From an optimization exercise on the open Yosys and OpenROAD flow, aimed at small area, a short achievable clock period and few clock cycles per item; shortcuts taken in it are not production practice. At most, simulation tests tie the RTL to the original design; equivalence was not proved. Not every run is shown, and edits may drop behaviour that the tests do not exercise. The RTL of runs 2 to 10 was laid out without a check of its function.

## flow/run.sh

```bash
#!/bin/bash
# synth_recipe.tcl (not shown) runs the flow's synth.tcl, then flattens the netlist and writes it again
# the make line also repeats each setting of config.mk as NAME=value (left out here)
make -C /OpenROAD-flow-scripts/flow DESIGN_CONFIG=/design/flow/config.mk WORK_HOME=/design/flow/orfs CLKGATE_MAP_FILE= SYNTH_SCRIPT=/design/flow/synth_recipe.tcl finish
```

## flow/config.mk

```make
export PLATFORM = sky130hd
export DESIGN_NAME = requant_top
export DESIGN_NICKNAME = requant_top
export VERILOG_FILES = /design/flow/design.v
export SDC_FILE = /design/flow/constraint.sdc
export NUM_CORES = 4
export LEC_CHECK = 0
export CAP_MARGIN = 20
export CORE_MARGIN = 2
export CORE_UTILIZATION = 40
export SLEW_MARGIN = 20
```

## flow/constraint.sdc

```tcl
create_clock -name core_clock -period 9.0 [get_ports {clk}]
set_input_delay 1.8000 -clock core_clock [delete_from_list [all_inputs] [get_ports {clk}]]
set_output_delay 1.8000 -clock core_clock [all_outputs]
set_load 0.01 [all_outputs]
```

## flow/design.v

```verilog
`timescale 1ps / 1ps
module requant
#(
    parameter integer D_W = 8,
    parameter integer D_W_ACC = 32,
    parameter integer OUT_BITS = 8,
    parameter integer CLIP = 0
)
(
    input  wire           clk,
    input  wire           rst,
    input  wire signed [D_W_ACC-1:0] in_A_tdata,
    input  wire                      in_A_tlast,
    input  wire                      in_A_tvalid,
    output wire                      in_A_tready,
    input  wire signed [D_W_ACC-1:0] in_bias_tdata,
    input  wire                      in_bias_tlast,
    input  wire                      in_bias_tvalid,
    output wire                      in_bias_tready,
    input  wire signed [D_W_ACC-1:0] in_m_tdata,
    input  wire                      in_m_tlast,
    input  wire                      in_m_tvalid,
    output wire                      in_m_tready,
    input  wire signed [D_W-1:0]     in_e_tdata,
    input  wire                      in_e_tlast,
    input  wire                      in_e_tvalid,
    output wire                      in_e_tready,
    output wire signed [OUT_BITS-1:0] out_D_tdata,
    output wire                      out_D_tlast,
    output wire                      out_D_tvalid,
    input  wire                      out_D_tready
);
localparam signed [D_W_ACC-1:0] UPPER_BOUND = (1 << (OUT_BITS - 1)) - 1;
localparam signed [D_W_ACC-1:0] LOWER_BOUND = - UPPER_BOUND - 1;
localparam SHAMT_SZ  = $clog2(2*D_W_ACC);
localparam MAX_SHAMT = 1 << SHAMT_SZ;
reg signed [D_W_ACC-1:0]   in_tdata_r0;
reg signed [D_W_ACC-1:0]   in_tdata_bias_r0;
reg signed [D_W_ACC-1:0]   in_tdata_m_r[1:0];
reg signed [D_W-1:0]       in_tdata_e_r[2:0];
reg in_tvalid_r0;
reg in_tvalid_bias_r0;
reg in_tvalid_m_r0;
reg in_tvalid_e_r0;
reg in_tlast_r0;
reg in_tlast_bias_r0;
reg in_tlast_m_r0;
reg in_tlast_e_r0;
reg signed [4:0]           result_tvalid;
reg signed [4:0]           result_tlast;
reg signed [D_W_ACC-1:0]   result_add;
reg signed [2*D_W_ACC-1:0] result_mul;
reg signed [2*D_W_ACC-1:0] result_shift_int;
reg signed [2*D_W_ACC-1:0] result_shift_frac;
reg signed [D_W_ACC-1:0]   result;
wire in_tvalid_s0;
wire in_tlast_s0;
wire in_tready_s0;
wire in_tready_s1;
assign out_D_tvalid = result_tvalid[4];
assign out_D_tlast = result_tlast[4];
assign out_D_tdata = (CLIP && result < LOWER_BOUND) ? LOWER_BOUND :
                   (CLIP && result > UPPER_BOUND) ? UPPER_BOUND : result;
assign in_A_tready = in_tready_s0 | ~in_tvalid_r0;
assign in_bias_tready = in_tready_s0 | ~in_tvalid_bias_r0;
assign in_m_tready = in_tready_s0 | ~in_tvalid_m_r0;
assign in_e_tready = in_tready_s0 | ~in_tvalid_e_r0;
assign in_tvalid_s0 = in_tvalid_r0 & in_tvalid_bias_r0 & in_tvalid_m_r0 & in_tvalid_e_r0;
assign in_tlast_s0 = in_tlast_r0 & in_tlast_bias_r0 & in_tlast_m_r0 & in_tlast_e_r0;
assign in_tready_s0 = in_tready_s1 & in_tvalid_s0;
assign in_tready_s1 = out_D_tready | ~out_D_tvalid;
always @(posedge clk) begin
    if (rst) begin
        in_tdata_r0 <= 0;
        in_tlast_r0 <= 0;
        in_tvalid_r0 <= 0;
        in_tdata_bias_r0 <= 0;
        in_tlast_bias_r0 <= 0;
        in_tvalid_bias_r0 <= 0;
        in_tdata_m_r[0] <= 0;
        in_tlast_m_r0 <= 0;
        in_tvalid_m_r0 <= 0;
        in_tdata_e_r[0] <= 0;
        in_tlast_e_r0 <= 0;
        in_tvalid_e_r0 <= 0;
    end else begin
        if (in_A_tready) begin
            in_tdata_r0 <= in_A_tdata;
            in_tlast_r0 <= in_A_tlast;
            in_tvalid_r0 <= in_A_tvalid;
        end
        if (in_bias_tready) begin
            in_tdata_bias_r0 <= in_bias_tdata;
            in_tlast_bias_r0 <= in_bias_tlast;
            in_tvalid_bias_r0 <= in_bias_tvalid;
        end
        if (in_m_tready) begin
            in_tdata_m_r[0] <= in_m_tdata;
            in_tlast_m_r0 <= in_m_tlast;
            in_tvalid_m_r0 <= in_m_tvalid;
        end
        if (in_e_tready) begin
            in_tdata_e_r[0] <= in_e_tdata;
            in_tlast_e_r0 <= in_e_tlast;
            in_tvalid_e_r0 <= in_e_tvalid;
        end
    end
end
always @(posedge clk) begin
    if (rst) begin
        result_add <= 0;
        in_tdata_m_r[1] <= 0;
        in_tdata_e_r[1] <= 0;
        result_tvalid[1] <= 0;
        result_tlast[1] <= 0;
        result_mul <= 0;
        in_tdata_e_r[2] <= 0;
        result_tvalid[2] <= 0;
        result_tlast[2] <= 0;
        result_shift_int <= 0;
        result_shift_frac <= 0;
        result_tvalid[3] <= 0;
        result_tlast[3] <= 0;
        result <= 0;
        result_tvalid[4] <= 0;
        result_tlast[4] <= 0;
    end else begin
        if (in_tready_s1) begin
            result_add <= in_tdata_r0 + in_tdata_bias_r0;
            in_tdata_m_r[1] <= in_tdata_m_r[0];
            in_tdata_e_r[1] <= in_tdata_e_r[0];
            result_tvalid[1] <= in_tvalid_s0;
            result_tlast[1] <= in_tlast_s0;
            result_mul <= result_add * in_tdata_m_r[1];
            in_tdata_e_r[2] <= in_tdata_e_r[1];
            result_tvalid[2] <= result_tvalid[1];
            result_tlast[2] <= result_tlast[1];
            result_shift_int <= result_mul >>> in_tdata_e_r[2];
            result_shift_frac <= result_mul << (MAX_SHAMT - in_tdata_e_r[2]);
            result_tvalid[3] <= result_tvalid[2];
            result_tlast[3] <= result_tlast[2];
            result <= result_shift_int + result_shift_frac[2*D_W_ACC-1];
            result_tvalid[4] <= result_tvalid[3];
            result_tlast[4] <= result_tlast[3];
        end
    end
end
endmodule
`timescale 1ps / 1ps
module requant_top (
    input  wire        clk,
    input  wire        rst,
    input  wire [31:0] in_A_tdata,
    input  wire        in_A_tlast,
    input  wire        in_A_tvalid,
    output wire        in_A_tready,
    input  wire [31:0] in_bias_tdata,
    input  wire        in_bias_tlast,
    input  wire        in_bias_tvalid,
    output wire        in_bias_tready,
    input  wire [31:0] in_m_tdata,
    input  wire        in_m_tlast,
    input  wire        in_m_tvalid,
    output wire        in_m_tready,
    input  wire [7:0]  in_e_tdata,
    input  wire        in_e_tlast,
    input  wire        in_e_tvalid,
    output wire        in_e_tready,
    output wire [7:0]  out_D_tdata,
    output wire        out_D_tlast,
    output wire        out_D_tvalid,
    input  wire        out_D_tready
);
requant #(
    .D_W      (8),
    .D_W_ACC  (32),
    .OUT_BITS (8),
    .CLIP     (1)
) requant_QKV (
    .clk            (clk),
    .rst            (rst),
    .in_A_tdata     (in_A_tdata),
    .in_A_tlast     (in_A_tlast),
    .in_A_tvalid    (in_A_tvalid),
    .in_A_tready    (in_A_tready),
    .in_bias_tdata  (in_bias_tdata),
    .in_bias_tlast  (in_bias_tlast),
    .in_bias_tvalid (in_bias_tvalid),
    .in_bias_tready (in_bias_tready),
    .in_m_tdata     (in_m_tdata),
    .in_m_tlast     (in_m_tlast),
    .in_m_tvalid    (in_m_tvalid),
    .in_m_tready    (in_m_tready),
    .in_e_tdata     (in_e_tdata),
    .in_e_tlast     (in_e_tlast),
    .in_e_tvalid    (in_e_tvalid),
    .in_e_tready    (in_e_tready),
    .out_D_tdata    (out_D_tdata),
    .out_D_tlast    (out_D_tlast),
    .out_D_tvalid   (out_D_tvalid),
    .out_D_tready   (out_D_tready)
);
endmodule
```

run_1/layers.png
Only two layers are drawn.
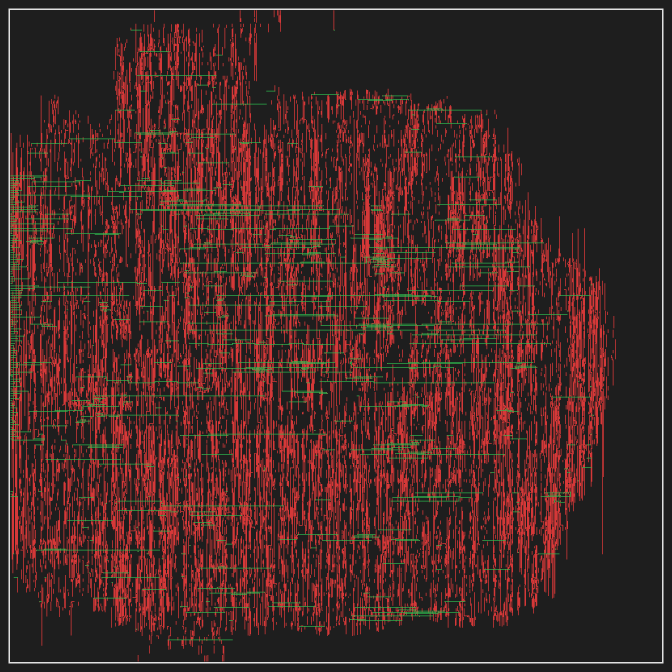
layer	colour	wire length
M2	red	71.7 mm
M3	green	8130 um

run_1/clock_wires.png
Scale bar: 100 um.
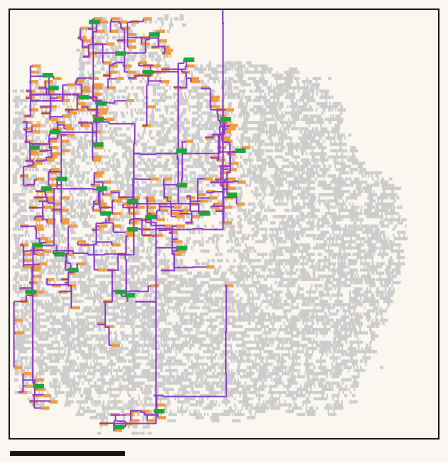
[clock wires] purple | length: 5320 um
[clock-net drivers] green | count: 36
[flip-flops] orange | count: 329
routed clock nets	37

==> results.json, run 1 <==
{
  "status": "no timing/DRC/antenna violations",
  "num_rows": 134,
  "synth_xor_area_share_pct": 1.82,
  "postCtsSetupRepairBufs": 0,
  "fin_util_pct": 43.7,
  "rrSetupSlack_ns": 0.60,
  "dr.pass1.iters": 5,
  "cts.sinks": 329,
  "area_delta_synth_final_pct": 8.40,
  "nFillCells": 13400,
  "path_cells": "buf_4 > buf_4 > nand2_1 > fa_1 > inv_1 > fa_1 > fa_1 > fa_1 > fa_1 > fa_1 > fa_1 > fa_1 > ha_1 > a21oi_1 > o21ai_0 > a41oi_1 > o21ai_0 > a31oi_1 > o21ai_2 > o21ai_2 > a211oi_1 > or4_1 > a32o_1",
  "cpMaxStageDelayCell": "dfxtp_1",
  "maxClockFrequency_ghz": 0.119,
  "synth_mux_area_share_pct": 5.45,
  "fin_tns_setup_ns": 0,
  "h-tree-depth": 2,
  "synth_area_per_cell_sq_um": 8.85,
  "hold_viol_final": 0,
  "path_class": "reg -> reg",
  "fin_crit_ns": 8.40,
  "reg2reg_depth": 23,
  "clock_latency_ns": 0.58,
  "setup_violations": 0
}
Testbench counts for the RTL of run 1, summed over its fixed seeds: cycles 8,040, items 8,000.
run_1/route_heat.png
37 x 37 tiles, from black (low) to pale yellow (high), scaled to the fullest tile. Values are wire area over tile area, all layers added.
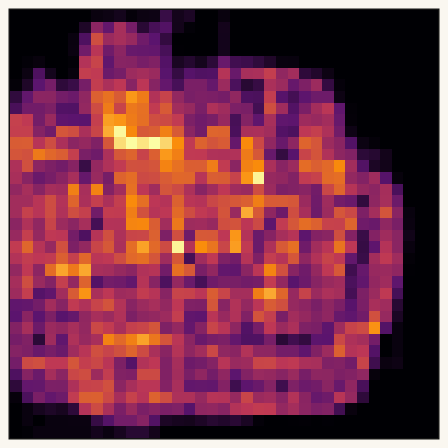
nearly empty tiles	23%
fullest tile	0.56
mean over tiles	0.18
emptiest ninth of the die	top right
tiles over half the peak	23%

run_1/m3.png
Scale bar: 100 um.
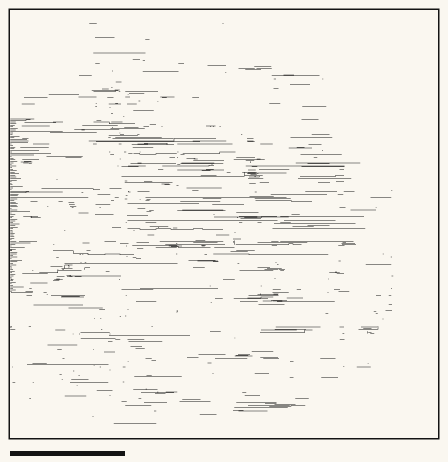
main direction	horizontal
wire length on this layer	8130 um
share of all routed wire	5.4%

## run 1: cells in the final DEF (no fill, tap or decap), drive strengths merged, types with 11 or more instances in the layout
| master | count |
|---|---|
| xor2 | 52 |
| nor2 | 179 |
| nand4 | 21 |
| mux2i | 140 |
| a21o | 36 |
| o21ai | 195 |
| a311oi | 11 |
| buf | 144 |
| ha | 218 |
| nor2b | 11 |
| nand3 | 50 |
| fa | 1083 |
| clkdlybuf4s50 | 127 |
| a211oi | 47 |
| dfxtp | 329 |
| nand2b | 26 |
| a21oi | 345 |
| nand2 | 1045 |
| inv | 980 |
| o21bai | 16 |
| nor3 | 21 |
| and3 | 17 |
| mux4 | 23 |
| or3 | 20 |
| o21a | 12 |
| mux2 | 90 |
| o211ai | 37 |
| a31oi | 23 |
| and2 | 512 |
| xnor2 | 60 |
| clkbuf | 45 |
| a221oi | 13 |
| clkinv | 12 |
## run 1: worst max-delay path: cells and delay by family, from the launching register on
kind | cells | cell delay, ns
AOI/OAI and AO/OA | 9 | 1.78
DFF | 1 | 0.91
buffers and inverters | 3 | 0.55
and+or+nand+nor | 2 | 0.57
adders and majority gates | 9 | 4.45
## run 1: cell type report
type                            instances  share of cell area [%]
Tap cell                             1768                    3.79
Timing Repair Buffer                  271                    4.15
Clock buffer                           45                    1.72
Sequential cell                       329                    11.3
Multi-Input combinational cell       4394                    72.2
Inverter                              980                    6.31
Clock inverter                         19                   0.513
## run 1: sequential cells by signal, summed over array words and instances (netlist names), 4 cells and up
signal,flops
requant_QKV.in_tdata_m_r,64
requant_QKV.result_mul,64
requant_QKV.in_tdata_bias_r0,32
requant_QKV.in_tdata_r0,32
requant_QKV.result,32
requant_QKV.result_add,32
requant_QKV.result_shift_int,32
requant_QKV.in_tdata_e_r,24
requant_QKV.result_tlast,4
requant_QKV.result_tvalid,4
## run 1: logic make-up after synthesis
kind of cell    after synthesis
compound gates              801
xor+xnor                    112
fa+ha+maj                  1301
buf+inv                    1359
flops                       329
mux                         253
simple gates               1927
## run 1: cell usage after synthesis, types with 50 or more instances
| library cell | instances | area [sq um] |
|---|---|---|
| mux2i_1 | 140 | 1400 |
| a21oi_1 | 344 | 1720 |
| xnor2_1 | 60 | 526 |
| nand2_1 | 1045 | 3920 |
| ha_1 | 218 | 2730 |
| inv_1 | 975 | 3660 |
| nor2_1 | 179 | 672 |
| clkbuf_1 | 343 | 1290 |
| nand3_1 | 50 | 250 |
| o21ai_0 | 192 | 961 |
| and2_1 | 511 | 3200 |
| mux2_2 | 90 | 1010 |
| xor2_1 | 52 | 455 |
| fa_1 | 1083 | 21700 |
| dfxtp_1 | 329 | 6590 |
## run 1: worst min path at each step
stage               slack, ns  cells past startpoint                         endpoint                            start
floorplan                0.43                      2   requant_QKV.in_tdata_m_r[0][0]   requant_QKV.in_tdata_m_r[0][0]
global placement         0.43                      2   requant_QKV.in_tdata_e_r[2][3]   requant_QKV.in_tdata_e_r[1][3]
detailed placement       0.44                      2   requant_QKV.in_tdata_e_r[2][3]   requant_QKV.in_tdata_e_r[1][3]
CTS                      0.44                      2  requant_QKV.in_tdata_m_r[1][22]  requant_QKV.in_tdata_m_r[0][22]
global route             0.45                      2  requant_QKV.in_tdata_m_r[1][22]  requant_QKV.in_tdata_m_r[0][22]
finish                   0.44                      2  requant_QKV.in_tdata_m_r[1][22]  requant_QKV.in_tdata_m_r[0][22]
## run 1: stage by stage
step | setup slack, ns | area [sq um] | cells
floorplan | 1.45 | 53800 | 6082
global placement | 0.681 | 57000 | 7742
CTS | 0.626 | 58300 | 7806
finish | 0.605 | 58300 | 7806
global route | 0.239 | 58300 | 7806
detailed placement | 0.657 | 57000 | 7742
## run 1: routing by layer
layer / track usage [%] / vias up / part of all wire, %
met5: 0 / - / 0.052
met3: 3.00 / 245 / 5.4
met2: 38.0 / 1008 / 48
met4: 7.12 / 12 / 3.5
met1: 30.1 / 20900 / 43
li1: - / 18600 / -
==> run 2: too many edits to list; what changed since run 1 <==
flow/design.v: 203 -> 3467 lines; modules unchanged: 1
  requant: edited, 147 -> 3411 lines
run_2/clock_wires.png
Scale bar: 100 um.
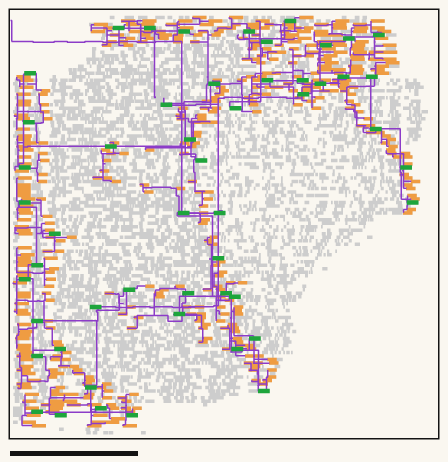
[flip-flops] orange | count: 434
[clock wires] purple | length: 6030 um
[clock-net drivers] green | count: 51
flops lie	widely spread

run_2/layers.png
Only two layers are drawn.
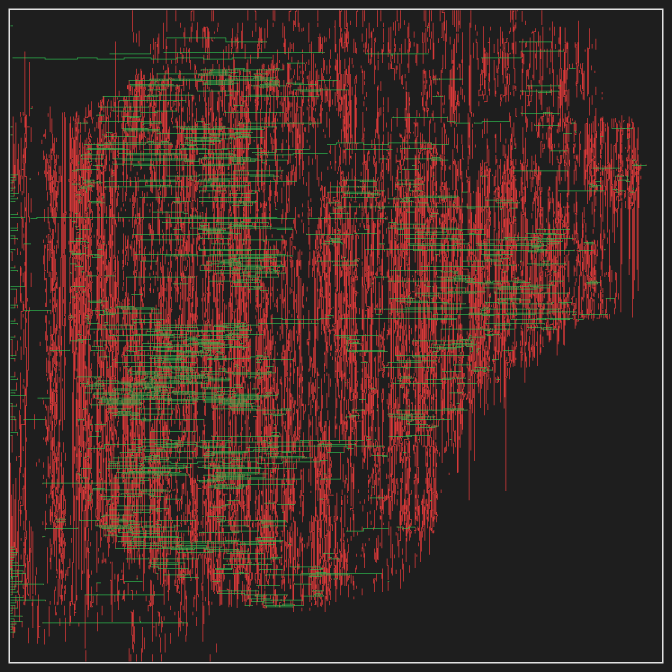
layer	colour	wire length
M3	green	13800 um
M2	red	68.0 mm

==> run 2 against run 1 <==
Net effect: register-to-register slack better by 3.3 ns; area after synthesis down 19%; clock skew rose by 0.026 ns; sequential cell count rose by 105; design area decreased by 19%; synthesized cell count fell by 24%; sequential share of layout area is 10 points higher; hold slack worse by 0.11 ns.
==> results.json, run 2 <==
{
  "fin_tns_setup_ns": 0,
  "design_area_sq_um": 47200,
  "holdPathStages": 0,
  "postCtsSetupRepairBufs": 0,
  "yosysTopAreaCell": "fa_1",
  "final_cell_mix": "511 x a22oi_1, 429 x inv_1, 423 x fa_1",
  "fin_util_pct": 44.0,
  "num_rows": 120,
  "max_flop_register": "requant_QKV.S2",
  "clock_latency_ns": 0.64,
  "holdCritStartpoint": "requant_QKV.sh1[6]",
  "cp_top_family": "simple AND/OR/NAND/NOR gates",
  "dp_hpwl_um": 101000,
  "cpMaxStageDelayCell": "and2_1",
  "groute.layer.met2.usage_pct": 42.4,
  "place_ws_ns": 3.92,
  "synth_most_common_cell": "a22oi_1",
  "reg2reg_depth": 16,
  "grt_max_degree": 66,
  "cts.sinks": 434,
  "rrSetupSlack_ns": 3.86,
  "synth_area_per_cell_sq_um": 9.45,
  "setup_violations": 0,
  "hold_viol_final": 0,
  "h-tree-depth": 2,
  "path_class": "reg -> reg",
  "area_delta_synth_final_pct": 8.70,
  "grtUsageMet3_pct": 5.33,
  "placed_area_sq_um": 45600,
  "routedWlPerCell_um": 25.0,
  "layout-drive-gt1-share_pct": 7.35,
  "status": "no timing/DRC/antenna violations",
  "fin_crit_ns": 5.14,
  "dr.pass1.iters": 6,
  "path_cells": "buf_4 > and2_1 > a21oi_1 > nor2_1 > ha_1 > ha_1 > a21boi_1 > and3_4 > nand2_2 > xor2_1 > or4_1 > nor4_2 > o2111ai_1 > o31a_1 > mux2_4 > mux2_2",
  "synth_top_cell_area_share_pct": 19.5,
  "instances_no_fill": 5910,
  "holdPathEnd": "requant_QKV.sh2[6]",
  "busiest_layer": "met2",
  "largest_reg_flops": 63,
  "nFillCells": 10300,
  "synth_common_cells": "511 x a22oi_1, 429 x inv_1, 423 x fa_1, 377 x xor2_1, 303 x clkbuf_1",
  "final_common_cell": "a22oi_1",
  "maxClockFrequency_ghz": 0.194,
  "placedCellCount": 5815
}
run_2/m3.png
Scale bar: 100 um.
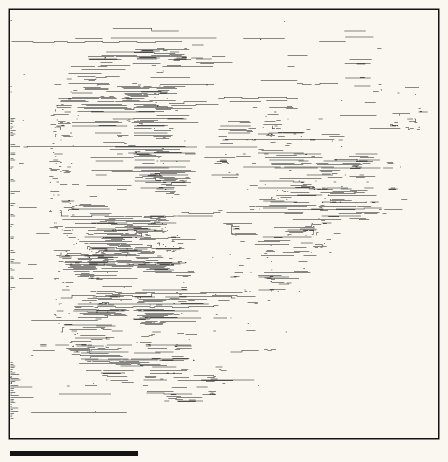
longest straight run	123 um
nets with wire on the layer	480
share of all routed wire	9.3%

==> run 2: cell count changes after synthesis, sizes merged, moves of 55 or more <==
cell	before	now
xnor2	60	264
ha	218	153
buf	36	91
xor2	52	377
and2	512	25
nand2	1045	221
a21oi	345	174
inv	976	431
fa	1083	423
edfxtp	0	153
a22oi	0	512
mux2i	140	51
==> run 2: layer usage <==
layer	wire length (um)	vias to the layer above
met5	13	-
met4	8350	2
met3	13800	494
met2	68000	2068
met1	57600	17600
li1	-	15800
==> run 2: how the worst max path moves through the flow <==
stage                                   end                from  slack, ns
after floorplan           requant_QKV.od[0]  requant_QKV.sh3[6]       4.53
after global placement    requant_QKV.od[6]  requant_QKV.sh3[6]       3.99
after detailed placement  requant_QKV.od[6]  requant_QKV.sh3[6]       3.92
after CTS                 requant_QKV.od[6]  requant_QKV.sh3[6]       3.90
after global routing      requant_QKV.od[6]  requant_QKV.sh3[6]       3.48
final                     requant_QKV.od[6]  requant_QKV.sh3[6]       3.86
==> run 2: final cells by class <==
cell class	instances	area [sq um]	area share, %
clock inverters	27	282	0.596
inverters	436	1640	3.47
repair buffers	212	1910	4.05
multi-input cells	3330	30000	63.5
well taps	1403	1760	3.72
clock buffers	67	1350	2.85
diodes	1	2.50	0.00530
flip-flops and latches	434	10300	21.8
==> run 2: kinds of logic after synthesis <==
group / count (synthesis) / synth area share [%]
AOI/OAI and AO/OA: 1213 / 20.0
DFF: 434 / 23.5
muxes: 109 / 3.10
and+or+nand+nor: 791 / 9.10
buffers and inverters: 833 / 7.42
xor gates and xnor gates: 641 / 12.9
adders and majority gates: 576 / 23.9
==> run 3, diff against run 2 <==
--- a/flow/design.v
+++ b/flow/design.v
@@ -3114,70 +3114,70 @@
 wire        sgn = mul[63];
 wire [64:0] t6 = {mul, 1'b0};
 wire [63:0] t5;
-assign t5[0] = sh2[5] ? t6[32] : t6[0];
-assign t5[1] = sh2[5] ? t6[33] : t6[1];
-assign t5[2] = sh2[5] ? t6[34] : t6[2];
-assign t5[3] = sh2[5] ? t6[35] : t6[3];
-assign t5[4] = sh2[5] ? t6[36] : t6[4];
-assign t5[5] = sh2[5] ? t6[37] : t6[5];
-assign t5[6] = sh2[5] ? t6[38] : t6[6];
-assign t5[7] = sh2[5] ? t6[39] : t6[7];
-assign t5[8] = sh2[5] ? t6[40] : t6[8];
-assign t5[9] = sh2[5] ? t6[41] : t6[9];
-assign t5[10] = sh2[5] ? t6[42] : t6[10];
-assign t5[11] = sh2[5] ? t6[43] : t6[11];
-assign t5[12] = sh2[5] ? t6[44] : t6[12];
-assign t5[13] = sh2[5] ? t6[45] : t6[13];
-assign t5[14] = sh2[5] ? t6[46] : t6[14];
-assign t5[15] = sh2[5] ? t6[47] : t6[15];
-assign t5[16] = sh2[5] ? t6[48] : t6[16];
-assign t5[17] = sh2[5] ? t6[49] : t6[17];
-assign t5[18] = sh2[5] ? t6[50] : t6[18];
-assign t5[19] = sh2[5] ? t6[51] : t6[19];
-assign t5[20] = sh2[5] ? t6[52] : t6[20];
-assign t5[21] = sh2[5] ? t6[53] : t6[21];
-assign t5[22] = sh2[5] ? t6[54] : t6[22];
-assign t5[23] = sh2[5] ? t6[55] : t6[23];
-assign t5[24] = sh2[5] ? t6[56] : t6[24];
-assign t5[25] = sh2[5] ? t6[57] : t6[25];
-assign t5[26] = sh2[5] ? t6[58] : t6[26];
-assign t5[27] = sh2[5] ? t6[59] : t6[27];
-assign t5[28] = sh2[5] ? t6[60] : t6[28];
-assign t5[29] = sh2[5] ? t6[61] : t6[29];
-assign t5[30] = sh2[5] ? t6[62] : t6[30];
-assign t5[31] = sh2[5] ? t6[63] : t6[31];
-assign t5[32] = sh2[5] ? t6[64] : t6[32];
-assign t5[33] = sh2[5] ? sgn : t6[33];
-assign t5[34] = sh2[5] ? sgn : t6[34];
-assign t5[35] = sh2[5] ? sgn : t6[35];
-assign t5[36] = sh2[5] ? sgn : t6[36];
-assign t5[37] = sh2[5] ? sgn : t6[37];
-assign t5[38] = sh2[5] ? sgn : t6[38];
-assign t5[39] = sh2[5] ? sgn : t6[39];
-assign t5[40] = sh2[5] ? sgn : t6[40];
-assign t5[41] = sh2[5] ? sgn : t6[41];
-assign t5[42] = sh2[5] ? sgn : t6[42];
-assign t5[43] = sh2[5] ? sgn : t6[43];
-assign t5[44] = sh2[5] ? sgn : t6[44];
-assign t5[45] = sh2[5] ? sgn : t6[45];
-assign t5[46] = sh2[5] ? sgn : t6[46];
-assign t5[47] = sh2[5] ? sgn : t6[47];
-assign t5[48] = sh2[5] ? sgn : t6[48];
-assign t5[49] = sh2[5] ? sgn : t6[49];
-assign t5[50] = sh2[5] ? sgn : t6[50];
-assign t5[51] = sh2[5] ? sgn : t6[51];
-assign t5[52] = sh2[5] ? sgn : t6[52];
-assign t5[53] = sh2[5] ? sgn : t6[53];
-assign t5[54] = sh2[5] ? sgn : t6[54];
-assign t5[55] = sh2[5] ? sgn : t6[55];
-assign t5[56] = sh2[5] ? sgn : t6[56];
-assign t5[57] = sh2[5] ? sgn : t6[57];
-assign t5[58] = sh2[5] ? sgn : t6[58];
-assign t5[59] = sh2[5] ? sgn : t6[59];
-assign t5[60] = sh2[5] ? sgn : t6[60];
-assign t5[61] = sh2[5] ? sgn : t6[61];
-assign t5[62] = sh2[5] ? sgn : t6[62];
-assign t5[63] = sh2[5] ? sgn : t6[63];
+assign t5[0] = sh2[6] ? sgn : sh2[5] ? t6[32] : t6[0];
+assign t5[1] = sh2[6] ? sgn : sh2[5] ? t6[33] : t6[1];
+assign t5[2] = sh2[6] ? sgn : sh2[5] ? t6[34] : t6[2];
+assign t5[3] = sh2[6] ? sgn : sh2[5] ? t6[35] : t6[3];
+assign t5[4] = sh2[6] ? sgn : sh2[5] ? t6[36] : t6[4];
+assign t5[5] = sh2[6] ? sgn : sh2[5] ? t6[37] : t6[5];
+assign t5[6] = sh2[6] ? sgn : sh2[5] ? t6[38] : t6[6];
+assign t5[7] = sh2[6] ? sgn : sh2[5] ? t6[39] : t6[7];
+assign t5[8] = sh2[6] ? sgn : sh2[5] ? t6[40] : t6[8];
+assign t5[9] = sh2[6] ? sgn : sh2[5] ? t6[41] : t6[9];
+assign t5[10] = sh2[6] ? sgn : sh2[5] ? t6[42] : t6[10];
+assign t5[11] = sh2[6] ? sgn : sh2[5] ? t6[43] : t6[11];
+assign t5[12] = sh2[6] ? sgn : sh2[5] ? t6[44] : t6[12];
+assign t5[13] = sh2[6] ? sgn : sh2[5] ? t6[45] : t6[13];
+assign t5[14] = sh2[6] ? sgn : sh2[5] ? t6[46] : t6[14];
+assign t5[15] = sh2[6] ? sgn : sh2[5] ? t6[47] : t6[15];
+assign t5[16] = sh2[6] ? sgn : sh2[5] ? t6[48] : t6[16];
+assign t5[17] = sh2[6] ? sgn : sh2[5] ? t6[49] : t6[17];
+assign t5[18] = sh2[6] ? sgn : sh2[5] ? t6[50] : t6[18];
+assign t5[19] = sh2[6] ? sgn : sh2[5] ? t6[51] : t6[19];
+assign t5[20] = sh2[6] ? sgn : sh2[5] ? t6[52] : t6[20];
+assign t5[21] = sh2[6] ? sgn : sh2[5] ? t6[53] : t6[21];
+assign t5[22] = sh2[6] ? sgn : sh2[5] ? t6[54] : t6[22];
+assign t5[23] = sh2[6] ? sgn : sh2[5] ? t6[55] : t6[23];
+assign t5[24] = sh2[6] ? sgn : sh2[5] ? t6[56] : t6[24];
+assign t5[25] = sh2[6] ? sgn : sh2[5] ? t6[57] : t6[25];
+assign t5[26] = sh2[6] ? sgn : sh2[5] ? t6[58] : t6[26];
+assign t5[27] = sh2[6] ? sgn : sh2[5] ? t6[59] : t6[27];
+assign t5[28] = sh2[6] ? sgn : sh2[5] ? t6[60] : t6[28];
+assign t5[29] = sh2[6] ? sgn : sh2[5] ? t6[61] : t6[29];
+assign t5[30] = sh2[6] ? sgn : sh2[5] ? t6[62] : t6[30];
+assign t5[31] = sh2[6] ? sgn : sh2[5] ? t6[63] : t6[31];
+assign t5[32] = sh2[6] ? sgn : sh2[5] ? t6[64] : t6[32];
+assign t5[33] = sh2[6] ? sgn : sh2[5] ? sgn : t6[33];
+assign t5[34] = sh2[6] ? sgn : sh2[5] ? sgn : t6[34];
+assign t5[35] = sh2[6] ? sgn : sh2[5] ? sgn : t6[35];
+assign t5[36] = sh2[6] ? sgn : sh2[5] ? sgn : t6[36];
+assign t5[37] = sh2[6] ? sgn : sh2[5] ? sgn : t6[37];
+assign t5[38] = sh2[6] ? sgn : sh2[5] ? sgn : t6[38];
+assign t5[39] = sh2[6] ? sgn : sh2[5] ? sgn : t6[39];
+assign t5[40] = sh2[6] ? sgn : sh2[5] ? sgn : t6[40];
+assign t5[41] = sh2[6] ? sgn : sh2[5] ? sgn : t6[41];
+assign t5[42] = sh2[6] ? sgn : sh2[5] ? sgn : t6[42];
+assign t5[43] = sh2[6] ? sgn : sh2[5] ? sgn : t6[43];
+assign t5[44] = sh2[6] ? sgn : sh2[5] ? sgn : t6[44];
+assign t5[45] = sh2[6] ? sgn : sh2[5] ? sgn : t6[45];
+assign t5[46] = sh2[6] ? sgn : sh2[5] ? sgn : t6[46];
+assign t5[47] = sh2[6] ? sgn : sh2[5] ? sgn : t6[47];
+assign t5[48] = sh2[6] ? sgn : sh2[5] ? sgn : t6[48];
+assign t5[49] = sh2[6] ? sgn : sh2[5] ? sgn : t6[49];
+assign t5[50] = sh2[6] ? sgn : sh2[5] ? sgn : t6[50];
+assign t5[51] = sh2[6] ? sgn : sh2[5] ? sgn : t6[51];
+assign t5[52] = sh2[6] ? sgn : sh2[5] ? sgn : t6[52];
+assign t5[53] = sh2[6] ? sgn : sh2[5] ? sgn : t6[53];
+assign t5[54] = sh2[6] ? sgn : sh2[5] ? sgn : t6[54];
+assign t5[55] = sh2[6] ? sgn : sh2[5] ? sgn : t6[55];
+assign t5[56] = sh2[6] ? sgn : sh2[5] ? sgn : t6[56];
+assign t5[57] = sh2[6] ? sgn : sh2[5] ? sgn : t6[57];
+assign t5[58] = sh2[6] ? sgn : sh2[5] ? sgn : t6[58];
+assign t5[59] = sh2[6] ? sgn : sh2[5] ? sgn : t6[59];
+assign t5[60] = sh2[6] ? sgn : sh2[5] ? sgn : t6[60];
+assign t5[61] = sh2[6] ? sgn : sh2[5] ? sgn : t6[61];
+assign t5[62] = sh2[6] ? sgn : sh2[5] ? sgn : t6[62];
+assign t5[63] = sh2[6] ? sgn : sh2[5] ? sgn : t6[63];
 wire [47:0] t4;
 assign t4[0] = sh2[4] ? t5[16] : t5[0];
 assign t4[1] = sh2[4] ? t5[17] : t5[1];
@@ -3380,11 +3380,15 @@
 always @(posedge clk) begin
     T3 <= t0; sh3 <= sh2; nr3 <= nr2; sg3 <= sgn; l3 <= l2;
 end
-wire [31:0] U  = sh3[6] ? {32{sg3}} : T3[32:1];
-wire        rb = (sh3[6] ? sg3 : T3[0]) & ~nr3;
-wire [31:0] res = U + {31'd0, rb};
-wire        inr = (&res[31:7]) | ~(|res[31:7]);
-wire [7:0]  q = inr ? res[7:0] : (res[31] ? 8'h80 : 8'h7f);
+wire [31:0] U  = T3[32:1];
+wire        rb = T3[0] & ~nr3;
+wire        c7 = rb & (&U[6:0]);
+wire        h1 = &U[31:7];
+wire        h0 = ~(|U[31:7]);
+wire        inr = h1 | (h0 & ~c7);
+wire        neg_res = U[31] ^ (c7 & (&U[30:7]));
+wire [7:0]  r8 = U[7:0] + {7'd0, rb};
+wire [7:0]  q = inr ? r8 : (neg_res ? 8'h80 : 8'h7f);
 reg  [8:0] od;
 reg  [8:0] mem [0:3];
 reg  [1:0] rp, wp;
run_3/route_heat.png
33 x 33 tiles, from black (low) to pale yellow (high), scaled to the fullest tile. Values are wire area over tile area, all layers added.
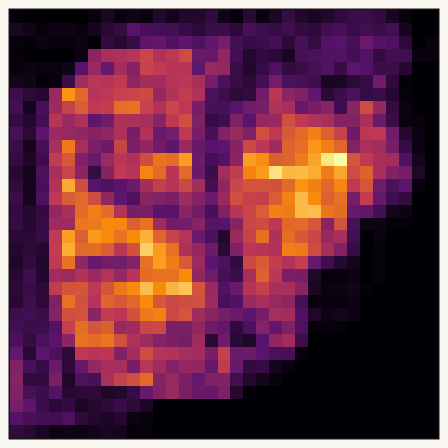
emptiest ninth of the die	bottom right
tiles over half the peak	20%
mean over tiles	0.23
fullest tile	0.85

run_3/clock_wires.png
Scale bar: 100 um.
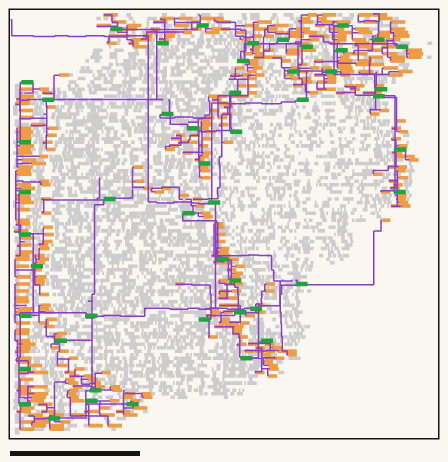
[clock-net drivers] green | count: 49
[clock wires] purple | length: 6300 um
[flip-flops] orange | count: 432
flops lie	widely spread

==> run 3 against run 2 <==
Net effect: still clean on timing, DRC and antenna; non-clock buffer count up 2; register-to-register slack about the same; hold slack better by 0.0012 ns; routed wire length down 1.4%; via count down 2.0%; worst setup slack better by 0.011 ns; area after synthesis down 2.9%.
==> results.json, run 3 <==
{
  "status": "no timing/DRC/antenna violations",
  "maxClockFrequency_ghz": 0.195,
  "h-tree-depth": 2,
  "maxCapViolations": 0,
  "dp_hpwl_um": 100000,
  "fin_tns_setup_ns": 0,
  "placedCellCount": 5662,
  "synth_fa_ha_area_share_pct": 24.6,
  "synth_top_family_by_area": "adder cells",
  "cp-end-kind": "register",
  "drtIter0Drc": 4196,
  "num_antenna_cells": 0,
  "largest_reg_flops": 63,
  "routedWlPerCell_um": 25.3,
  "yosysTopAreaCell": "fa_1",
  "layout-drive-gt1-share_pct": 6.53,
  "io_buffer_count": 128,
  "seqCellArea_sq_um": 10200,
  "clock_latency_ns": 0.66,
  "drc": 0,
  "nFillCells": 10200,
  "grt_max_degree": 49,
  "synth_common_cells": "507 x a22oi_1, 423 x fa_1, 418 x inv_1, 372 x xor2_1, 298 x clkbuf_1",
  "synth_compound_area_share_pct": 20.0,
  "rrSetupSlack_ns": 3.87,
  "synth_mux_area_share_pct": 2.32,
  "num_rows": 119,
  "synthSimpleGateAreaFrac_pct": 8.59,
  "placed_area_sq_um": 44400,
  "fin_crit_ns": 5.13,
  "fin_util_pct": 43.8,
  "synth_area_per_cell_sq_um": 9.51,
  "max_flop_register": "requant_QKV.S2",
  "synth_most_common_cell": "a22oi_1",
  "path_class": "reg -> reg",
  "hold_viol_final": 0,
  "place_ws_ns": 3.89,
  "vias_per_cell": 6.13,
  "final_common_cell": "a22oi_1",
  "synth_top_cell_area_share_pct": 20.1,
  "postCtsSetupRepairBufs": 0,
  "area_delta_synth_final_pct": 8.92,
  "setup_violations": 0,
  "fin_nets": 5013,
  "multiInputGateArea_sq_um": 28900,
  "dr.pass1.iters": 7,
  "design_area_sq_um": 46000,
  "cts.sinks": 432
}
run_3/placed.png
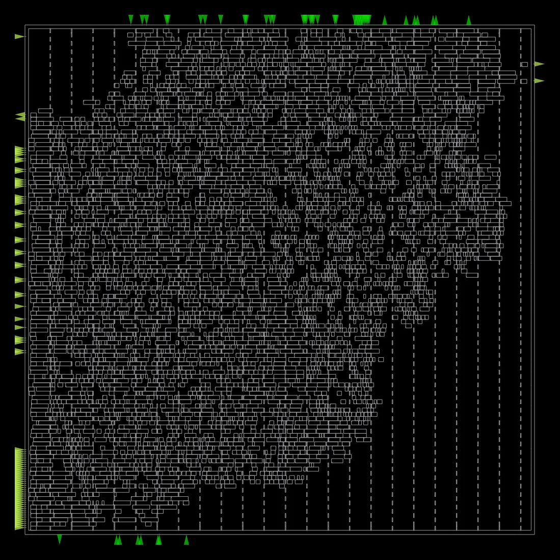
FF+latch count: 432
fin cells: 5753
Tap Cells: 1391
core area: 105000 sq um

run 3: final timing paths:
check                startpoint            endpoint  depth (start not counted)
max reg2reg  requant_QKV.one[0]  requant_QKV.C2[35]                         11
max          requant_QKV.one[0]  requant_QKV.C2[35]                         11
min          requant_QKV.sh1[2]  requant_QKV.sh2[2]                          0
min reg2reg  requant_QKV.sh1[2]  requant_QKV.sh2[2]                          0
run 3: layer usage:
| layer | share of wire, % | GRT usage (%) | wire [um] |
|---|---|---|---|
| met5 | 0.021 | 0 | 30 |
| met4 | 6.5 | 14.9 | 9410 |
| met3 | 9.9 | 5.81 | 14400 |
| met2 | 45 | 42.4 | 65800 |
| met1 | 39 | 33.4 | 56100 |
run 3: layout make-up:
class / count / area share (%)
clock buffers: 68 / 2.90
clock inverters: 23 / 0.504
inverters: 423 / 3.45
multi-input cells: 3202 / 62.9
flip-flops and latches: 432 / 22.2
well taps: 1391 / 3.79
repair buffers: 214 / 4.19
run 3: worst max-delay path: stages, from the launching register on:
cell and delay, ns:
dfxtp_1 1.00, buf_4 0.33, o21ai_0 0.14, xnor2_1 0.40, inv_1 0.18, fa_1 0.48, fa_1 0.58, fa_1 0.44
fa_1 0.42, fa_1 0.51, inv_1 0.06, fa_1 0.43
run 3: logic make-up (layout without fill, tap and decap cells):
logic type / Yosys count / after routing
AO/OA/AOI/OAI: 1186 / 1186
buffers and inverters: 804 / 728
multiplexers: 78 / 78
XOR/XNOR: 622 / 622
flip-flops: 432 / 432
AND/OR/NAND/NOR: 740 / 740
adder cells (fa/ha/maj): 576 / 576
==> run 4, diff against run 3 <==
--- a/flow/config.mk
+++ b/flow/config.mk
@@ -5,7 +5,9 @@
 export SDC_FILE = /design/flow/constraint.sdc
 export NUM_CORES = 4
 export LEC_CHECK = 0
+export ABC_CLOCK_PERIOD_IN_PS = 4000
 export CAP_MARGIN = 20
 export CORE_MARGIN = 2
 export CORE_UTILIZATION = 40
+export SETUP_SLACK_MARGIN = 5
 export SLEW_MARGIN = 20
run_4/placed.png
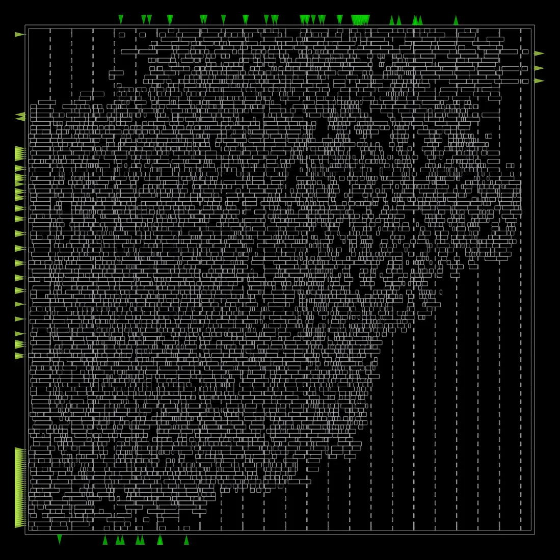
Layout fillers: 9563
fin cells: 5985
sequential share of cell area: 19.9%
Final Util: 49.6%
Rows: 119

run_4/clock_wires.png
Scale bar: 100 um.
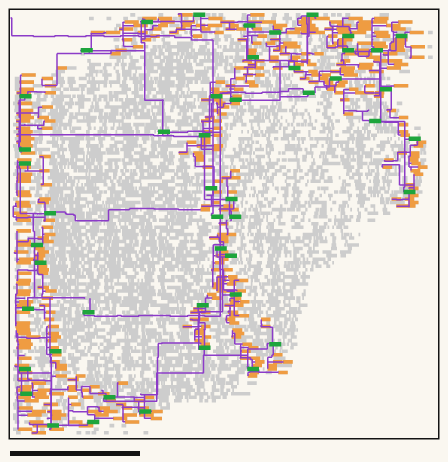
[clock-net drivers] green | count: 48
[clock wires] purple | length: 6250 um
[flip-flops] orange | count: 432
flops lie	widely spread

==> run 4 against run 3 <==
Net effect: register-to-register slack better by 1.0 ns; highest routed layer unchanged; hold slack improved by 0.0015 ns.
==> results.json, run 4 <==
{
  "holdCritStartpoint": "requant_QKV.nr1",
  "clock_latency_ns": 0.66,
  "dp_hpwl_um": 100000,
  "placedCellCount": 5670,
  "rrSetupSlack_ns": 4.89,
  "synth_common_cells": "507 x a22oi_1, 423 x fa_1, 418 x inv_1, 372 x xor2_1, 298 x clkbuf_1",
  "h-tree-depth": 2,
  "cpMaxStageDelayCell": "fa_2",
  "yosysTopAreaCell": "fa_1",
  "cts.sinks": 432,
  "max_flop_register": "requant_QKV.S2",
  "synth_area_per_cell_sq_um": 9.51,
  "fin_tns_setup_ns": 0,
  "holdPathStages": 0,
  "synth.distinct_cells": 101,
  "synth_most_common_cell": "a22oi_1",
  "holdPathEnd": "requant_QKV.nr2",
  "io_buffer_count": 128,
  "synth_top_cell_area_share_pct": 20.1,
  "setup_violations": 0,
  "cpPeakStageDelay_ns": 0.63,
  "largest_reg_flops": 63,
  "drc": 0,
  "grt_max_degree": 49,
  "path_class": "reg -> reg",
  "area_delta_synth_final_pct": 23.4,
  "status": "no timing/DRC/antenna violations",
  "final_common_cell": "a22oi_1",
  "r2r_start": "requant_QKV.X[31]",
  "skew_ns": 0.0517,
  "arrival_ns": 4.68,
  "path_cells": "buf_4 > o21ai_2 > xnor2_2 > fa_1 > inv_1 > fa_1 > fa_2 > fa_2 > fa_1 > inv_1 > fa_2",
  "layout-drive-gt1-share_pct": 21.3,
  "fin_crit_ns": 4.11,
  "r2r_end": "requant_QKV.C2[39]",
  "hold_viol_final": 0,
  "reg2reg_depth": 11,
  "drtIter0Drc": 4526,
  "maxCapViolations": 0,
  "dr.pass1.iters": 6,
  "fin_nets": 5242,
  "cts_made_buffers": 48,
  "routedWlPerCell_um": 27.6
}
run_4/route_heat.png
33 x 33 tiles, from black (low) to pale yellow (high), scaled to the fullest tile. Values are wire area over tile area, all layers added.
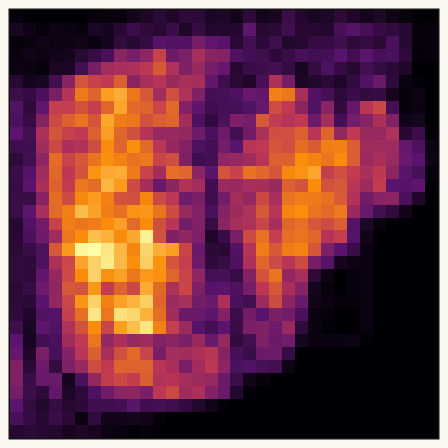
tiles over half the peak	25%
densest ninth of the die	left middle
emptiest ninth of the die	bottom right
mean over tiles	0.27

## run 4: cell counts after synthesis
No cell type changed its count.
## run 4: per-stage QoR
step	setup slack, ns	instance area, sq um	hold WS, ns
3_5_place_dp	4.13	44400	0.314
5_1_grt	4.79	52100	0.333
6_report	4.89	52100	0.326
3_3_place_gp	4.09	44400	0.314
4_1_cts	4.92	49500	0.329
2_1_floorplan	5.00	42300	0.310
## run 4: area by class of cell
type / count / area [sq um] / share of cell area, %
Antenna cell: 4 / 10.0 / 0.0192
Sequential cell: 432 / 10400 / 19.9
Inverter: 423 / 1610 / 3.10
Clock inverter: 28 / 282 / 0.541
Timing Repair Buffer: 444 / 5390 / 10.3
Clock buffer: 61 / 1330 / 2.56
Tap cell: 1391 / 1740 / 3.34
Multi-Input combinational cell: 3202 / 31300 / 60.2
## run 4: metal layers
metal | up-vias | global-route usage, % | wire [um]
li1 | 15800 | - | -
met1 | 18400 | 34.8 | 59800
met2 | 2541 | 45.2 | 72900
met3 | 841 | 8.61 | 19200
met4 | 8 | 20.0 | 13300
met5 | - | 0.0444 | 51
## run 4: how the worst max path moves through the flow
stage	from	endpoint
finish	requant_QKV.X[31]	requant_QKV.C2[39]
global placement	requant_QKV.C2[22]	requant_QKV.T3[19]
detailed placement	requant_QKV.neg[4]	requant_QKV.C2[38]
global route	requant_QKV.C2[14]	requant_QKV.T3[0]
floorplan	requant_QKV.neg[4]	requant_QKV.C2[29]
CTS	requant_QKV.X[23]	requant_QKV.C2[38]
## run 4: cells by family (layout without fill, tap and decap cells)
logic type | after synthesis | count (layout) | share of synthesized area, %
AO/OA/AOI/OAI | 1186 | 1186 | 20.0
XOR/XNOR | 622 | 622 | 12.9
adder cells (fa/ha/maj) | 576 | 576 | 24.6
buffers and inverters | 804 | 956 | 7.40
flip-flops | 432 | 432 | 24.1
multiplexers | 78 | 78 | 2.32
other | 0 | 4 | 0
AND/OR/NAND/NOR | 740 | 740 | 8.59
## run 4: timing repair
item                       CTS  global route
resized for setup          419           373
buffers inserted            92            93
pin swaps                   82           163
setup endpoints to repair   92            80
gates cloned                27            10
## run 4: critical path, delay by kind of cell (launching register included)
kind,cells,cell delay (ns)
adder cells (fa/ha/maj),6,3.03
flip-flops,1,0.46
buffers and inverters,3,0.28
XOR/XNOR,1,0.16
AO/OA/AOI/OAI,1,0.07
==> run 5: too many edits to list; what changed since run 4 <==
flow/design.v: 3471 -> 3853 lines; modules unchanged: 1
  requant: edited, 3415 -> 3797 lines
--- a/flow/config.mk
+++ b/flow/config.mk
@@ -6,5 +6,5 @@
 export NUM_CORES = 4
 export LEC_CHECK = 0
-export ABC_CLOCK_PERIOD_IN_PS = 4000
+export ABC_CLOCK_PERIOD_IN_PS = 3500
 export CAP_MARGIN = 20
 export CORE_MARGIN = 2
run_5/m3.png
Scale bar: 100 um.
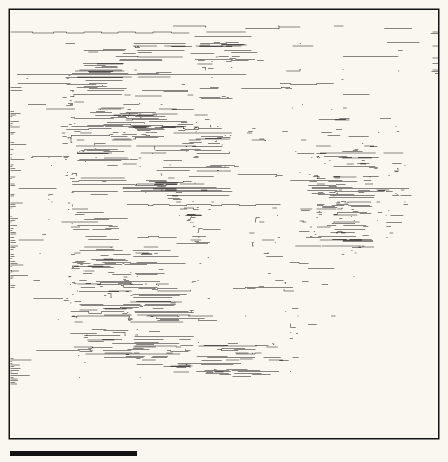
wire length on this layer	10800 um
share of all routed wire	8.2%
longest straight run	180 um
nets with wire on the layer	376

run_5/clock_wires.png
Scale bar: 100 um.
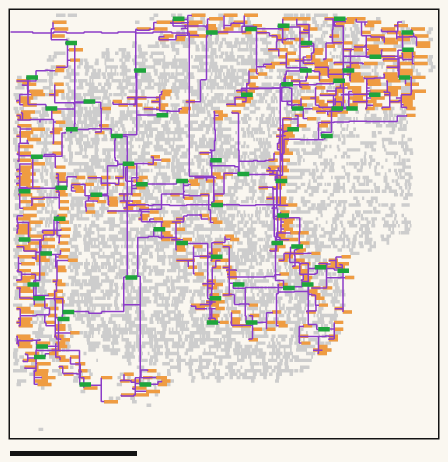
[clock wires] purple | length: 7850 um
[flip-flops] orange | count: 557
[clock-net drivers] green | count: 67
flops lie	widely spread

==> run 5 against run 4 <==
Net effect: via count decreased by 11%; routed wire length decreased by 20%; count of clock-buffer cells in the layout increased by 27; critical endpoint is now requant_QKV.q2[48]; first-iteration DRC count decreased by 29%; register-to-register slack improved by 0.26 ns; still clean on timing, DRC and antenna; global-route usage decreased by 5.7 points.
==> results.json, run 5 <==
{
  "status": "no timing/DRC/antenna violations",
  "reg2reg_depth": 7,
  "path_class": "reg -> reg",
  "maxCapViolations": 0,
  "final_common_cell": "inv_1",
  "fin_tns_setup_ns": 0,
  "io_buffer_count": 128,
  "met1_length_um": 54800,
  "drc": 0,
  "yosysTopAreaCell": "fa_1",
  "placed_area_sq_um": 46700,
  "rrSetupSlack_ns": 5.15,
  "fin_crit_ns": 3.85,
  "cp_top_family": "adder cells",
  "place_ws_ns": 4.30,
  "synth_area_per_cell_sq_um": 10.1,
  "cts_made_buffers": 67,
  "cp.buffers_inverters": 2,
  "drtIter0Drc": 3210,
  "cpMaxStageDelayCell": "dfxtp_1",
  "synth_common_cells": "549 x inv_1, 503 x a22oi_1, 426 x fa_1, 395 x dfxtp_1, 390 x xnor2_1",
  "hold_viol_final": 0,
  "synth.distinct_cells": 105,
  "setup_violations": 0,
  "holdPathEnd": "requant_QKV.sh3[4]",
  "skew_ns": 0.0276,
  "clock_latency_ns": 0.64,
  "hold_ws_ns": 0.320,
  "cts.sinks": 557,
  "fin_ws_ns": 5.15,
  "r2r_start": "requant_QKV.neg[4]",
  "cpPeakStageDelay_ns": 0.91,
  "fin_nets": 5067,
  "wl_met2_um": 61700,
  "design_area_sq_um": 49400,
  "num_antenna_cells": 0,
  "h-tree-depth": 3,
  "arrival_ns": 4.32,
  "largest_reg_flops": 186,
  "grt_max_degree": 55,
  "holdPathStages": 0,
  "max_flop_register": "requant_QKV.q2",
  "r2r_end": "requant_QKV.q2[48]",
  "num_rows": 122,
  "path_cells": "inv_4 > xnor2_1 > fa_1 > fa_1 > inv_1 > fa_1 > fa_1"
}
run_5/route_heat.png
34 x 34 tiles, from black (low) to pale yellow (high), scaled to the fullest tile. Values are wire area over tile area, all layers added.
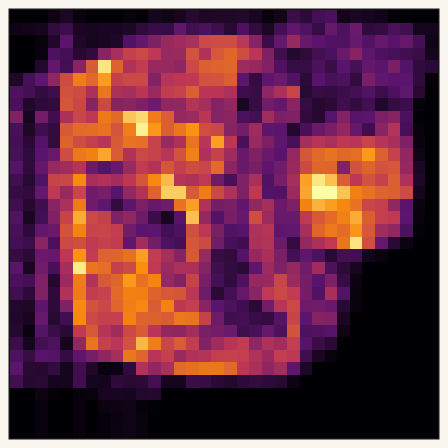
emptiest ninth of the die	bottom right
mean over tiles	0.19
nearly empty tiles	20%
tiles over half the peak	23%

## run 5: cell count changes after synthesis, moves of 51 or more
cell     change
nor2_1      -70
nand2_1     -73
inv_1      +131
xnor2_1    +140
xor2_1     -122
dfxtp_1    +116
o21ai_0     -51
## run 5: final cells by class
cell class	instances	area [sq um]
inverters	554	2080
clock buffers	88	1840
clock inverters	34	383
well taps	1488	1860
multi-input cells	2956	28600
repair buffers	196	1820
flip-flops and latches	557	12800
fillers	10600	61100
## run 5: worst reg2reg max path, stage by stage, from the launching register on
cell     delay, ns
dfxtp_1       0.91
inv_4         0.45
xnor2_1       0.35
fa_1          0.48
fa_1          0.40
inv_1         0.09
fa_1          0.44
fa_1          0.58
## run 5: through the flow
step	utilization [%]	std cells
final	44.7	5873
after global routing	44.7	5873
after CTS	44.4	5864
after detailed placement	42.2	5739
after global placement	42.2	5739
after floorplan	-	4418
## run 5: how the worst max path moves through the flow
stage	from	to	slack (ns)	cells past startpoint
2_1_floorplan	requant_QKV.q2[37]	requant_QKV.mul[63]	5.08	16
4_1_cts	requant_QKV.q2[35]	requant_QKV.mul[63]	4.96	15
3_5_place_dp	requant_QKV.q2[37]	requant_QKV.mul[63]	4.30	15
3_3_place_gp	requant_QKV.q2[37]	requant_QKV.mul[63]	4.36	15
6_report	requant_QKV.neg[4]	requant_QKV.q2[48]	5.15	7
5_1_grt	requant_QKV.q2[41]	requant_QKV.mul[63]	4.95	15
## run 5: layer usage
metal	GRT usage [%]	vias up
li1	-	15000
met1	31.1	16500
met2	37.9	1536
met3	3.69	321
met4	9.85	2
met5	0	-
## run 5: cells by family after synthesis
logic type	after synthesis	share of synthesized area (%)
AO/OA/AOI/OAI	1065	17.1
flip-flops	557	28.7
AND/OR/NAND/NOR	544	6.43
buffers and inverters	905	7.91
adder cells (fa/ha/maj)	620	24.6
multiplexers	87	2.56
XOR/XNOR	640	12.6
## run 5: timing repair
item | CTS | global route
endpoints found under the setup margin | 42 | 32
pin swaps | 4 | 15
resized for setup | 37 | 57
buffers inserted | 3 | 9
hold buffers | 0 | 0
==> run 6, diff against run 5 <==
--- a/flow/config.mk
+++ b/flow/config.mk
@@ -5,9 +5,7 @@
 export SDC_FILE = /design/flow/constraint.sdc
 export NUM_CORES = 4
 export LEC_CHECK = 0
-export ABC_CLOCK_PERIOD_IN_PS = 3500
 export CAP_MARGIN = 20
 export CORE_MARGIN = 2
 export CORE_UTILIZATION = 40
-export SETUP_SLACK_MARGIN = 5
 export SLEW_MARGIN = 20
run_6/m3.png
Scale bar: 100 um.
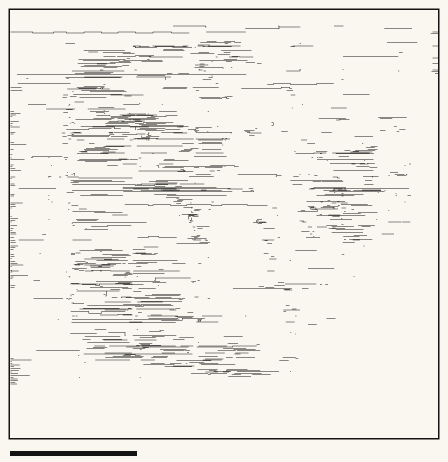
share of all routed wire	8.2%
nets with wire on the layer	388

run_6/clock_wires.png
Scale bar: 100 um.
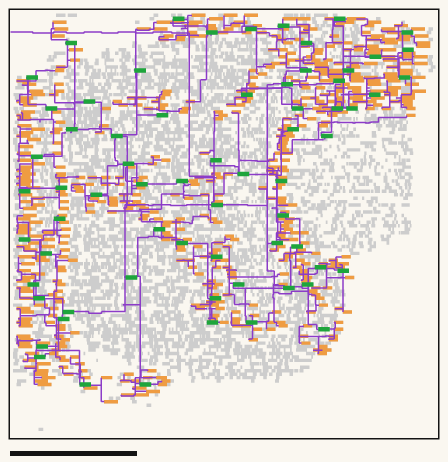
[clock-net drivers] green | count: 67
[clock wires] purple | length: 7870 um
[flip-flops] orange | count: 557
routed clock nets	68
flops lie	widely spread

==> run 6 against run 5 <==
Net effect: still clean on timing, DRC and antenna; first-iteration DRC count shrank 1.9%; worst setup slack lost 0.78 ns; core utilization shrank 0.48 points; die area is the same; count of clock-buffer cells in the layout is the same; routed wire length is essentially flat; critical path depth grew 8; global-route usage shrank 0.051 points; cell count shrank 0.20%.
==> results.json, run 6 <==
{
  "cp.buffers_inverters": 2,
  "instances_no_fill": 5861,
  "design_area_sq_um": 48900,
  "status": "no timing/DRC/antenna violations",
  "hold_viol_final": 0,
  "drtIter0Drc": 3150,
  "vias": 33400,
  "skew_ns": 0.0275,
  "final_common_cell": "inv_1",
  "maxCapViolations": 0,
  "cpMaxStageDelayCell": "o311ai_0",
  "cts_resized": 0,
  "num_antenna_cells": 0,
  "die_area_sq_um": 114000,
  "yosysTopAreaCell": "fa_1",
  "fin_nets": 5055,
  "grt_max_degree": 55,
  "place_ws_ns": 4.30,
  "cts-hold-fix-buffers": 0,
  "path_cells": "inv_1 > fa_1 > fa_1 > inv_1 > ha_1 > nand3_1 > o22ai_1 > a221o_1 > o211a_1 > o311ai_0 > nand2_1 > a31oi_1 > o211ai_1 > a31oi_1 > xor2_1",
  "synth.distinct_cells": 105,
  "placedCellCount": 5739,
  "placed_area_sq_um": 46700,
  "fin_ws_ns": 4.36,
  "h-tree-depth": 3,
  "cts_made_buffers": 67,
  "clock_latency_ns": 0.64,
  "synth_common_cells": "549 x inv_1, 503 x a22oi_1, 426 x fa_1, 395 x dfxtp_1, 390 x xnor2_1",
  "fin_tns_setup_ns": 0,
  "synth_area_per_cell_sq_um": 10.1,
  "largest_reg_flops": 186,
  "arrival_ns": 5.19,
  "drc": 0,
  "setup_violations": 0,
  "cpPeakStageDelay_ns": 0.66,
  "io_buffer_count": 128
}
run_6/placed.png
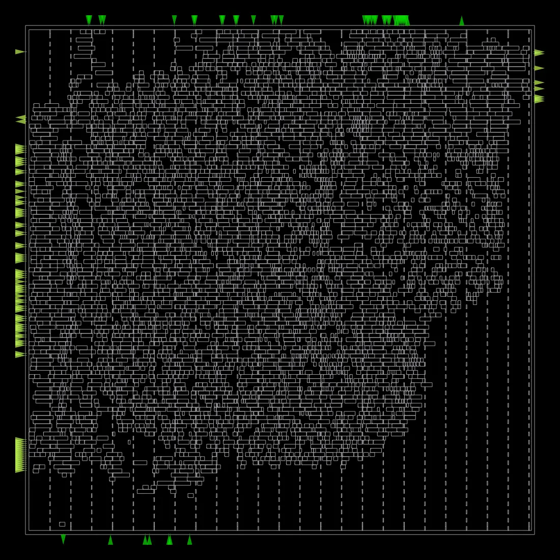
Layout fillers: 10600
core area: 111000 sq um
Final Util: 44.2%
FF+latch count: 557
Rows: 122

run 6: cell counts after synthesis:
Identical to the previous run, type by type.
run 6: logic make-up after synthesis:
logic type      share of synthesized area, %
compound gates                          17.1
buf+inv                                 7.91
xor+xnor                                12.6
fa+ha+maj                               24.6
flops                                   28.7
simple gates                            6.43
mux                                     2.56
run 6: path summary, 6_finish.rpt:
kind | slack, ns | start | cells after the start | endpoint
worst max-delay path | 4.36 | requant_QKV.q2[37] | 15 | requant_QKV.mul[63]
worst min-delay path | 0.32 | requant_QKV.sh2[4] | 0 | requant_QKV.sh3[4]
worst max register to register | 4.36 | requant_QKV.q2[37] | 15 | requant_QKV.mul[63]
worst min register to register | 0.32 | requant_QKV.sh2[4] | 0 | requant_QKV.sh3[4]
run 6: area by class of cell:
| type | instances | area [sq um] | area share, % |
|---|---|---|---|
| clock buffer | 88 | 1840 | 3.76 |
| clock inverter | 34 | 383 | 0.783 |
| inverter | 554 | 2080 | 4.25 |
| sequential | 557 | 12800 | 26.3 |
| tap | 1488 | 1860 | 3.81 |
| multi-input combinational | 2956 | 28200 | 57.6 |
| timing repair buffer | 184 | 1700 | 3.48 |
run 6: routing by layer:
metal / routed length (um) / track usage (%)
met1: 55100 / 31.1
met2: 61300 / 37.9
met5: 10 / 0
met3: 10800 / 3.68
met4: 5260 / 9.83
run 6: through the flow:
step	utilization [%]	hold slack [ns]
2_1_floorplan	-	0.310
3_5_place_dp	42.2	0.312
6_report	44.2	0.322
5_1_grt	44.2	0.328
3_3_place_gp	42.2	0.310
4_1_cts	44.2	0.326
==> run 7, diff against run 6 <==
==> flow/flow/run.sh (new file) <==
#!/bin/bash
set -euo pipefail
MARGIN=${MARGIN:-5.8}
sed "s/SETUP_SLACK_MARGIN=[-0-9.]*/SETUP_SLACK_MARGIN=${MARGIN}/" standard.sh > standard_margin.sh
grep -q "SETUP_SLACK_MARGIN=${MARGIN}" standard_margin.sh
bash standard_margin.sh > flow_make.log 2>&1
==> flow/standard.sh (new file) <==
#!/bin/bash
# synth_recipe.tcl (not shown) runs the flow's synth.tcl, then flattens the netlist and writes it again
# the make line also repeats each setting of config.mk as NAME=value (left out here)
make -C /OpenROAD-flow-scripts/flow DESIGN_CONFIG=/design/flow/config.mk WORK_HOME=/design/flow/orfs CLKGATE_MAP_FILE= SYNTH_SCRIPT=/design/flow/synth_recipe.tcl "${@:-finish}"
--- a/flow/config.mk
+++ b/flow/config.mk
@@ -8,4 +8,5 @@
 export CAP_MARGIN = 20
 export CORE_MARGIN = 2
 export CORE_UTILIZATION = 40
+export SETUP_SLACK_MARGIN = 5
 export SLEW_MARGIN = 20
removed: flow/run.sh
run_7/route_heat.png
34 x 34 tiles, from black (low) to pale yellow (high), scaled to the fullest tile. Values are wire area over tile area, all layers added.
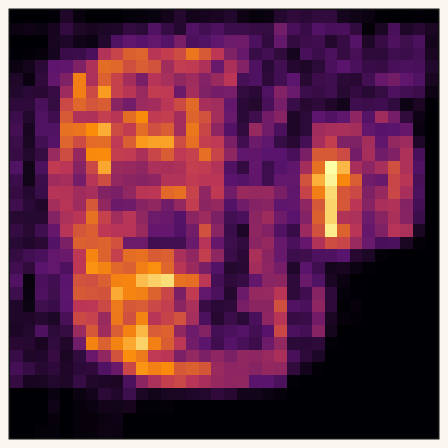
tiles over half the peak	17%
fullest tile	0.88
emptiest ninth of the die	bottom right
mean over tiles	0.23
nearly empty tiles	20%

run_7/m3.png
Scale bar: 100 um.
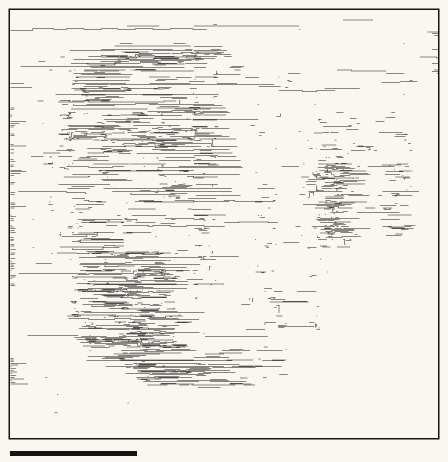
nets with wire on the layer	551
share of all routed wire	10%
longest straight run	130 um
wire length on this layer	15700 um
main direction	horizontal

==> run 7 against run 6 <==
Net effect: synthesized cell count unchanged; non-clock buffer count up 227; count of clock-buffer cells in the layout is 4 higher; cell count rose by 4.0%; hold slack about the same; core utilization up 5.1 points; first-iteration DRC count grew 19%; clock skew up 0.0057 ns.
==> results.json, run 7 <==
{
  "clock_latency_ns": 0.66,
  "die_area_sq_um": 114000,
  "setup_violations": 0,
  "maxCapViolations": 0,
  "cpMaxStageDelayCell": "fa_1",
  "fin_tns_setup_ns": 0,
  "h-tree-depth": 3,
  "arrival_ns": 4.36,
  "cpPeakStageDelay_ns": 0.53,
  "drtIter0Drc": 3763,
  "drc": 0,
  "num_antenna_cells": 0,
  "synth_common_cells": "549 x inv_1, 503 x a22oi_1, 426 x fa_1, 395 x dfxtp_1, 390 x xnor2_1",
  "fin_ws_ns": 5.19,
  "synth_area_per_cell_sq_um": 10.1,
  "hold_viol_final": 0,
  "cp.buffers_inverters": 2,
  "cts-hold-fix-buffers": 0,
  "synth_seq_area_share_pct": 28.7,
  "io_buffer_count": 128,
  "path_cells": "inv_2 > fa_1 > fa_1 > inv_2 > ha_4 > a21oi_4 > nand2_1 > a221o_1 > o211a_1 > o311ai_4 > nand2_2 > a31oi_4 > o211ai_1 > a31oi_1 > xor2_1",
  "skew_ns": 0.0332,
  "status": "no timing/DRC/antenna violations",
  "yosysTopAreaCell": "fa_1",
  "num_rows": 122,
  "synth.distinct_cells": 105,
  "vias": 35600
}
run_7/clock_wires.png
Scale bar: 100 um.
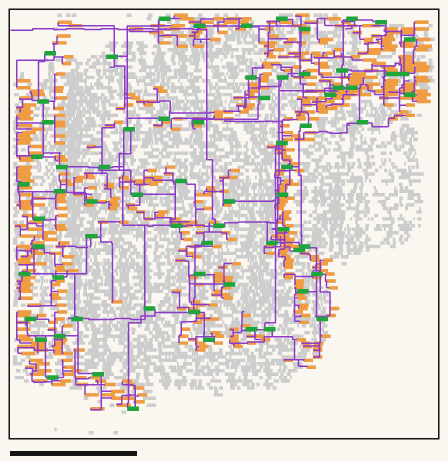
[flip-flops] orange | count: 557
[clock wires] purple | length: 8050 um
[clock-net drivers] green | count: 69
flops lie	widely spread

-- run 7: logic make-up (layout without fill, tap and decap cells) --
kind of cell	after synthesis	count (layout)	synth area share, %
multiplexers	87	87	2.56
AO/OA/AOI/OAI	1065	1066	17.1
AND/OR/NAND/NOR	544	544	6.43
XOR/XNOR	640	640	12.6
adder cells (fa/ha/maj)	620	620	24.6
flip-flops	557	557	28.7
buffers and inverters	905	1092	7.91
-- run 7: path summary, 6_finish.rpt --
kind,start,slack (ns),to,cells past startpoint
worst max register to register,requant_QKV.q2[41],5.19,requant_QKV.mul[63],15
worst max-delay path,requant_QKV.q2[41],5.19,requant_QKV.mul[63],15
worst min-delay path,requant_QKV.sh2[4],0.32,requant_QKV.sh3[4],0
worst min register to register,requant_QKV.sh2[4],0.32,requant_QKV.sh3[4],0
-- run 7: final cells by class --
class,instances,area [sq um],area share (%)
Clock buffer,92,1930,3.54
Clock inverter,35,348,0.638
Inverter,554,2120,3.89
Multi-Input combinational cell,2957,30100,55.2
Sequential cell,557,13000,23.9
Tap cell,1488,1860,3.42
Timing Repair Buffer,411,5170,9.48
-- run 7: repair_timing --
| item | 4_1_cts | 5_1_grt |
|---|---|---|
| cloned | 0 | 17 |
| endpoints found under the setup margin | 200 | 148 |
| resized for setup | 242 | 324 |
| setup buffers | 58 | 155 |
| pin swaps | 64 | 114 |
-- run 7: per-layer routing --
layer  wire, um  part of all wire [%]  global-route usage, %
met1      58100                    38                   31.7
met4       9480                   6.3                   13.1
met2      68300                    45                   39.8
met3      15700                    10                   6.24
met5         70                 0.046                      0
-- run 7: per-stage QoR --
step	std cells	area (sq um)	util, %	hold slack (ns)
final	6094	54500	49.3	0.322
after floorplan	4418	44900	-	0.310
after detailed placement	5737	47000	42.5	0.312
after global routing	6094	54500	49.3	0.330
after CTS	5922	51000	46.1	0.325
after global placement	5737	47000	42.5	0.311
-- run 7: worst reg2reg max path, cell delays in order (launching register included) --
cell and delay (ns):
dfxtp_2 0.32, inv_2 0.03, fa_1 0.49, fa_1 0.53, inv_2 0.05, ha_4 0.24, a21oi_4 0.19, nand2_1 0.08
a221o_1 0.34, o211a_1 0.30, o311ai_4 0.30, nand2_2 0.13, a31oi_4 0.20, o211ai_1 0.14, a31oi_1 0.21, xor2_1 0.18
==> run 8, diff against run 7 <==
--- a/flow/design.v
+++ b/flow/design.v
@@ -30,70 +30,70 @@
     output wire          out_D_tvalid,
     input  wire          out_D_tready
 );
-localparam integer CAP = 6;    
+localparam integer CAP = 5;    
 reg va, vb, vm, ve;             
 reg ra, rb, rm, re;             
 reg fire;                       
-reg [2:0] cnt;                  
-reg cr;                         
-reg p1, p2, p3, p4;
-reg l1, l2, l3;
+reg [CAP-1:0] th;              
+reg p2, p3, p4;
+reg l2, l3;
 reg la, lb, lm, le;
-reg [31:0] a_r, b_r, m_r;
+reg [31:0] X;                   
+reg [31:0] m_r;
 reg [7:0]  e_r;
 reg ov;
 assign in_A_tready    = ra;
 assign in_bias_tready = rb;
 assign in_m_tready    = rm;
 assign in_e_tready    = re;
-wire va_n = (in_A_tvalid & ra) | (va & ~fire);
-wire vb_n = (in_bias_tvalid & rb) | (vb & ~fire);
+wire acA  = in_A_tvalid & ra;
+wire acB  = in_bias_tvalid & rb;
+wire va_n = acA | (va & ~fire);
+wire vb_n = acB | (vb & ~fire);
 wire vm_n = (in_m_tvalid & rm) | (vm & ~fire);
 wire ve_n = (in_e_tvalid & re) | (ve & ~fire);
 wire pop  = ov & out_D_tready;
-wire [2:0] cnt_n = cnt + {2'd0, fire} - {2'd0, pop};
-wire cr_n = (cnt_n < CAP);
+wire inc  = fire & ~pop;
+wire dec  = pop & ~fire;
+wire [CAP-1:0] th_n = inc ? {th[CAP-2:0], 1'b1} : dec ? {1'b0, th[CAP-1:1]} : th;
+wire cr_n = ~th_n[CAP-1];
 wire fire_n = va_n & vb_n & vm_n & ve_n & cr_n;
 always @(posedge clk) begin
     if (rst) begin
         va <= 1'b0; vb <= 1'b0; vm <= 1'b0; ve <= 1'b0;
         ra <= 1'b1; rb <= 1'b1; rm <= 1'b1; re <= 1'b1;
-        fire <= 1'b0; cnt <= 0; cr <= 1'b1;
-        p1 <= 1'b0; p2 <= 1'b0; p3 <= 1'b0; p4 <= 1'b0;
+        fire <= 1'b0; th <= 0;
+        p2 <= 1'b0; p3 <= 1'b0; p4 <= 1'b0;
     end else begin
         va <= va_n; vb <= vb_n; vm <= vm_n; ve <= ve_n;
         ra <= ~va_n | fire_n; rb <= ~vb_n | fire_n;
         rm <= ~vm_n | fire_n; re <= ~ve_n | fire_n;
         fire <= fire_n;
-        cnt <= cnt_n; cr <= cr_n;
-        p1 <= fire; p2 <= p1; p3 <= p2; p4 <= p3;
+        th <= th_n;
+        p2 <= fire; p3 <= p2; p4 <= p3;
     end
 end
+wire        keep = (va | vb) & ~fire;
+wire [31:0] xp = acA ? in_A_tdata : keep ? X : 32'd0;
+wire [31:0] xq = acB ? in_bias_tdata : (keep & acA) ? X : 32'd0;
 always @(posedge clk) begin
-    if (ra) begin a_r <= in_A_tdata;    la <= in_A_tlast;    end
-    if (rb) begin b_r <= in_bias_tdata; lb <= in_bias_tlast; end
-    if (rm) begin m_r <= in_m_tdata;    lm <= in_m_tlast;    end
-    if (re) begin e_r <= in_e_tdata;    le <= in_e_tlast;    end
+    X <= xp + xq;
+    if (ra) la <= in_A_tlast;
+    if (rb) lb <= in_bias_tlast;
+    if (rm) begin m_r <= in_m_tdata; lm <= in_m_tlast; end
+    if (re) begin e_r <= in_e_tdata; le <= in_e_tlast; end
 end
-reg  [31:0] X;
-reg  [15:0] neg, one, two;
-reg  [6:0]  sh1;
-reg         nr1;
 wire [32:0] mx = {m_r, 1'b0};
-wire [15:0] neg_n, one_n, two_n;
+wire [15:0] neg, one, two;
 genvar gi;
 generate for (gi = 0; gi < 16; gi = gi + 1) begin : benc
-    assign neg_n[gi] = mx[2*gi+2];
-    assign one_n[gi] = mx[2*gi+1] ^ mx[2*gi];
-    assign two_n[gi] = (mx[2*gi+2] & ~mx[2*gi+1] & ~mx[2*gi]) | (~mx[2*gi+2] & mx[2*gi+1] & mx[2*gi]);
+    assign neg[gi] = mx[2*gi+2];
+    assign one[gi] = mx[2*gi+1] ^ mx[2*gi];
+    assign two[gi] = (mx[2*gi+2] & ~mx[2*gi+1] & ~mx[2*gi]) | (~mx[2*gi+2] & mx[2*gi+1] & mx[2*gi]);
 end endgenerate
-always @(posedge clk) begin
-    X   <= a_r + b_r;
-    neg <= neg_n; one <= one_n; two <= two_n;
-    sh1 <= (e_r[7] | e_r[6]) ? 7'd64 : {1'b0, e_r[5:0]};
-    nr1 <= e_r[7] | (e_r[6] & (|e_r[5:0]));
-    l1  <= la & lb & lm & le;
-end
+wire [6:0] sh1 = (e_r[7] | e_r[6]) ? 7'd64 : {1'b0, e_r[5:0]};
+wire       nr1 = e_r[7] | (e_r[6] & (|e_r[5:0]));
+wire       l1  = la & lb & lm & le;
 wire pp0_0;
 wire pp0_1;
 wire pp0_2;
@@ -3772,20 +3772,21 @@
 wire       wv = p4;
 wire [8:0] wd = r4;
 reg  [8:0] od;
-reg  [8:0] mem [0:4];
-reg  [2:0] rp, wp;
-reg  [2:0] ns;                  
+reg  [8:0] mem [0:3];
+reg  [1:0] rp, wp;
+reg  [3:0] nt;                  
 wire take = ~ov | pop;
-wire from_mem = ns != 0;
+wire from_mem = nt[0];
 wire wr = wv & ~(take & ~from_mem);
 always @(posedge clk) begin
     if (rst) begin
-        ov <= 1'b0; rp <= 0; wp <= 0; ns <= 0;
+        ov <= 1'b0; rp <= 0; wp <= 0; nt <= 0;
     end else begin
         if (take) ov <= from_mem | wv;
-        if (take & from_mem) rp <= (rp == 4) ? 0 : rp + 1'b1;
-        if (wr) wp <= (wp == 4) ? 0 : wp + 1'b1;
-        ns <= ns + {2'd0, wr} - {2'd0, take & from_mem};
+        if (take & from_mem) rp <= (rp == 3) ? 0 : rp + 1'b1;
+        if (wr) wp <= (wp == 3) ? 0 : wp + 1'b1;
+        if (wr & ~(take & from_mem)) nt <= {nt[2:0], 1'b1};
+        else if (~wr & take & from_mem) nt <= {1'b0, nt[3:1]};
     end
 end
 always @(posedge clk) begin
==> flow/run.sh (new file) <==
#!/bin/bash
# synth_recipe.tcl (not shown) runs the flow's synth.tcl, then flattens the netlist and writes it again
# the make line also repeats each setting of config.mk as NAME=value (left out here)
make -C /OpenROAD-flow-scripts/flow DESIGN_CONFIG=/design/flow/config.mk WORK_HOME=/design/flow/orfs CLKGATE_MAP_FILE= SYNTH_SCRIPT=/design/flow/synth_recipe.tcl finish
removed: flow/flow/run.sh
removed: flow/standard.sh
run_8/route_heat.png
34 x 34 tiles, from black (low) to pale yellow (high), scaled to the fullest tile. Values are wire area over tile area, all layers added.
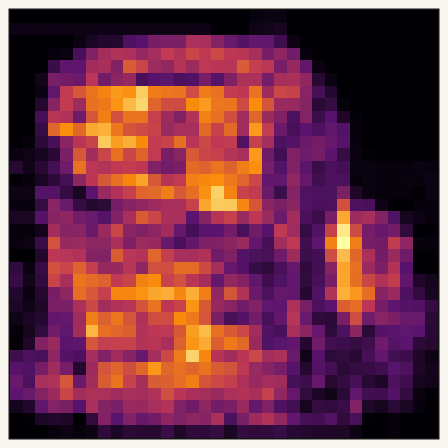
fullest tile	0.83
nearly empty tiles	17%
tiles over half the peak	22%
mean over tiles	0.25
emptiest ninth of the die	top right

run_8/clock_wires.png
Scale bar: 100 um.
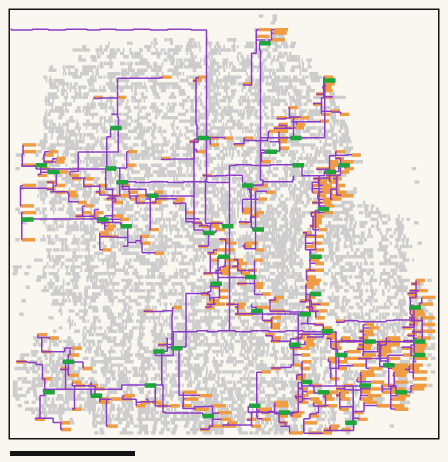
[clock-net drivers] green | count: 51
[clock wires] purple | length: 6660 um
[flip-flops] orange | count: 426
routed clock nets	52

==> run 8 against run 7 <==
Net effect: largest cell class unchanged; fmax is 14% lower; synthesized cell count is 35% higher; cell count is 20% higher.
==> results.json, run 8 <==
{
  "status": "no timing/DRC/antenna violations",
  "io_buffer_count": 128,
  "num_rows": 124,
  "arrival_ns": 4.95,
  "worst_pin_slew_ns": 1.22,
  "fin_util_pct": 45.8,
  "fin_tns_setup_ns": 0,
  "yosysTopAreaCell": "fa_1",
  "synth.top_cells.by_area": "fa_1 18%, dfxtp_1 15%, nand2_1 8.6%",
  "synth.distinct_cells": 90,
  "skew_ns": 0.0431,
  "setup_violations": 0,
  "grt_max_degree": 65,
  "grt_usage_pct": 28.1,
  "r2r_start": "requant_QKV.fire",
  "slew_headroom_pct": 18.1,
  "reg2reg_depth": 19,
  "clock_latency_ns": 0.68,
  "drc": 0,
  "die_area_sq_um": 118000,
  "die_h_um": 344,
  "crit_start": "in_bias_tvalid",
  "holdPathStages": 0,
  "place.gp.congestion": 0.920,
  "drtIter0Drc": 5675,
  "hold_viol_final": 0,
  "path_class": "in -> reg",
  "synth_nets": 6715,
  "synth_common_cells": "1052 x nand2_1, 605 x a21oi_1, 550 x inv_1, 541 x clkbuf_1, 424 x fa_1",
  "synth_area_per_cell_sq_um": 7.71,
  "cts.sinks": 426,
  "synth_seq_area_share_pct": 20.4,
  "maxCapViolations": 0,
  "cts-hold-fix-buffers": 0
}
run_8/layers.png
Only two layers are drawn.
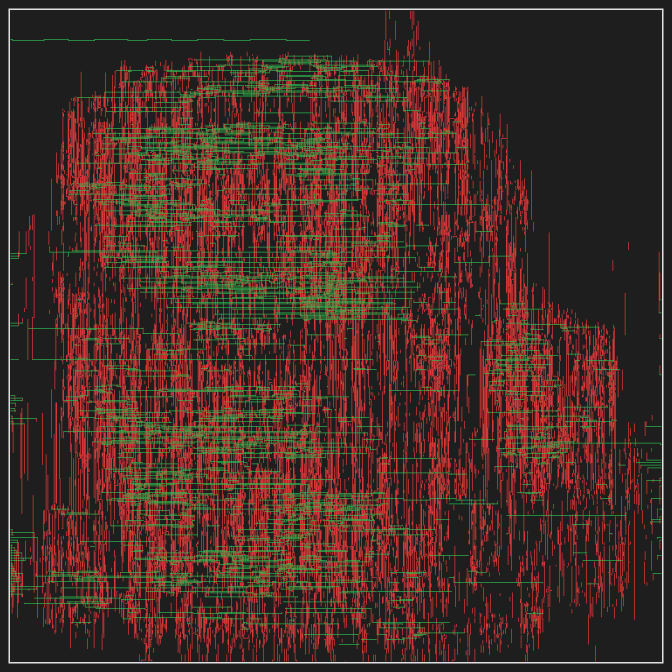
layer	colour	wire length
M2	red	75.7 mm
M3	green	20.3 mm

-- run 8: timing repair --
| action | 4_1_cts | 5_1_grt |
|---|---|---|
| buffers inserted | 40 | 53 |
| endpoints found under the setup margin | 172 | 128 |
| gates cloned | 17 | 11 |
| resized for setup | 156 | 199 |
| pin swaps | 51 | 69 |
-- run 8: cell type report --
cell class                      instances  area, sq um  area share, %
Clock inverter                         29          384          0.734
Sequential cell                       426         9480           18.1
Timing Repair Buffer                  337         3660           7.00
Multi-Input combinational cell       4385        33400           63.9
Inverter                              554         2080           3.98
Antenna cell                            2         5.00        0.00956
Clock buffer                           66         1400           2.68
Tap cell                             1512         1890           3.62
-- run 8: metal layers --
| metal | GRT usage, % | wire length (um) | vias to the layer above |
|---|---|---|---|
| li1 | - | - | 19900 |
| met1 | 38.0 | 70300 | 21600 |
| met2 | 43.2 | 75700 | 2784 |
| met3 | 7.03 | 20300 | 484 |
| met4 | 10.4 | 7190 | 4 |
| met5 | 0 | 21 | - |
-- run 8: cell families (layout without fill, tap and decap cells) --
group                    count (synthesis)  in the layout  share of synthesized area (%)
AO/OA/AOI/OAI                         1809           1809                           24.9
AND/OR/NAND/NOR                       1671           1691                           15.0
buffers and inverters                 1192            986                           9.87
adder cells (fa/ha/maj)                628            628                           23.9
flip-flops                             426            426                           20.4
XOR/XNOR                               155            155                           2.94
multiplexers                           102            102                           2.91
other                                    0              2                              0
-- run 8: critical path: stages --
cell,delay (ns)
buf_12,0.07
and2_4,0.18
nor3_4,0.06
buf_12,0.16
a22o_1,0.21
ha_4,0.18
fa_2,0.37
a211oi_2,0.29
o21ai_1,0.12
a21oi_2,0.24
nor3_2,0.07
o31a_1,0.29
o21ai_2,0.17
o21ai_2,0.09
a211oi_2,0.29
buf_4,0.16
buf_6,0.08
buf_6,0.08
xnor2_2,0.04
-- run 8: per-stage QoR --
| stage | setup slack [ns] | cell area, sq um | hold slack (ns) | cells |
|---|---|---|---|---|
| floorplan | 4.29 | 46400 | 0.310 | 5983 |
| global placement | 3.02 | 48000 | 0.312 | 7093 |
| detailed placement | 2.98 | 48000 | 0.314 | 7093 |
| CTS | 4.66 | 50900 | 0.325 | 7245 |
| global route | 4.51 | 52300 | 0.328 | 7309 |
| finish | 4.58 | 52300 | 0.320 | 7311 |
-- run 8: final timing paths --
check	end	slack, ns
setup / recovery	requant_QKV.X[28]	4.58
hold / removal	requant_QKV.r4[8]	0.32
setup reg to reg	requant_QKV.X[28]	4.91
hold reg to reg	requant_QKV.r4[8]	0.32
==> run 9, diff against run 8 <==
--- a/flow/design.v
+++ b/flow/design.v
@@ -39,8 +39,9 @@
 reg l2, l3;
 reg la, lb, lm, le;
 reg [31:0] X;                   
-reg [31:0] m_r;
-reg [7:0]  e_r;
+reg [15:0] neg, one, two;       
+reg [6:0]  sh1;                 
+reg        nr1;                 
 reg ov;
 assign in_A_tready    = ra;
 assign in_bias_tready = rb;
@@ -80,19 +81,19 @@
     X <= xp + xq;
     if (ra) la <= in_A_tlast;
     if (rb) lb <= in_bias_tlast;
-    if (rm) begin m_r <= in_m_tdata; lm <= in_m_tlast; end
-    if (re) begin e_r <= in_e_tdata; le <= in_e_tlast; end
+    if (rm) begin neg <= neg_n; one <= one_n; two <= two_n; lm <= in_m_tlast; end
+    if (re) begin sh1 <= sh_n; nr1 <= nr_n; le <= in_e_tlast; end
 end
-wire [32:0] mx = {m_r, 1'b0};
-wire [15:0] neg, one, two;
+wire [32:0] mx = {in_m_tdata, 1'b0};
+wire [15:0] neg_n, one_n, two_n;
 genvar gi;
 generate for (gi = 0; gi < 16; gi = gi + 1) begin : benc
-    assign neg[gi] = mx[2*gi+2];
-    assign one[gi] = mx[2*gi+1] ^ mx[2*gi];
-    assign two[gi] = (mx[2*gi+2] & ~mx[2*gi+1] & ~mx[2*gi]) | (~mx[2*gi+2] & mx[2*gi+1] & mx[2*gi]);
+    assign neg_n[gi] = mx[2*gi+2];
+    assign one_n[gi] = mx[2*gi+1] ^ mx[2*gi];
+    assign two_n[gi] = (mx[2*gi+2] & ~mx[2*gi+1] & ~mx[2*gi]) | (~mx[2*gi+2] & mx[2*gi+1] & mx[2*gi]);
 end endgenerate
-wire [6:0] sh1 = (e_r[7] | e_r[6]) ? 7'd64 : {1'b0, e_r[5:0]};
-wire       nr1 = e_r[7] | (e_r[6] & (|e_r[5:0]));
+wire [6:0] sh_n = (in_e_tdata[7] | in_e_tdata[6]) ? 7'd64 : {1'b0, in_e_tdata[5:0]};
+wire       nr_n = in_e_tdata[7] | (in_e_tdata[6] & (|in_e_tdata[5:0]));
 wire       l1  = la & lb & lm & le;
 wire pp0_0;
 wire pp0_1;
run_9/clock_wires.png
Scale bar: 100 um.
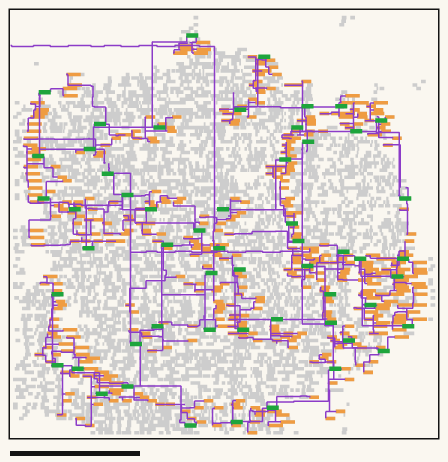
[flip-flops] orange | count: 442
[clock-net drivers] green | count: 55
[clock wires] purple | length: 6880 um
flops lie	widely spread

run_9/m3.png
Scale bar: 100 um.
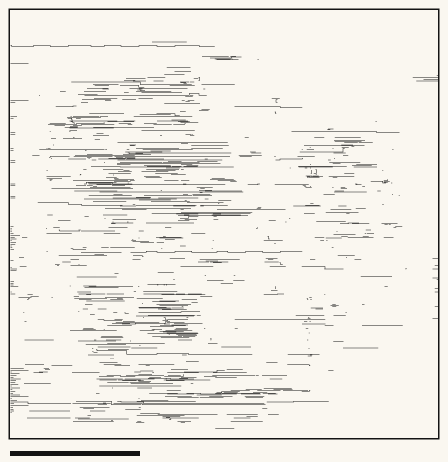
longest straight run	110 um
wire length on this layer	11100 um

==> run 9 against run 8 <==
Net effect: sequential share of layout area grew 2.9 points; sequential cell count grew 16; fmax shrank 0.30%; still clean; core utilization shrank 0.44 points; non-clock buffer count shrank 87; routed wire length shrank 26%.
==> results.json, run 9 <==
{
  "setup_violations": 0,
  "fin_tns_setup_ns": 0,
  "cp.buffers_inverters": 2,
  "cp.depth": 17,
  "worst_pin_slew_ns": 1.13,
  "hold_viol_final": 0,
  "synth.top_cells.by_area": "fa_1 20%, dfxtp_1 16%, a22oi_1 9.0%",
  "synth_mux_area_share_pct": 3.68,
  "grt_max_degree": 62,
  "grt_usage_pct": 23.8,
  "synth_fa_ha_area_share_pct": 25.9,
  "r2r_start": "requant_QKV.fire",
  "arrival_ns": 4.98,
  "synth_top_family_by_area": "adder cells",
  "cp_top_family": "compound AO/OA/AOI/OAI gates",
  "path_cells": "buf_12 > and2_4 > nor2_4 > buf_12 > a22o_1 > ha_2 > fa_2 > a21o_1 > a21oi_4 > o21ai_4 > a2111oi_4 > o31ai_4 > a21oi_2 > o2111ai_2 > a211o_1 > a21oi_2 > xnor2_1",
  "clock_latency_ns": 0.68,
  "status": "no timing/DRC/antenna violations",
  "cpMaxStageDelayCell": "a2111oi_4",
  "synth_compound_area_share_pct": 18.8,
  "num_rows": 118,
  "path_class": "in -> reg",
  "die_h_um": 328,
  "drc": 0,
  "num_antenna_cells": 0,
  "synth_seq_area_share_pct": 23.5
}
run_9/placed.png
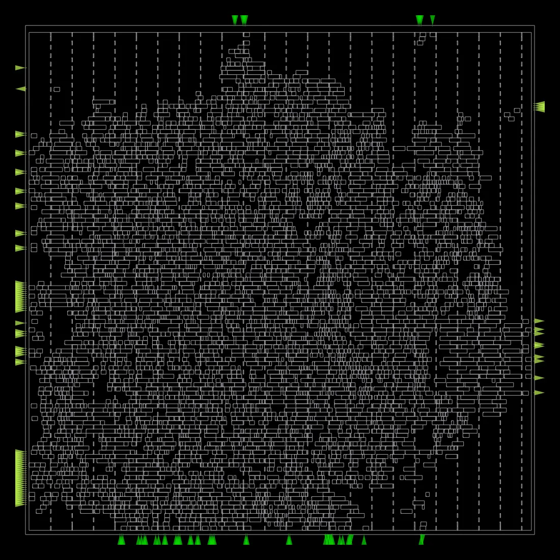
fin cells: 5691
FF+latch count: 442

run 9: worst min path at each step:
stage	end	slack [ns]	cells past startpoint
5_1_grt	requant_QKV.sh3[4]	0.33	0
2_1_floorplan	requant_QKV.l3	0.31	0
3_5_place_dp	requant_QKV.sh3[2]	0.31	0
4_1_cts	requant_QKV.sh3[6]	0.33	0
3_3_place_gp	requant_QKV.sh3[6]	0.31	0
6_report	requant_QKV.sh3[2]	0.32	0
run 9: final cells by class:
cell class                 count  area share, %
timing repair buffer         250           4.97
sequential                   442           21.0
tap                         1380           3.67
clock inverter                34          0.831
multi-input combinational   2979           62.0
inverter                     537           4.29
clock buffer                  69           3.21
run 9: through the flow:
stage	area (sq um)	hold WS, ns	util, %	instances	worst slack (ns)
floorplan	42200	0.310	-	4354	4.28
global placement	44200	0.312	42.5	5545	2.64
detailed placement	44200	0.313	42.5	5546	2.81
CTS	46800	0.327	45.0	5682	4.55
global route	47100	0.330	45.3	5691	4.50
finish	47100	0.325	45.3	5691	4.57
run 9: cell families (layout without fill, tap and decap cells):
group	Yosys count	in the layout
flops	442	442
fa+ha+maj	617	617
compound gates	1107	1107
mux	106	106
simple gates	511	515
xor+xnor	634	634
buf+inv	937	890
run 9: layer usage:
layer	up-vias	global-route usage, %	share of wire [%]
li1	14700	-	-
met1	16500	32.0	42
met2	1519	38.2	46
met3	275	4.49	8.7
met4	0	8.24	3.2
met5	-	0	0
run 9: worst reg2reg max path, delay by kind of cell, from the launching register on:
family	cells	cell delay (ns)
AOI/OAI and AO/OA	11	2.54
DFF	1	0.44
and+or+nand+nor	1	0.08
adders and majority gates	2	0.54
xor gates and xnor gates	1	0.08
buffers and inverters	2	0.30
run 9: repair_timing:
item | in CTS | in global routing
gates cloned | 5 | 0
pin swaps | 33 | 45
setup buffers | 28 | 9
hold endpoints to repair | 0 | 0
resized for setup | 93 | 71
endpoints found under the setup margin | 43 | 53
hold buffers | 0 | 0
==> run 10, diff against run 9 <==
--- a/flow/design.v
+++ b/flow/design.v
@@ -30,27 +30,23 @@
     output wire          out_D_tvalid,
     input  wire          out_D_tready
 );
-localparam integer CAP = 5;    
+localparam integer CAP = 6;    
 reg va, vb, vm, ve;             
 reg ra, rb, rm, re;             
 reg fire;                       
 reg [CAP-1:0] th;              
-reg p2, p3, p4;
-reg l2, l3;
+reg p1, p2, p3, p4;
+reg l1, l2, l3;
 reg la, lb, lm, le;
-reg [31:0] X;                   
-reg [15:0] neg, one, two;       
-reg [6:0]  sh1;                 
-reg        nr1;                 
+reg [31:0] a_r, b_r, m_r;
+reg [7:0]  e_r;
 reg ov;
 assign in_A_tready    = ra;
 assign in_bias_tready = rb;
 assign in_m_tready    = rm;
 assign in_e_tready    = re;
-wire acA  = in_A_tvalid & ra;
-wire acB  = in_bias_tvalid & rb;
-wire va_n = acA | (va & ~fire);
-wire vb_n = acB | (vb & ~fire);
+wire va_n = (in_A_tvalid & ra) | (va & ~fire);
+wire vb_n = (in_bias_tvalid & rb) | (vb & ~fire);
 wire vm_n = (in_m_tvalid & rm) | (vm & ~fire);
 wire ve_n = (in_e_tvalid & re) | (ve & ~fire);
 wire pop  = ov & out_D_tready;
@@ -64,27 +60,27 @@
         va <= 1'b0; vb <= 1'b0; vm <= 1'b0; ve <= 1'b0;
         ra <= 1'b1; rb <= 1'b1; rm <= 1'b1; re <= 1'b1;
         fire <= 1'b0; th <= 0;
-        p2 <= 1'b0; p3 <= 1'b0; p4 <= 1'b0;
+        p1 <= 1'b0; p2 <= 1'b0; p3 <= 1'b0; p4 <= 1'b0;
     end else begin
         va <= va_n; vb <= vb_n; vm <= vm_n; ve <= ve_n;
         ra <= ~va_n | fire_n; rb <= ~vb_n | fire_n;
         rm <= ~vm_n | fire_n; re <= ~ve_n | fire_n;
         fire <= fire_n;
         th <= th_n;
-        p2 <= fire; p3 <= p2; p4 <= p3;
+        p1 <= fire; p2 <= p1; p3 <= p2; p4 <= p3;
     end
 end
-wire        keep = (va | vb) & ~fire;
-wire [31:0] xp = acA ? in_A_tdata : keep ? X : 32'd0;
-wire [31:0] xq = acB ? in_bias_tdata : (keep & acA) ? X : 32'd0;
 always @(posedge clk) begin
-    X <= xp + xq;
-    if (ra) la <= in_A_tlast;
-    if (rb) lb <= in_bias_tlast;
-    if (rm) begin neg <= neg_n; one <= one_n; two <= two_n; lm <= in_m_tlast; end
-    if (re) begin sh1 <= sh_n; nr1 <= nr_n; le <= in_e_tlast; end
+    if (ra) begin a_r <= in_A_tdata;    la <= in_A_tlast;    end
+    if (rb) begin b_r <= in_bias_tdata; lb <= in_bias_tlast; end
+    if (rm) begin m_r <= in_m_tdata;    lm <= in_m_tlast;    end
+    if (re) begin e_r <= in_e_tdata;    le <= in_e_tlast;    end
 end
-wire [32:0] mx = {in_m_tdata, 1'b0};
+reg  [31:0] X;
+reg  [15:0] neg, one, two;
+reg  [6:0]  sh1;
+reg         nr1;
+wire [32:0] mx = {m_r, 1'b0};
 wire [15:0] neg_n, one_n, two_n;
 genvar gi;
 generate for (gi = 0; gi < 16; gi = gi + 1) begin : benc
@@ -92,9 +88,13 @@
     assign one_n[gi] = mx[2*gi+1] ^ mx[2*gi];
     assign two_n[gi] = (mx[2*gi+2] & ~mx[2*gi+1] & ~mx[2*gi]) | (~mx[2*gi+2] & mx[2*gi+1] & mx[2*gi]);
 end endgenerate
-wire [6:0] sh_n = (in_e_tdata[7] | in_e_tdata[6]) ? 7'd64 : {1'b0, in_e_tdata[5:0]};
-wire       nr_n = in_e_tdata[7] | (in_e_tdata[6] & (|in_e_tdata[5:0]));
-wire       l1  = la & lb & lm & le;
+always @(posedge clk) begin
+    X   <= a_r + b_r;
+    neg <= neg_n; one <= one_n; two <= two_n;
+    sh1 <= (e_r[7] | e_r[6]) ? 7'd64 : {1'b0, e_r[5:0]};
+    nr1 <= e_r[7] | (e_r[6] & (|e_r[5:0]));
+    l1  <= la & lb & lm & le;
+end
 wire pp0_0;
 wire pp0_1;
 wire pp0_2;
@@ -3489,13 +3489,18 @@
 assign tc1056 = q2[184] & q2[185];
 wire [63:0] rs = {tc1056, tc1054, tc1052, tc1050, tc1048, tc1046, tc1044, tc1042, tc1040, tc1038, tc1036, tc1034, tc1032, tc1030, tc1028, tc1026, tc1024, tc1022, tc1020, tc1018, tc1016, tc1014, tc1012, tc1010, tc1008, tc1006, tc1004, tc1002, tc1000, tc998, tc996, tc994, tc992, tc990, tc988, tc986, tc984, tc982, tc980, tc978, tc976, tc974, tc972, tc970, tc968, tc966, tc964, ts963, q2[29], q2[27], q2[25], q2[23], q2[21], q2[19], q2[17], q2[15], q2[13], q2[11], q2[9], q2[7], q2[5], q2[3], q2[2], q2[0]};
 wire [63:0] rc = {1'b1, ts1055, ts1053, ts1051, ts1049, ts1047, ts1045, ts1043, ts1041, ts1039, ts1037, ts1035, ts1033, ts1031, ts1029, ts1027, ts1025, ts1023, ts1021, ts1019, ts1017, ts1015, ts1013, ts1011, ts1009, ts1007, ts1005, ts1003, ts1001, ts999, ts997, ts995, ts993, ts991, ts989, ts987, ts985, ts983, ts981, ts979, ts977, ts975, ts973, ts971, ts969, ts967, ts965, q2[94], q2[30], q2[28], q2[26], q2[24], q2[22], q2[20], q2[18], q2[16], q2[14], q2[12], q2[10], q2[8], q2[6], q2[4], 1'b0, q2[1]};
-reg  [63:0] mul;
+reg  [39:0] lo3;
+reg  [23:0] hs3;
+reg         c3;
 reg  [6:0]  sh3;
 reg         nr3;
 always @(posedge clk) begin
-    mul <= rs + rc;
+    {c3, lo3} <= {1'b0, rs[39:0]} + {1'b0, rc[39:0]};
+    hs3 <= rs[63:40] + rc[63:40];
     sh3 <= sh2; nr3 <= nr2; l3 <= l2;
 end
+wire [23:0] hi4 = hs3 + {23'd0, c3};
+wire [63:0] mul = {hi4, lo3};
 wire        sgn = mul[63];
 wire [64:0] t6 = {mul, 1'b0};
 wire [63:0] t5;
@@ -3759,8 +3764,10 @@
 assign t0[30] = sh3[0] ? t1[31] : t1[30];
 assign t0[31] = sh3[0] ? t1[32] : t1[31];
 assign t0[32] = sh3[0] ? t1[33] : t1[32];
+wire nr4 = nr3;
+wire l4 = l3;
 wire [31:0] U  = t0[32:1];
-wire        rnd = t0[0] & ~nr3;
+wire        rnd = t0[0] & ~nr4;
 wire        c7 = rnd & (&U[6:0]);
 wire        h1 = &U[31:7];
 wire        h0 = ~(|U[31:7]);
@@ -3768,31 +3775,31 @@
 wire        neg_res = U[31] ^ (c7 & (&U[30:7]));
 wire [7:0]  r8 = U[7:0] + {7'd0, rnd};
 wire [7:0]  q = inr ? r8 : (neg_res ? 8'h80 : 8'h7f);
-reg  [8:0] r4;
-always @(posedge clk) r4 <= {l3, q};
+reg  [8:0] r5;
+always @(posedge clk) r5 <= {l4, q};
 wire       wv = p4;
-wire [8:0] wd = r4;
+wire [8:0] wd = r5;
 reg  [8:0] od;
-reg  [8:0] mem [0:3];
-reg  [1:0] rp, wp;
-reg  [3:0] nt;                  
+reg  [8:0] mem [0:4];
+reg  [2:0] rp, wp;
+reg  [4:0] nt;                  
 wire take = ~ov | pop;
-wire from_mem = nt[0];
-wire wr = wv & ~(take & ~from_mem);
+wire have = nt[0] | wv;
+wire rd   = take & have;
 always @(posedge clk) begin
     if (rst) begin
         ov <= 1'b0; rp <= 0; wp <= 0; nt <= 0;
     end else begin
-        if (take) ov <= from_mem | wv;
-        if (take & from_mem) rp <= (rp == 3) ? 0 : rp + 1'b1;
-        if (wr) wp <= (wp == 3) ? 0 : wp + 1'b1;
-        if (wr & ~(take & from_mem)) nt <= {nt[2:0], 1'b1};
-        else if (~wr & take & from_mem) nt <= {1'b0, nt[3:1]};
+        if (take) ov <= have;
+        if (rd) rp <= (rp == 4) ? 0 : rp + 1'b1;
+        if (wv) wp <= (wp == 4) ? 0 : wp + 1'b1;
+        if (wv & ~rd) nt <= {nt[3:0], 1'b1};
+        else if (~wv & rd) nt <= {1'b0, nt[4:1]};
     end
 end
 always @(posedge clk) begin
-    if (take) od <= from_mem ? mem[rp] : wd;
-    if (wr) mem[wp] <= wd;
+    if (take) od <= nt[0] ? mem[rp] : wd;
+    if (wv) mem[wp] <= wd;
 end
 assign out_D_tvalid = ov;
 assign out_D_tdata  = od[7:0];
==> flow/flow/run.sh (new file) <==
#!/bin/bash
set -euo pipefail
MARGIN=5.6
EXTRA="'BUFFER_PORTS_ARGS=-buffer_cell sky130_fd_sc_hd__buf_2'"
sed -e "s/SETUP_SLACK_MARGIN=[-0-9.]*/SETUP_SLACK_MARGIN=${MARGIN}/" \
    -e "s|\"\${@:-finish}\"|${EXTRA} \"\${@:-finish}\"|" standard.sh > standard_mod.sh
grep -q "SETUP_SLACK_MARGIN=${MARGIN}" standard_mod.sh
grep -q "BUFFER_PORTS_ARGS" standard_mod.sh
bash standard_mod.sh synth > flow_synth.log 2>&1
RES="$PWD/orfs/results/${FLOW_PLATFORM:-sky130hd}/requant_top/base"
cp "$RES/1_synth.odb" "$RES/1_synth_std.odb"
openroad -python -exit flow/fa_polarity.py "$RES/1_synth_std.odb" "$RES/1_synth.odb" > fa_polarity.log 2>&1
touch "$RES/1_synth.sdc"
bash standard_mod.sh > flow_make.log 2>&1
==> flow/flow/fa_polarity.py (new file) <==
# Inverter clean-up around full adders, run on the synthesized netlist
# (1_synth.odb) before floorplanning.
#
# Yosys's full-adder extraction leaves many inverters between full-adder
# cells.  A full adder is self-dual: FA(~a, ~b, ~c) = (~cout, ~sum).  So any
# full adder may be "flipped" (all three inputs and both outputs complemented)
# without changing the logic.  This script removes the plain inverters of the
# netlist, chooses a flip for each full adder that needs few inverters, and
# puts back one inverter per signal whose complement some pin needs.  Only
# combinational cells change; registers and ports are untouched.
import sys
import odb

src, dst = sys.argv[1], sys.argv[2]
db = odb.dbDatabase.create()
odb.read_db(db, src)
blk = db.getChip().getBlock()

INV = 'sky130_fd_sc_hd__inv_1'
inv_master = db.findMaster(INV)

def is_inv(inst):
    n = inst.getMaster().getName()
    return n.startswith('sky130_fd_sc_hd__inv_') or n.startswith('sky130_fd_sc_hd__clkinv_')

def is_fa(inst):
    return inst.getMaster().getName().startswith('sky130_fd_sc_hd__fa_')

def sig_iterms(inst):
    return [it for it in inst.getITerms() if it.getSigType() not in ('POWER', 'GROUND')]

def net_has_port(net):
    return net is not None and len(list(net.getBTerms())) > 0

def driver(net):
    for it in net.getITerms():
        if it.isOutputSignal():
            return it
    return None

# inverters we may remove: input and output nets are plain internal nets
removable = []
for inst in blk.getInsts():
    if not is_inv(inst):
        continue
    a = inst.findITerm('A').getNet()
    y = inst.findITerm('Y').getNet()
    if a is None or y is None or net_has_port(a) or net_has_port(y):
        continue
    if a.getSigType() == 'CLOCK' or y.getSigType() == 'CLOCK':
        continue
    removable.append(inst)
rem_set = set(r.getName() for r in removable)

def root(net):
    """(root net, polarity) after stripping removable inverters."""
    p = 0
    seen = 0
    while True:
        d = driver(net)
        if d is None or d.getInst().getName() not in rem_set:
            return net, p
        net = d.getInst().findITerm('A').getNet()
        p ^= 1
        seen += 1
        if seen > 1000:
            raise RuntimeError('inverter loop')

# every load pin that is not a removable inverter input: its (root, polarity)
loads = []          # [iterm, rootnet, pol, fa_inst_name or None]
for inst in blk.getInsts():
    if inst.getName() in rem_set:
        continue
    for it in sig_iterms(inst):
        if it.isOutputSignal() or it.getNet() is None:
            continue
        if not it.isInputSignal():
            continue
        r, p = root(it.getNet())
        loads.append([it, r, p, inst.getName() if is_fa(inst) else None])
# output ports driven through removable inverters cannot occur (excluded above)

fa_names = [i.getName() for i in blk.getInsts() if is_fa(i)]
flip = {n: 0 for n in fa_names}
# root net -> FA name that drives it (if any)
drv_fa = {}
for inst in blk.getInsts():
    if is_fa(inst):
        for it in sig_iterms(inst):
            if it.isOutputSignal() and it.getNet() is not None:
                drv_fa[it.getNet().getName()] = inst.getName()

by_root = {}
for ld in loads:
    by_root.setdefault(ld[1].getName(), []).append(ld)
fa_roots = {n: set() for n in fa_names}   # roots an FA touches (inputs and outputs)
for ld in loads:
    if ld[3] is not None:
        fa_roots[ld[3]].add(ld[1].getName())
for rn, fn in drv_fa.items():
    fa_roots[fn].add(rn)

def need(ld):
    rn = ld[1].getName()
    f = flip[drv_fa[rn]] if rn in drv_fa else 0
    g = flip[ld[3]] if ld[3] is not None else 0
    return ld[2] ^ f ^ g

def cost_root(rn):
    return 1 if any(need(ld) for ld in by_root.get(rn, [])) else 0

def total():
    return sum(cost_root(rn) for rn in by_root)

before_inv = len(removable)
c0 = total()
import random

def greedy():
    improved = True
    rounds = 0
    while improved and rounds < 50:
        improved = False
        rounds += 1
        for fn in fa_names:
            rs = fa_roots[fn]
            old = sum(cost_root(r) for r in rs)
            flip[fn] ^= 1
            new = sum(cost_root(r) for r in rs)
            if new < old:
                improved = True
            else:
                flip[fn] ^= 1
    return rounds

rounds = greedy()
best = total()
best_flip = dict(flip)
# perturb and re-descend (deterministic seed)
rng = random.Random(1)
for it in range(int(sys.argv[3]) if len(sys.argv) > 3 else 40):
    for fn in fa_names:
        flip[fn] = best_flip[fn]
    for fn in rng.sample(fa_names, max(1, len(fa_names) // 10)):
        flip[fn] ^= 1
    for fn in fa_names:
        rs = fa_roots[fn]
        old = sum(cost_root(r) for r in rs)
        flip[fn] ^= 1
        if sum(cost_root(r) for r in rs) > old:
            flip[fn] ^= 1
    greedy()
    t = total()
    if t < best:
        best = t
        best_flip = dict(flip)
for fn in fa_names:
    flip[fn] = best_flip[fn]
c1 = total()
print('fa_polarity: %d full adders, %d removable inverters, %d needed before, %d after (%d rounds, %d flipped)'
      % (len(fa_names), before_inv, c0, c1, rounds, sum(flip.values())))

# rebuild: disconnect loads, drop removable inverters, add one inverter per root needing it
inv_net = {}
cnt = [0]
def get_inv(rnet):
    rn = rnet.getName()
    if rn in inv_net:
        return inv_net[rn]
    cnt[0] += 1
    n = odb.dbNet_create(blk, 'fapol_n%d' % cnt[0])
    i = odb.dbInst_create(blk, inv_master, 'fapol_inv%d' % cnt[0])
    i.findITerm('A').connect(rnet)
    i.findITerm('Y').connect(n)
    inv_net[rn] = n
    return n

plan = [(ld[0], ld[1], need(ld)) for ld in loads]
for it, r, p in plan:
    it.disconnect()
old_nets = set()
for inst in removable:
    for it in sig_iterms(inst):
        if it.getNet() is not None:
            old_nets.add(it.getNet().getName())
        it.disconnect()
    odb.dbInst_destroy(inst)
for it, r, p in plan:
    it.connect(get_inv(r) if p else r)
# drop nets left without any connection
for nn in old_nets:
    n = blk.findNet(nn)
    if n is not None and len(list(n.getITerms())) == 0 and len(list(n.getBTerms())) == 0:
        odb.dbNet_destroy(n)
print('fa_polarity: %d inverters in place of %d' % (cnt[0], before_inv))
# a flipped adder's output nets carry the complement of what their names
# (from the RTL) say: give them fresh names
k = 0
for inst in blk.getInsts():
    if is_fa(inst) and flip.get(inst.getName()):
        for it in sig_iterms(inst):
            if it.isOutputSignal() and it.getNet() is not None:
                k += 1
                it.getNet().rename('fapol_x%d' % k)
odb.write_db(db, dst)
==> flow/standard.sh (new file) <==
#!/bin/bash
# synth_recipe.tcl (not shown) runs the flow's synth.tcl, then flattens the netlist and writes it again
# the make line also repeats each setting of config.mk as NAME=value (left out here)
make -C /OpenROAD-flow-scripts/flow DESIGN_CONFIG=/design/flow/config.mk WORK_HOME=/design/flow/orfs CLKGATE_MAP_FILE= SYNTH_SCRIPT=/design/flow/synth_recipe.tcl "${@:-finish}"
--- a/flow/config.mk
+++ b/flow/config.mk
@@ -7,6 +7,6 @@
 export LEC_CHECK = 0
 export CAP_MARGIN = 20
 export CORE_MARGIN = 2
-export CORE_UTILIZATION = 40
+export CORE_UTILIZATION = 65
 export SETUP_SLACK_MARGIN = 5
 export SLEW_MARGIN = 20
removed: flow/run.sh
run_10/placed.png
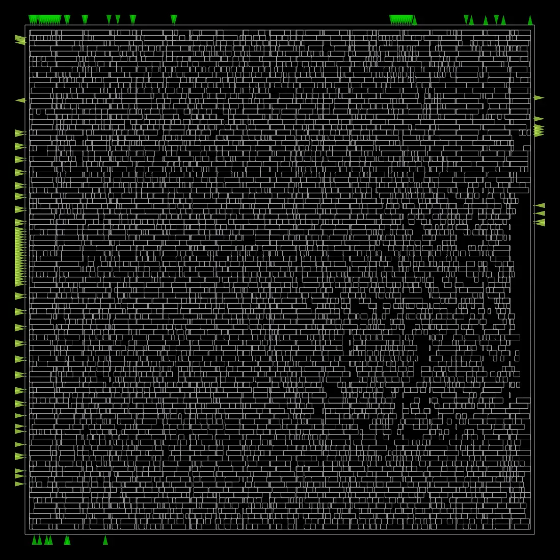
Tap Cells: 873
Rows: 95

run_10/layers.png
Only two layers are drawn.
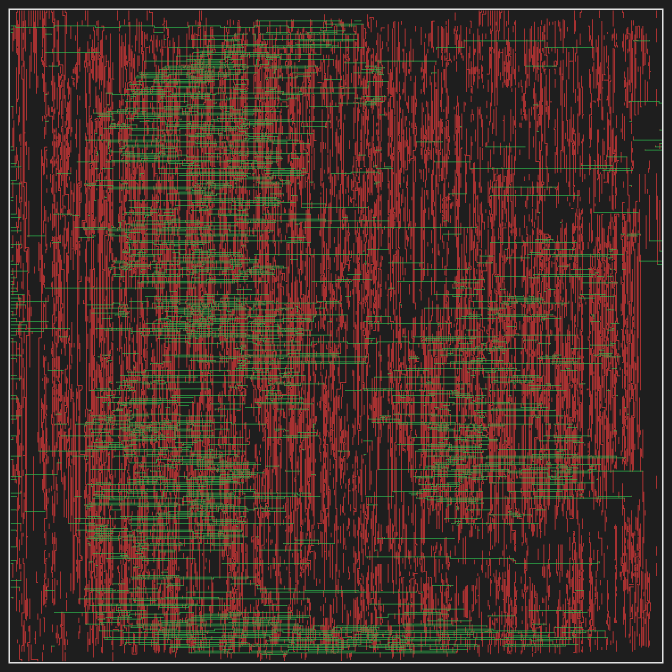
layer	colour	wire length
M3	green	17100 um
M2	red	62.8 mm

==> run 10 against run 9 <==
Net effect: count of clock-buffer cells in the layout increased by 12; worst setup slack better by 0.099 ns; design area up 5.5%; hold slack lost 0.0026 ns; sequential share of layout area grew 5.3 points; via count up 6.7%; highest routed layer is now met5.
==> results.json, run 10 <==
{
  "status": "no timing/DRC/antenna violations",
  "antenna_found_initial": 3,
  "cts_made_buffers": 59,
  "area_delta_synth_final_pct": 13.3,
  "period_share_pct": 48.2,
  "cpMaxStageDelayCell": "or4_1",
  "path_cells": "ha_4 > nand3_4 > buf_4 > o31ai_1 > a31oi_1 > nor4_1 > a311oi_2 > a211oi_4 > mux2i_1 > or4_1 > a2111o_1 > nor4_4 > nand4b_1 > buf_4 > o21ai_4 > a31o_1",
  "crit_end": "requant_QKV.r5[6]",
  "cp.buffers_inverters": 2,
  "die_area_sq_um": 69600,
  "cp.depth": 16,
  "path_class": "reg -> reg",
  "fin_tns_setup_ns": 0,
  "hold_viol_final": 0,
  "clock_latency_ns": 0.65,
  "ant_nets": 0,
  "die_h_um": 264,
  "arrival_ns": 4.92,
  "fin_nets": 5021,
  "final_cell_mix": "504 x a22oi_1, 421 x fa_1, 371 x xnor2_1",
  "setup_violations": 0,
  "die_w_um": 264,
  "cp_top_family": "compound AO/OA/AOI/OAI gates",
  "worst_pin_slew_ns": 1.02,
  "cp-start-kind": "register",
  "grt_usage_pct": 39.7,
  "holdPathStages": 0,
  "fin_crit_ns": 4.34,
  "routedWlPerCell_um": 27.3,
  "grt_max_degree": 57,
  "cts-hold-fix-buffers": 0,
  "dp_hpwl_um": 90200,
  "cp-end-kind": "register",
  "place.gp.congestion": 1.11,
  "layout-drive-gt1-share_pct": 17.6,
  "r2r_start": "requant_QKV.c3",
  "largest_reg_flops": 186,
  "drc": 0,
  "synth_nets": 5009,
  "final_common_cell": "a22oi_1"
}
run_10/m3.png
Scale bar: 100 um.
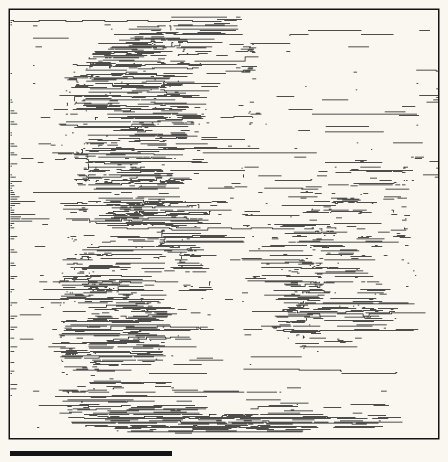
nets with wire on the layer	523
longest straight run	108 um
main direction	horizontal
share of all routed wire	12%
wire length on this layer	17100 um

-- run 10: final cells by class --
class / count / area (sq um) / area share (%)
repair buffers: 304 / 2380 / 4.78
clock buffers: 81 / 1600 / 3.23
flip-flops and latches: 563 / 13100 / 26.4
clock inverters: 31 / 449 / 0.904
well taps: 873 / 1090 / 2.20
diodes: 2 / 5.00 / 0.0101
inverters: 279 / 1080 / 2.17
multi-input cells: 3078 / 30000 / 60.3
-- run 10: worst reg2reg max path: cells and delay by family, from the launching register on --
| kind | cells | cell delay (ns) |
|---|---|---|
| flops | 1 | 0.37 |
| buf+inv | 2 | 0.36 |
| mux | 1 | 0.13 |
| fa+ha+maj | 1 | 0.17 |
| simple gates | 5 | 1.38 |
| compound gates | 7 | 1.87 |
-- run 10: per-stage QoR --
| stage | instances | setup WS, ns | hold WS [ns] | utilization [%] | area, sq um |
|---|---|---|---|---|---|
| floorplan | 4273 | 5.06 | 0.310 | - | 44100 |
| global placement | 4980 | 4.00 | 0.310 | 67.1 | 45000 |
| detailed placement | 4980 | 3.98 | 0.312 | 67.1 | 45000 |
| CTS | 5170 | 4.75 | 0.322 | 72.6 | 48700 |
| global route | 5209 | 4.58 | 0.330 | 74.1 | 49700 |
| finish | 5211 | 4.66 | 0.322 | 74.1 | 49700 |
-- run 10: metal layers --
layer / vias up / global-route usage [%] / share of wire [%]
met4: 9 / 22.0 / 7.5
met5: - / 1.04 / 0.11
li1: 15000 / - / -
met3: 676 / 10.7 / 12
met1: 17000 / 50.5 / 36
met2: 2512 / 61.6 / 44
-- run 10: how the worst min path moves through the flow --
| stage | slack (ns) | end |
|---|---|---|
| after global routing | 0.33 | requant_QKV.l3 |
| after floorplan | 0.31 | requant_QKV.l2 |
| final | 0.32 | requant_QKV.sh2[0] |
| after global placement | 0.31 | requant_QKV.sh2[1] |
| after CTS | 0.32 | requant_QKV.sh2[0] |
| after detailed placement | 0.31 | requant_QKV.sh2[0] |
-- run 10: repair_timing --
action | in CTS | in global routing
setup buffers | 78 | 38
pin swaps | 99 | 72
gates resized for setup | 237 | 124
endpoints found under the setup margin | 152 | 88
cloned | 0 | 1

==> notes/layouts.md <==
Pictures saved along the way, in no particular order.

Routed metal per tile.
picture 1
34 x 34 tiles, from black (low) to pale yellow (high), scaled to the fullest tile. Values are wire area over tile area, all layers added.
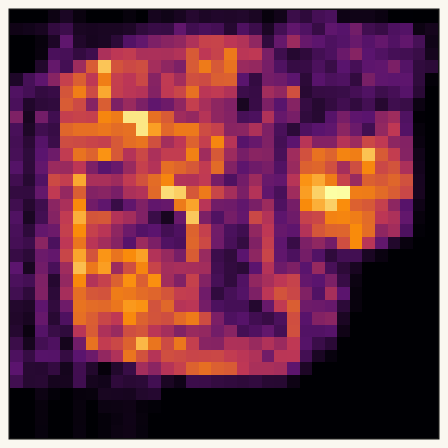
picture 2
26 x 26 tiles, from black (low) to pale yellow (high), scaled to the fullest tile. Values are wire area over tile area, all layers added.
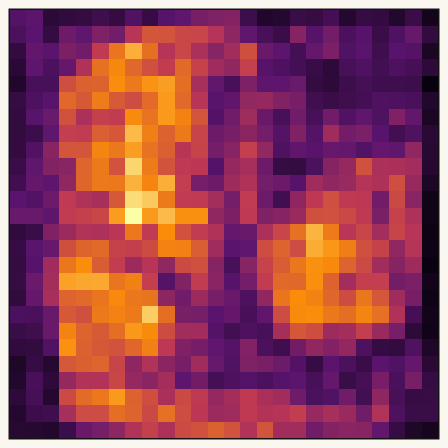
picture 3
33 x 33 tiles, from black (low) to pale yellow (high), scaled to the fullest tile. Values are wire area over tile area, all layers added.
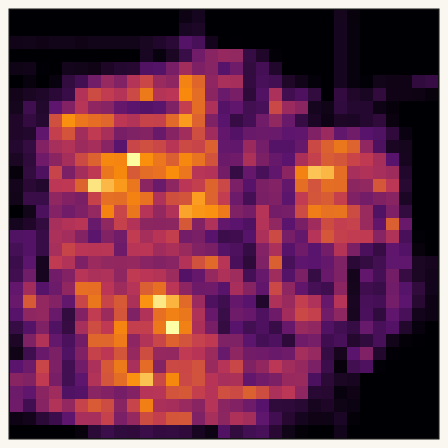
- run 6 = picture 1
- run 9 = picture 3
- run 10 = picture 2

Key to picture 2:
fullest tile	0.92
emptiest ninth of the die	top right
tiles over half the peak	34%


==> screenshots <==
Cell outlines without signal wires.
panel A
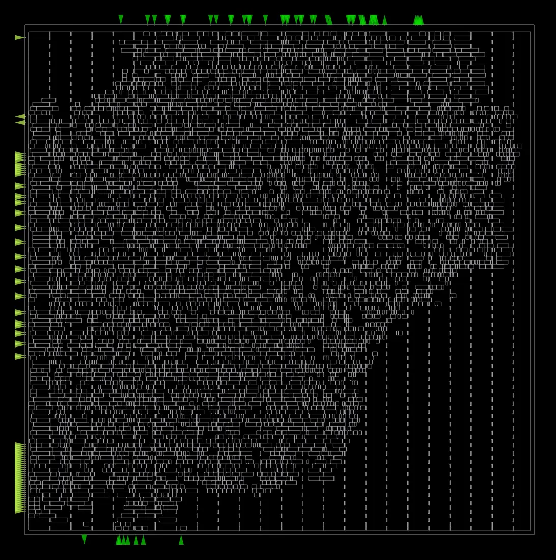
panel B
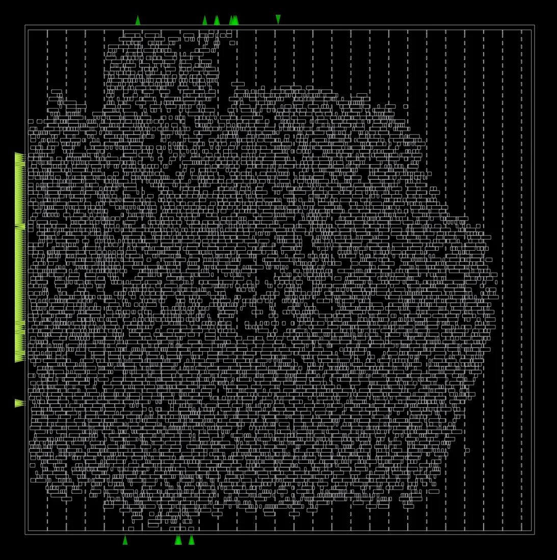
panel C
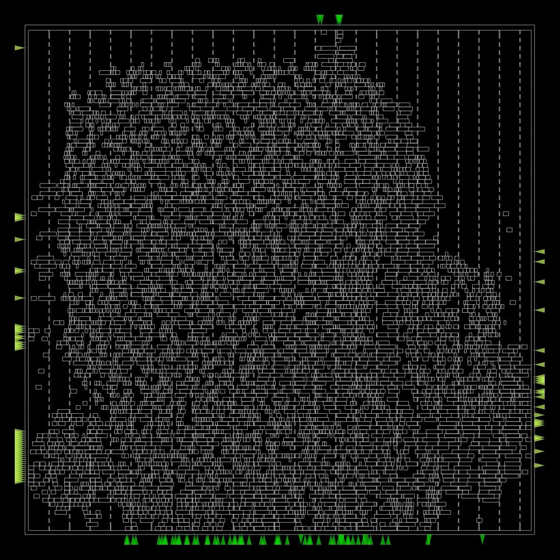
Panel C is run 8.
Panel B is run 1.
Panel A is run 2.
The one with the fewest sequential cells is panel B.

## port drivers added, routing unchanged
The flow's constraints put no driver on any port. The routed layouts listed below were extracted and timed again, unchanged, in two steps. Step 1, drivers: a clkbuf_16 drives clk and a buf_2 each remaining input, both assumed. Step 2 adds t to the input delays and takes it off the output delays; t is the mean of the earliest and latest rising clock arrival at the registers after step 1. Input paths then give back, and output paths get back, about the clock's delay inside the block. a / b / c = ideal / step 1 / step 2; a / b = the first two.
run | t (ns) | slack for setup (ns) | worst register clock-pin slew, ns
run 1 | 0.639 | 0.605 / 0.605 / 0.605 | 0.08 / 0.08
run 2 | 0.690 | 3.858 / 3.858 / 3.858 | 0.06 / 0.06
run 3 | 0.698 | 3.869 / 3.869 / 3.869 | 0.09 / 0.09
run 4 | 0.707 | 4.892 / 4.892 / 4.712 | 0.08 / 0.08
run 5 | 0.701 | 5.148 / 5.148 / 4.610 | 0.07 / 0.07
run 6 | 0.703 | 4.364 / 4.364 / 4.364 | 0.07 / 0.07
run 7 | 0.720 | 5.187 / 5.187 / 5.165 | 0.07 / 0.07
run 8 | 0.731 | 4.578 / 4.587 / 3.856 | 0.08 / 0.08
run 9 | 0.734 | 4.565 / 4.563 / 3.828 | 0.07 / 0.07
run 10 | 0.708 | 4.664 / 4.664 / 4.664 | 0.07 / 0.07
After both steps setup and hold are still met in every run listed. For run 9, which loses most, drivers alone change the setup slack by -0.002 ns; drivers and shift together by -0.737 ns.
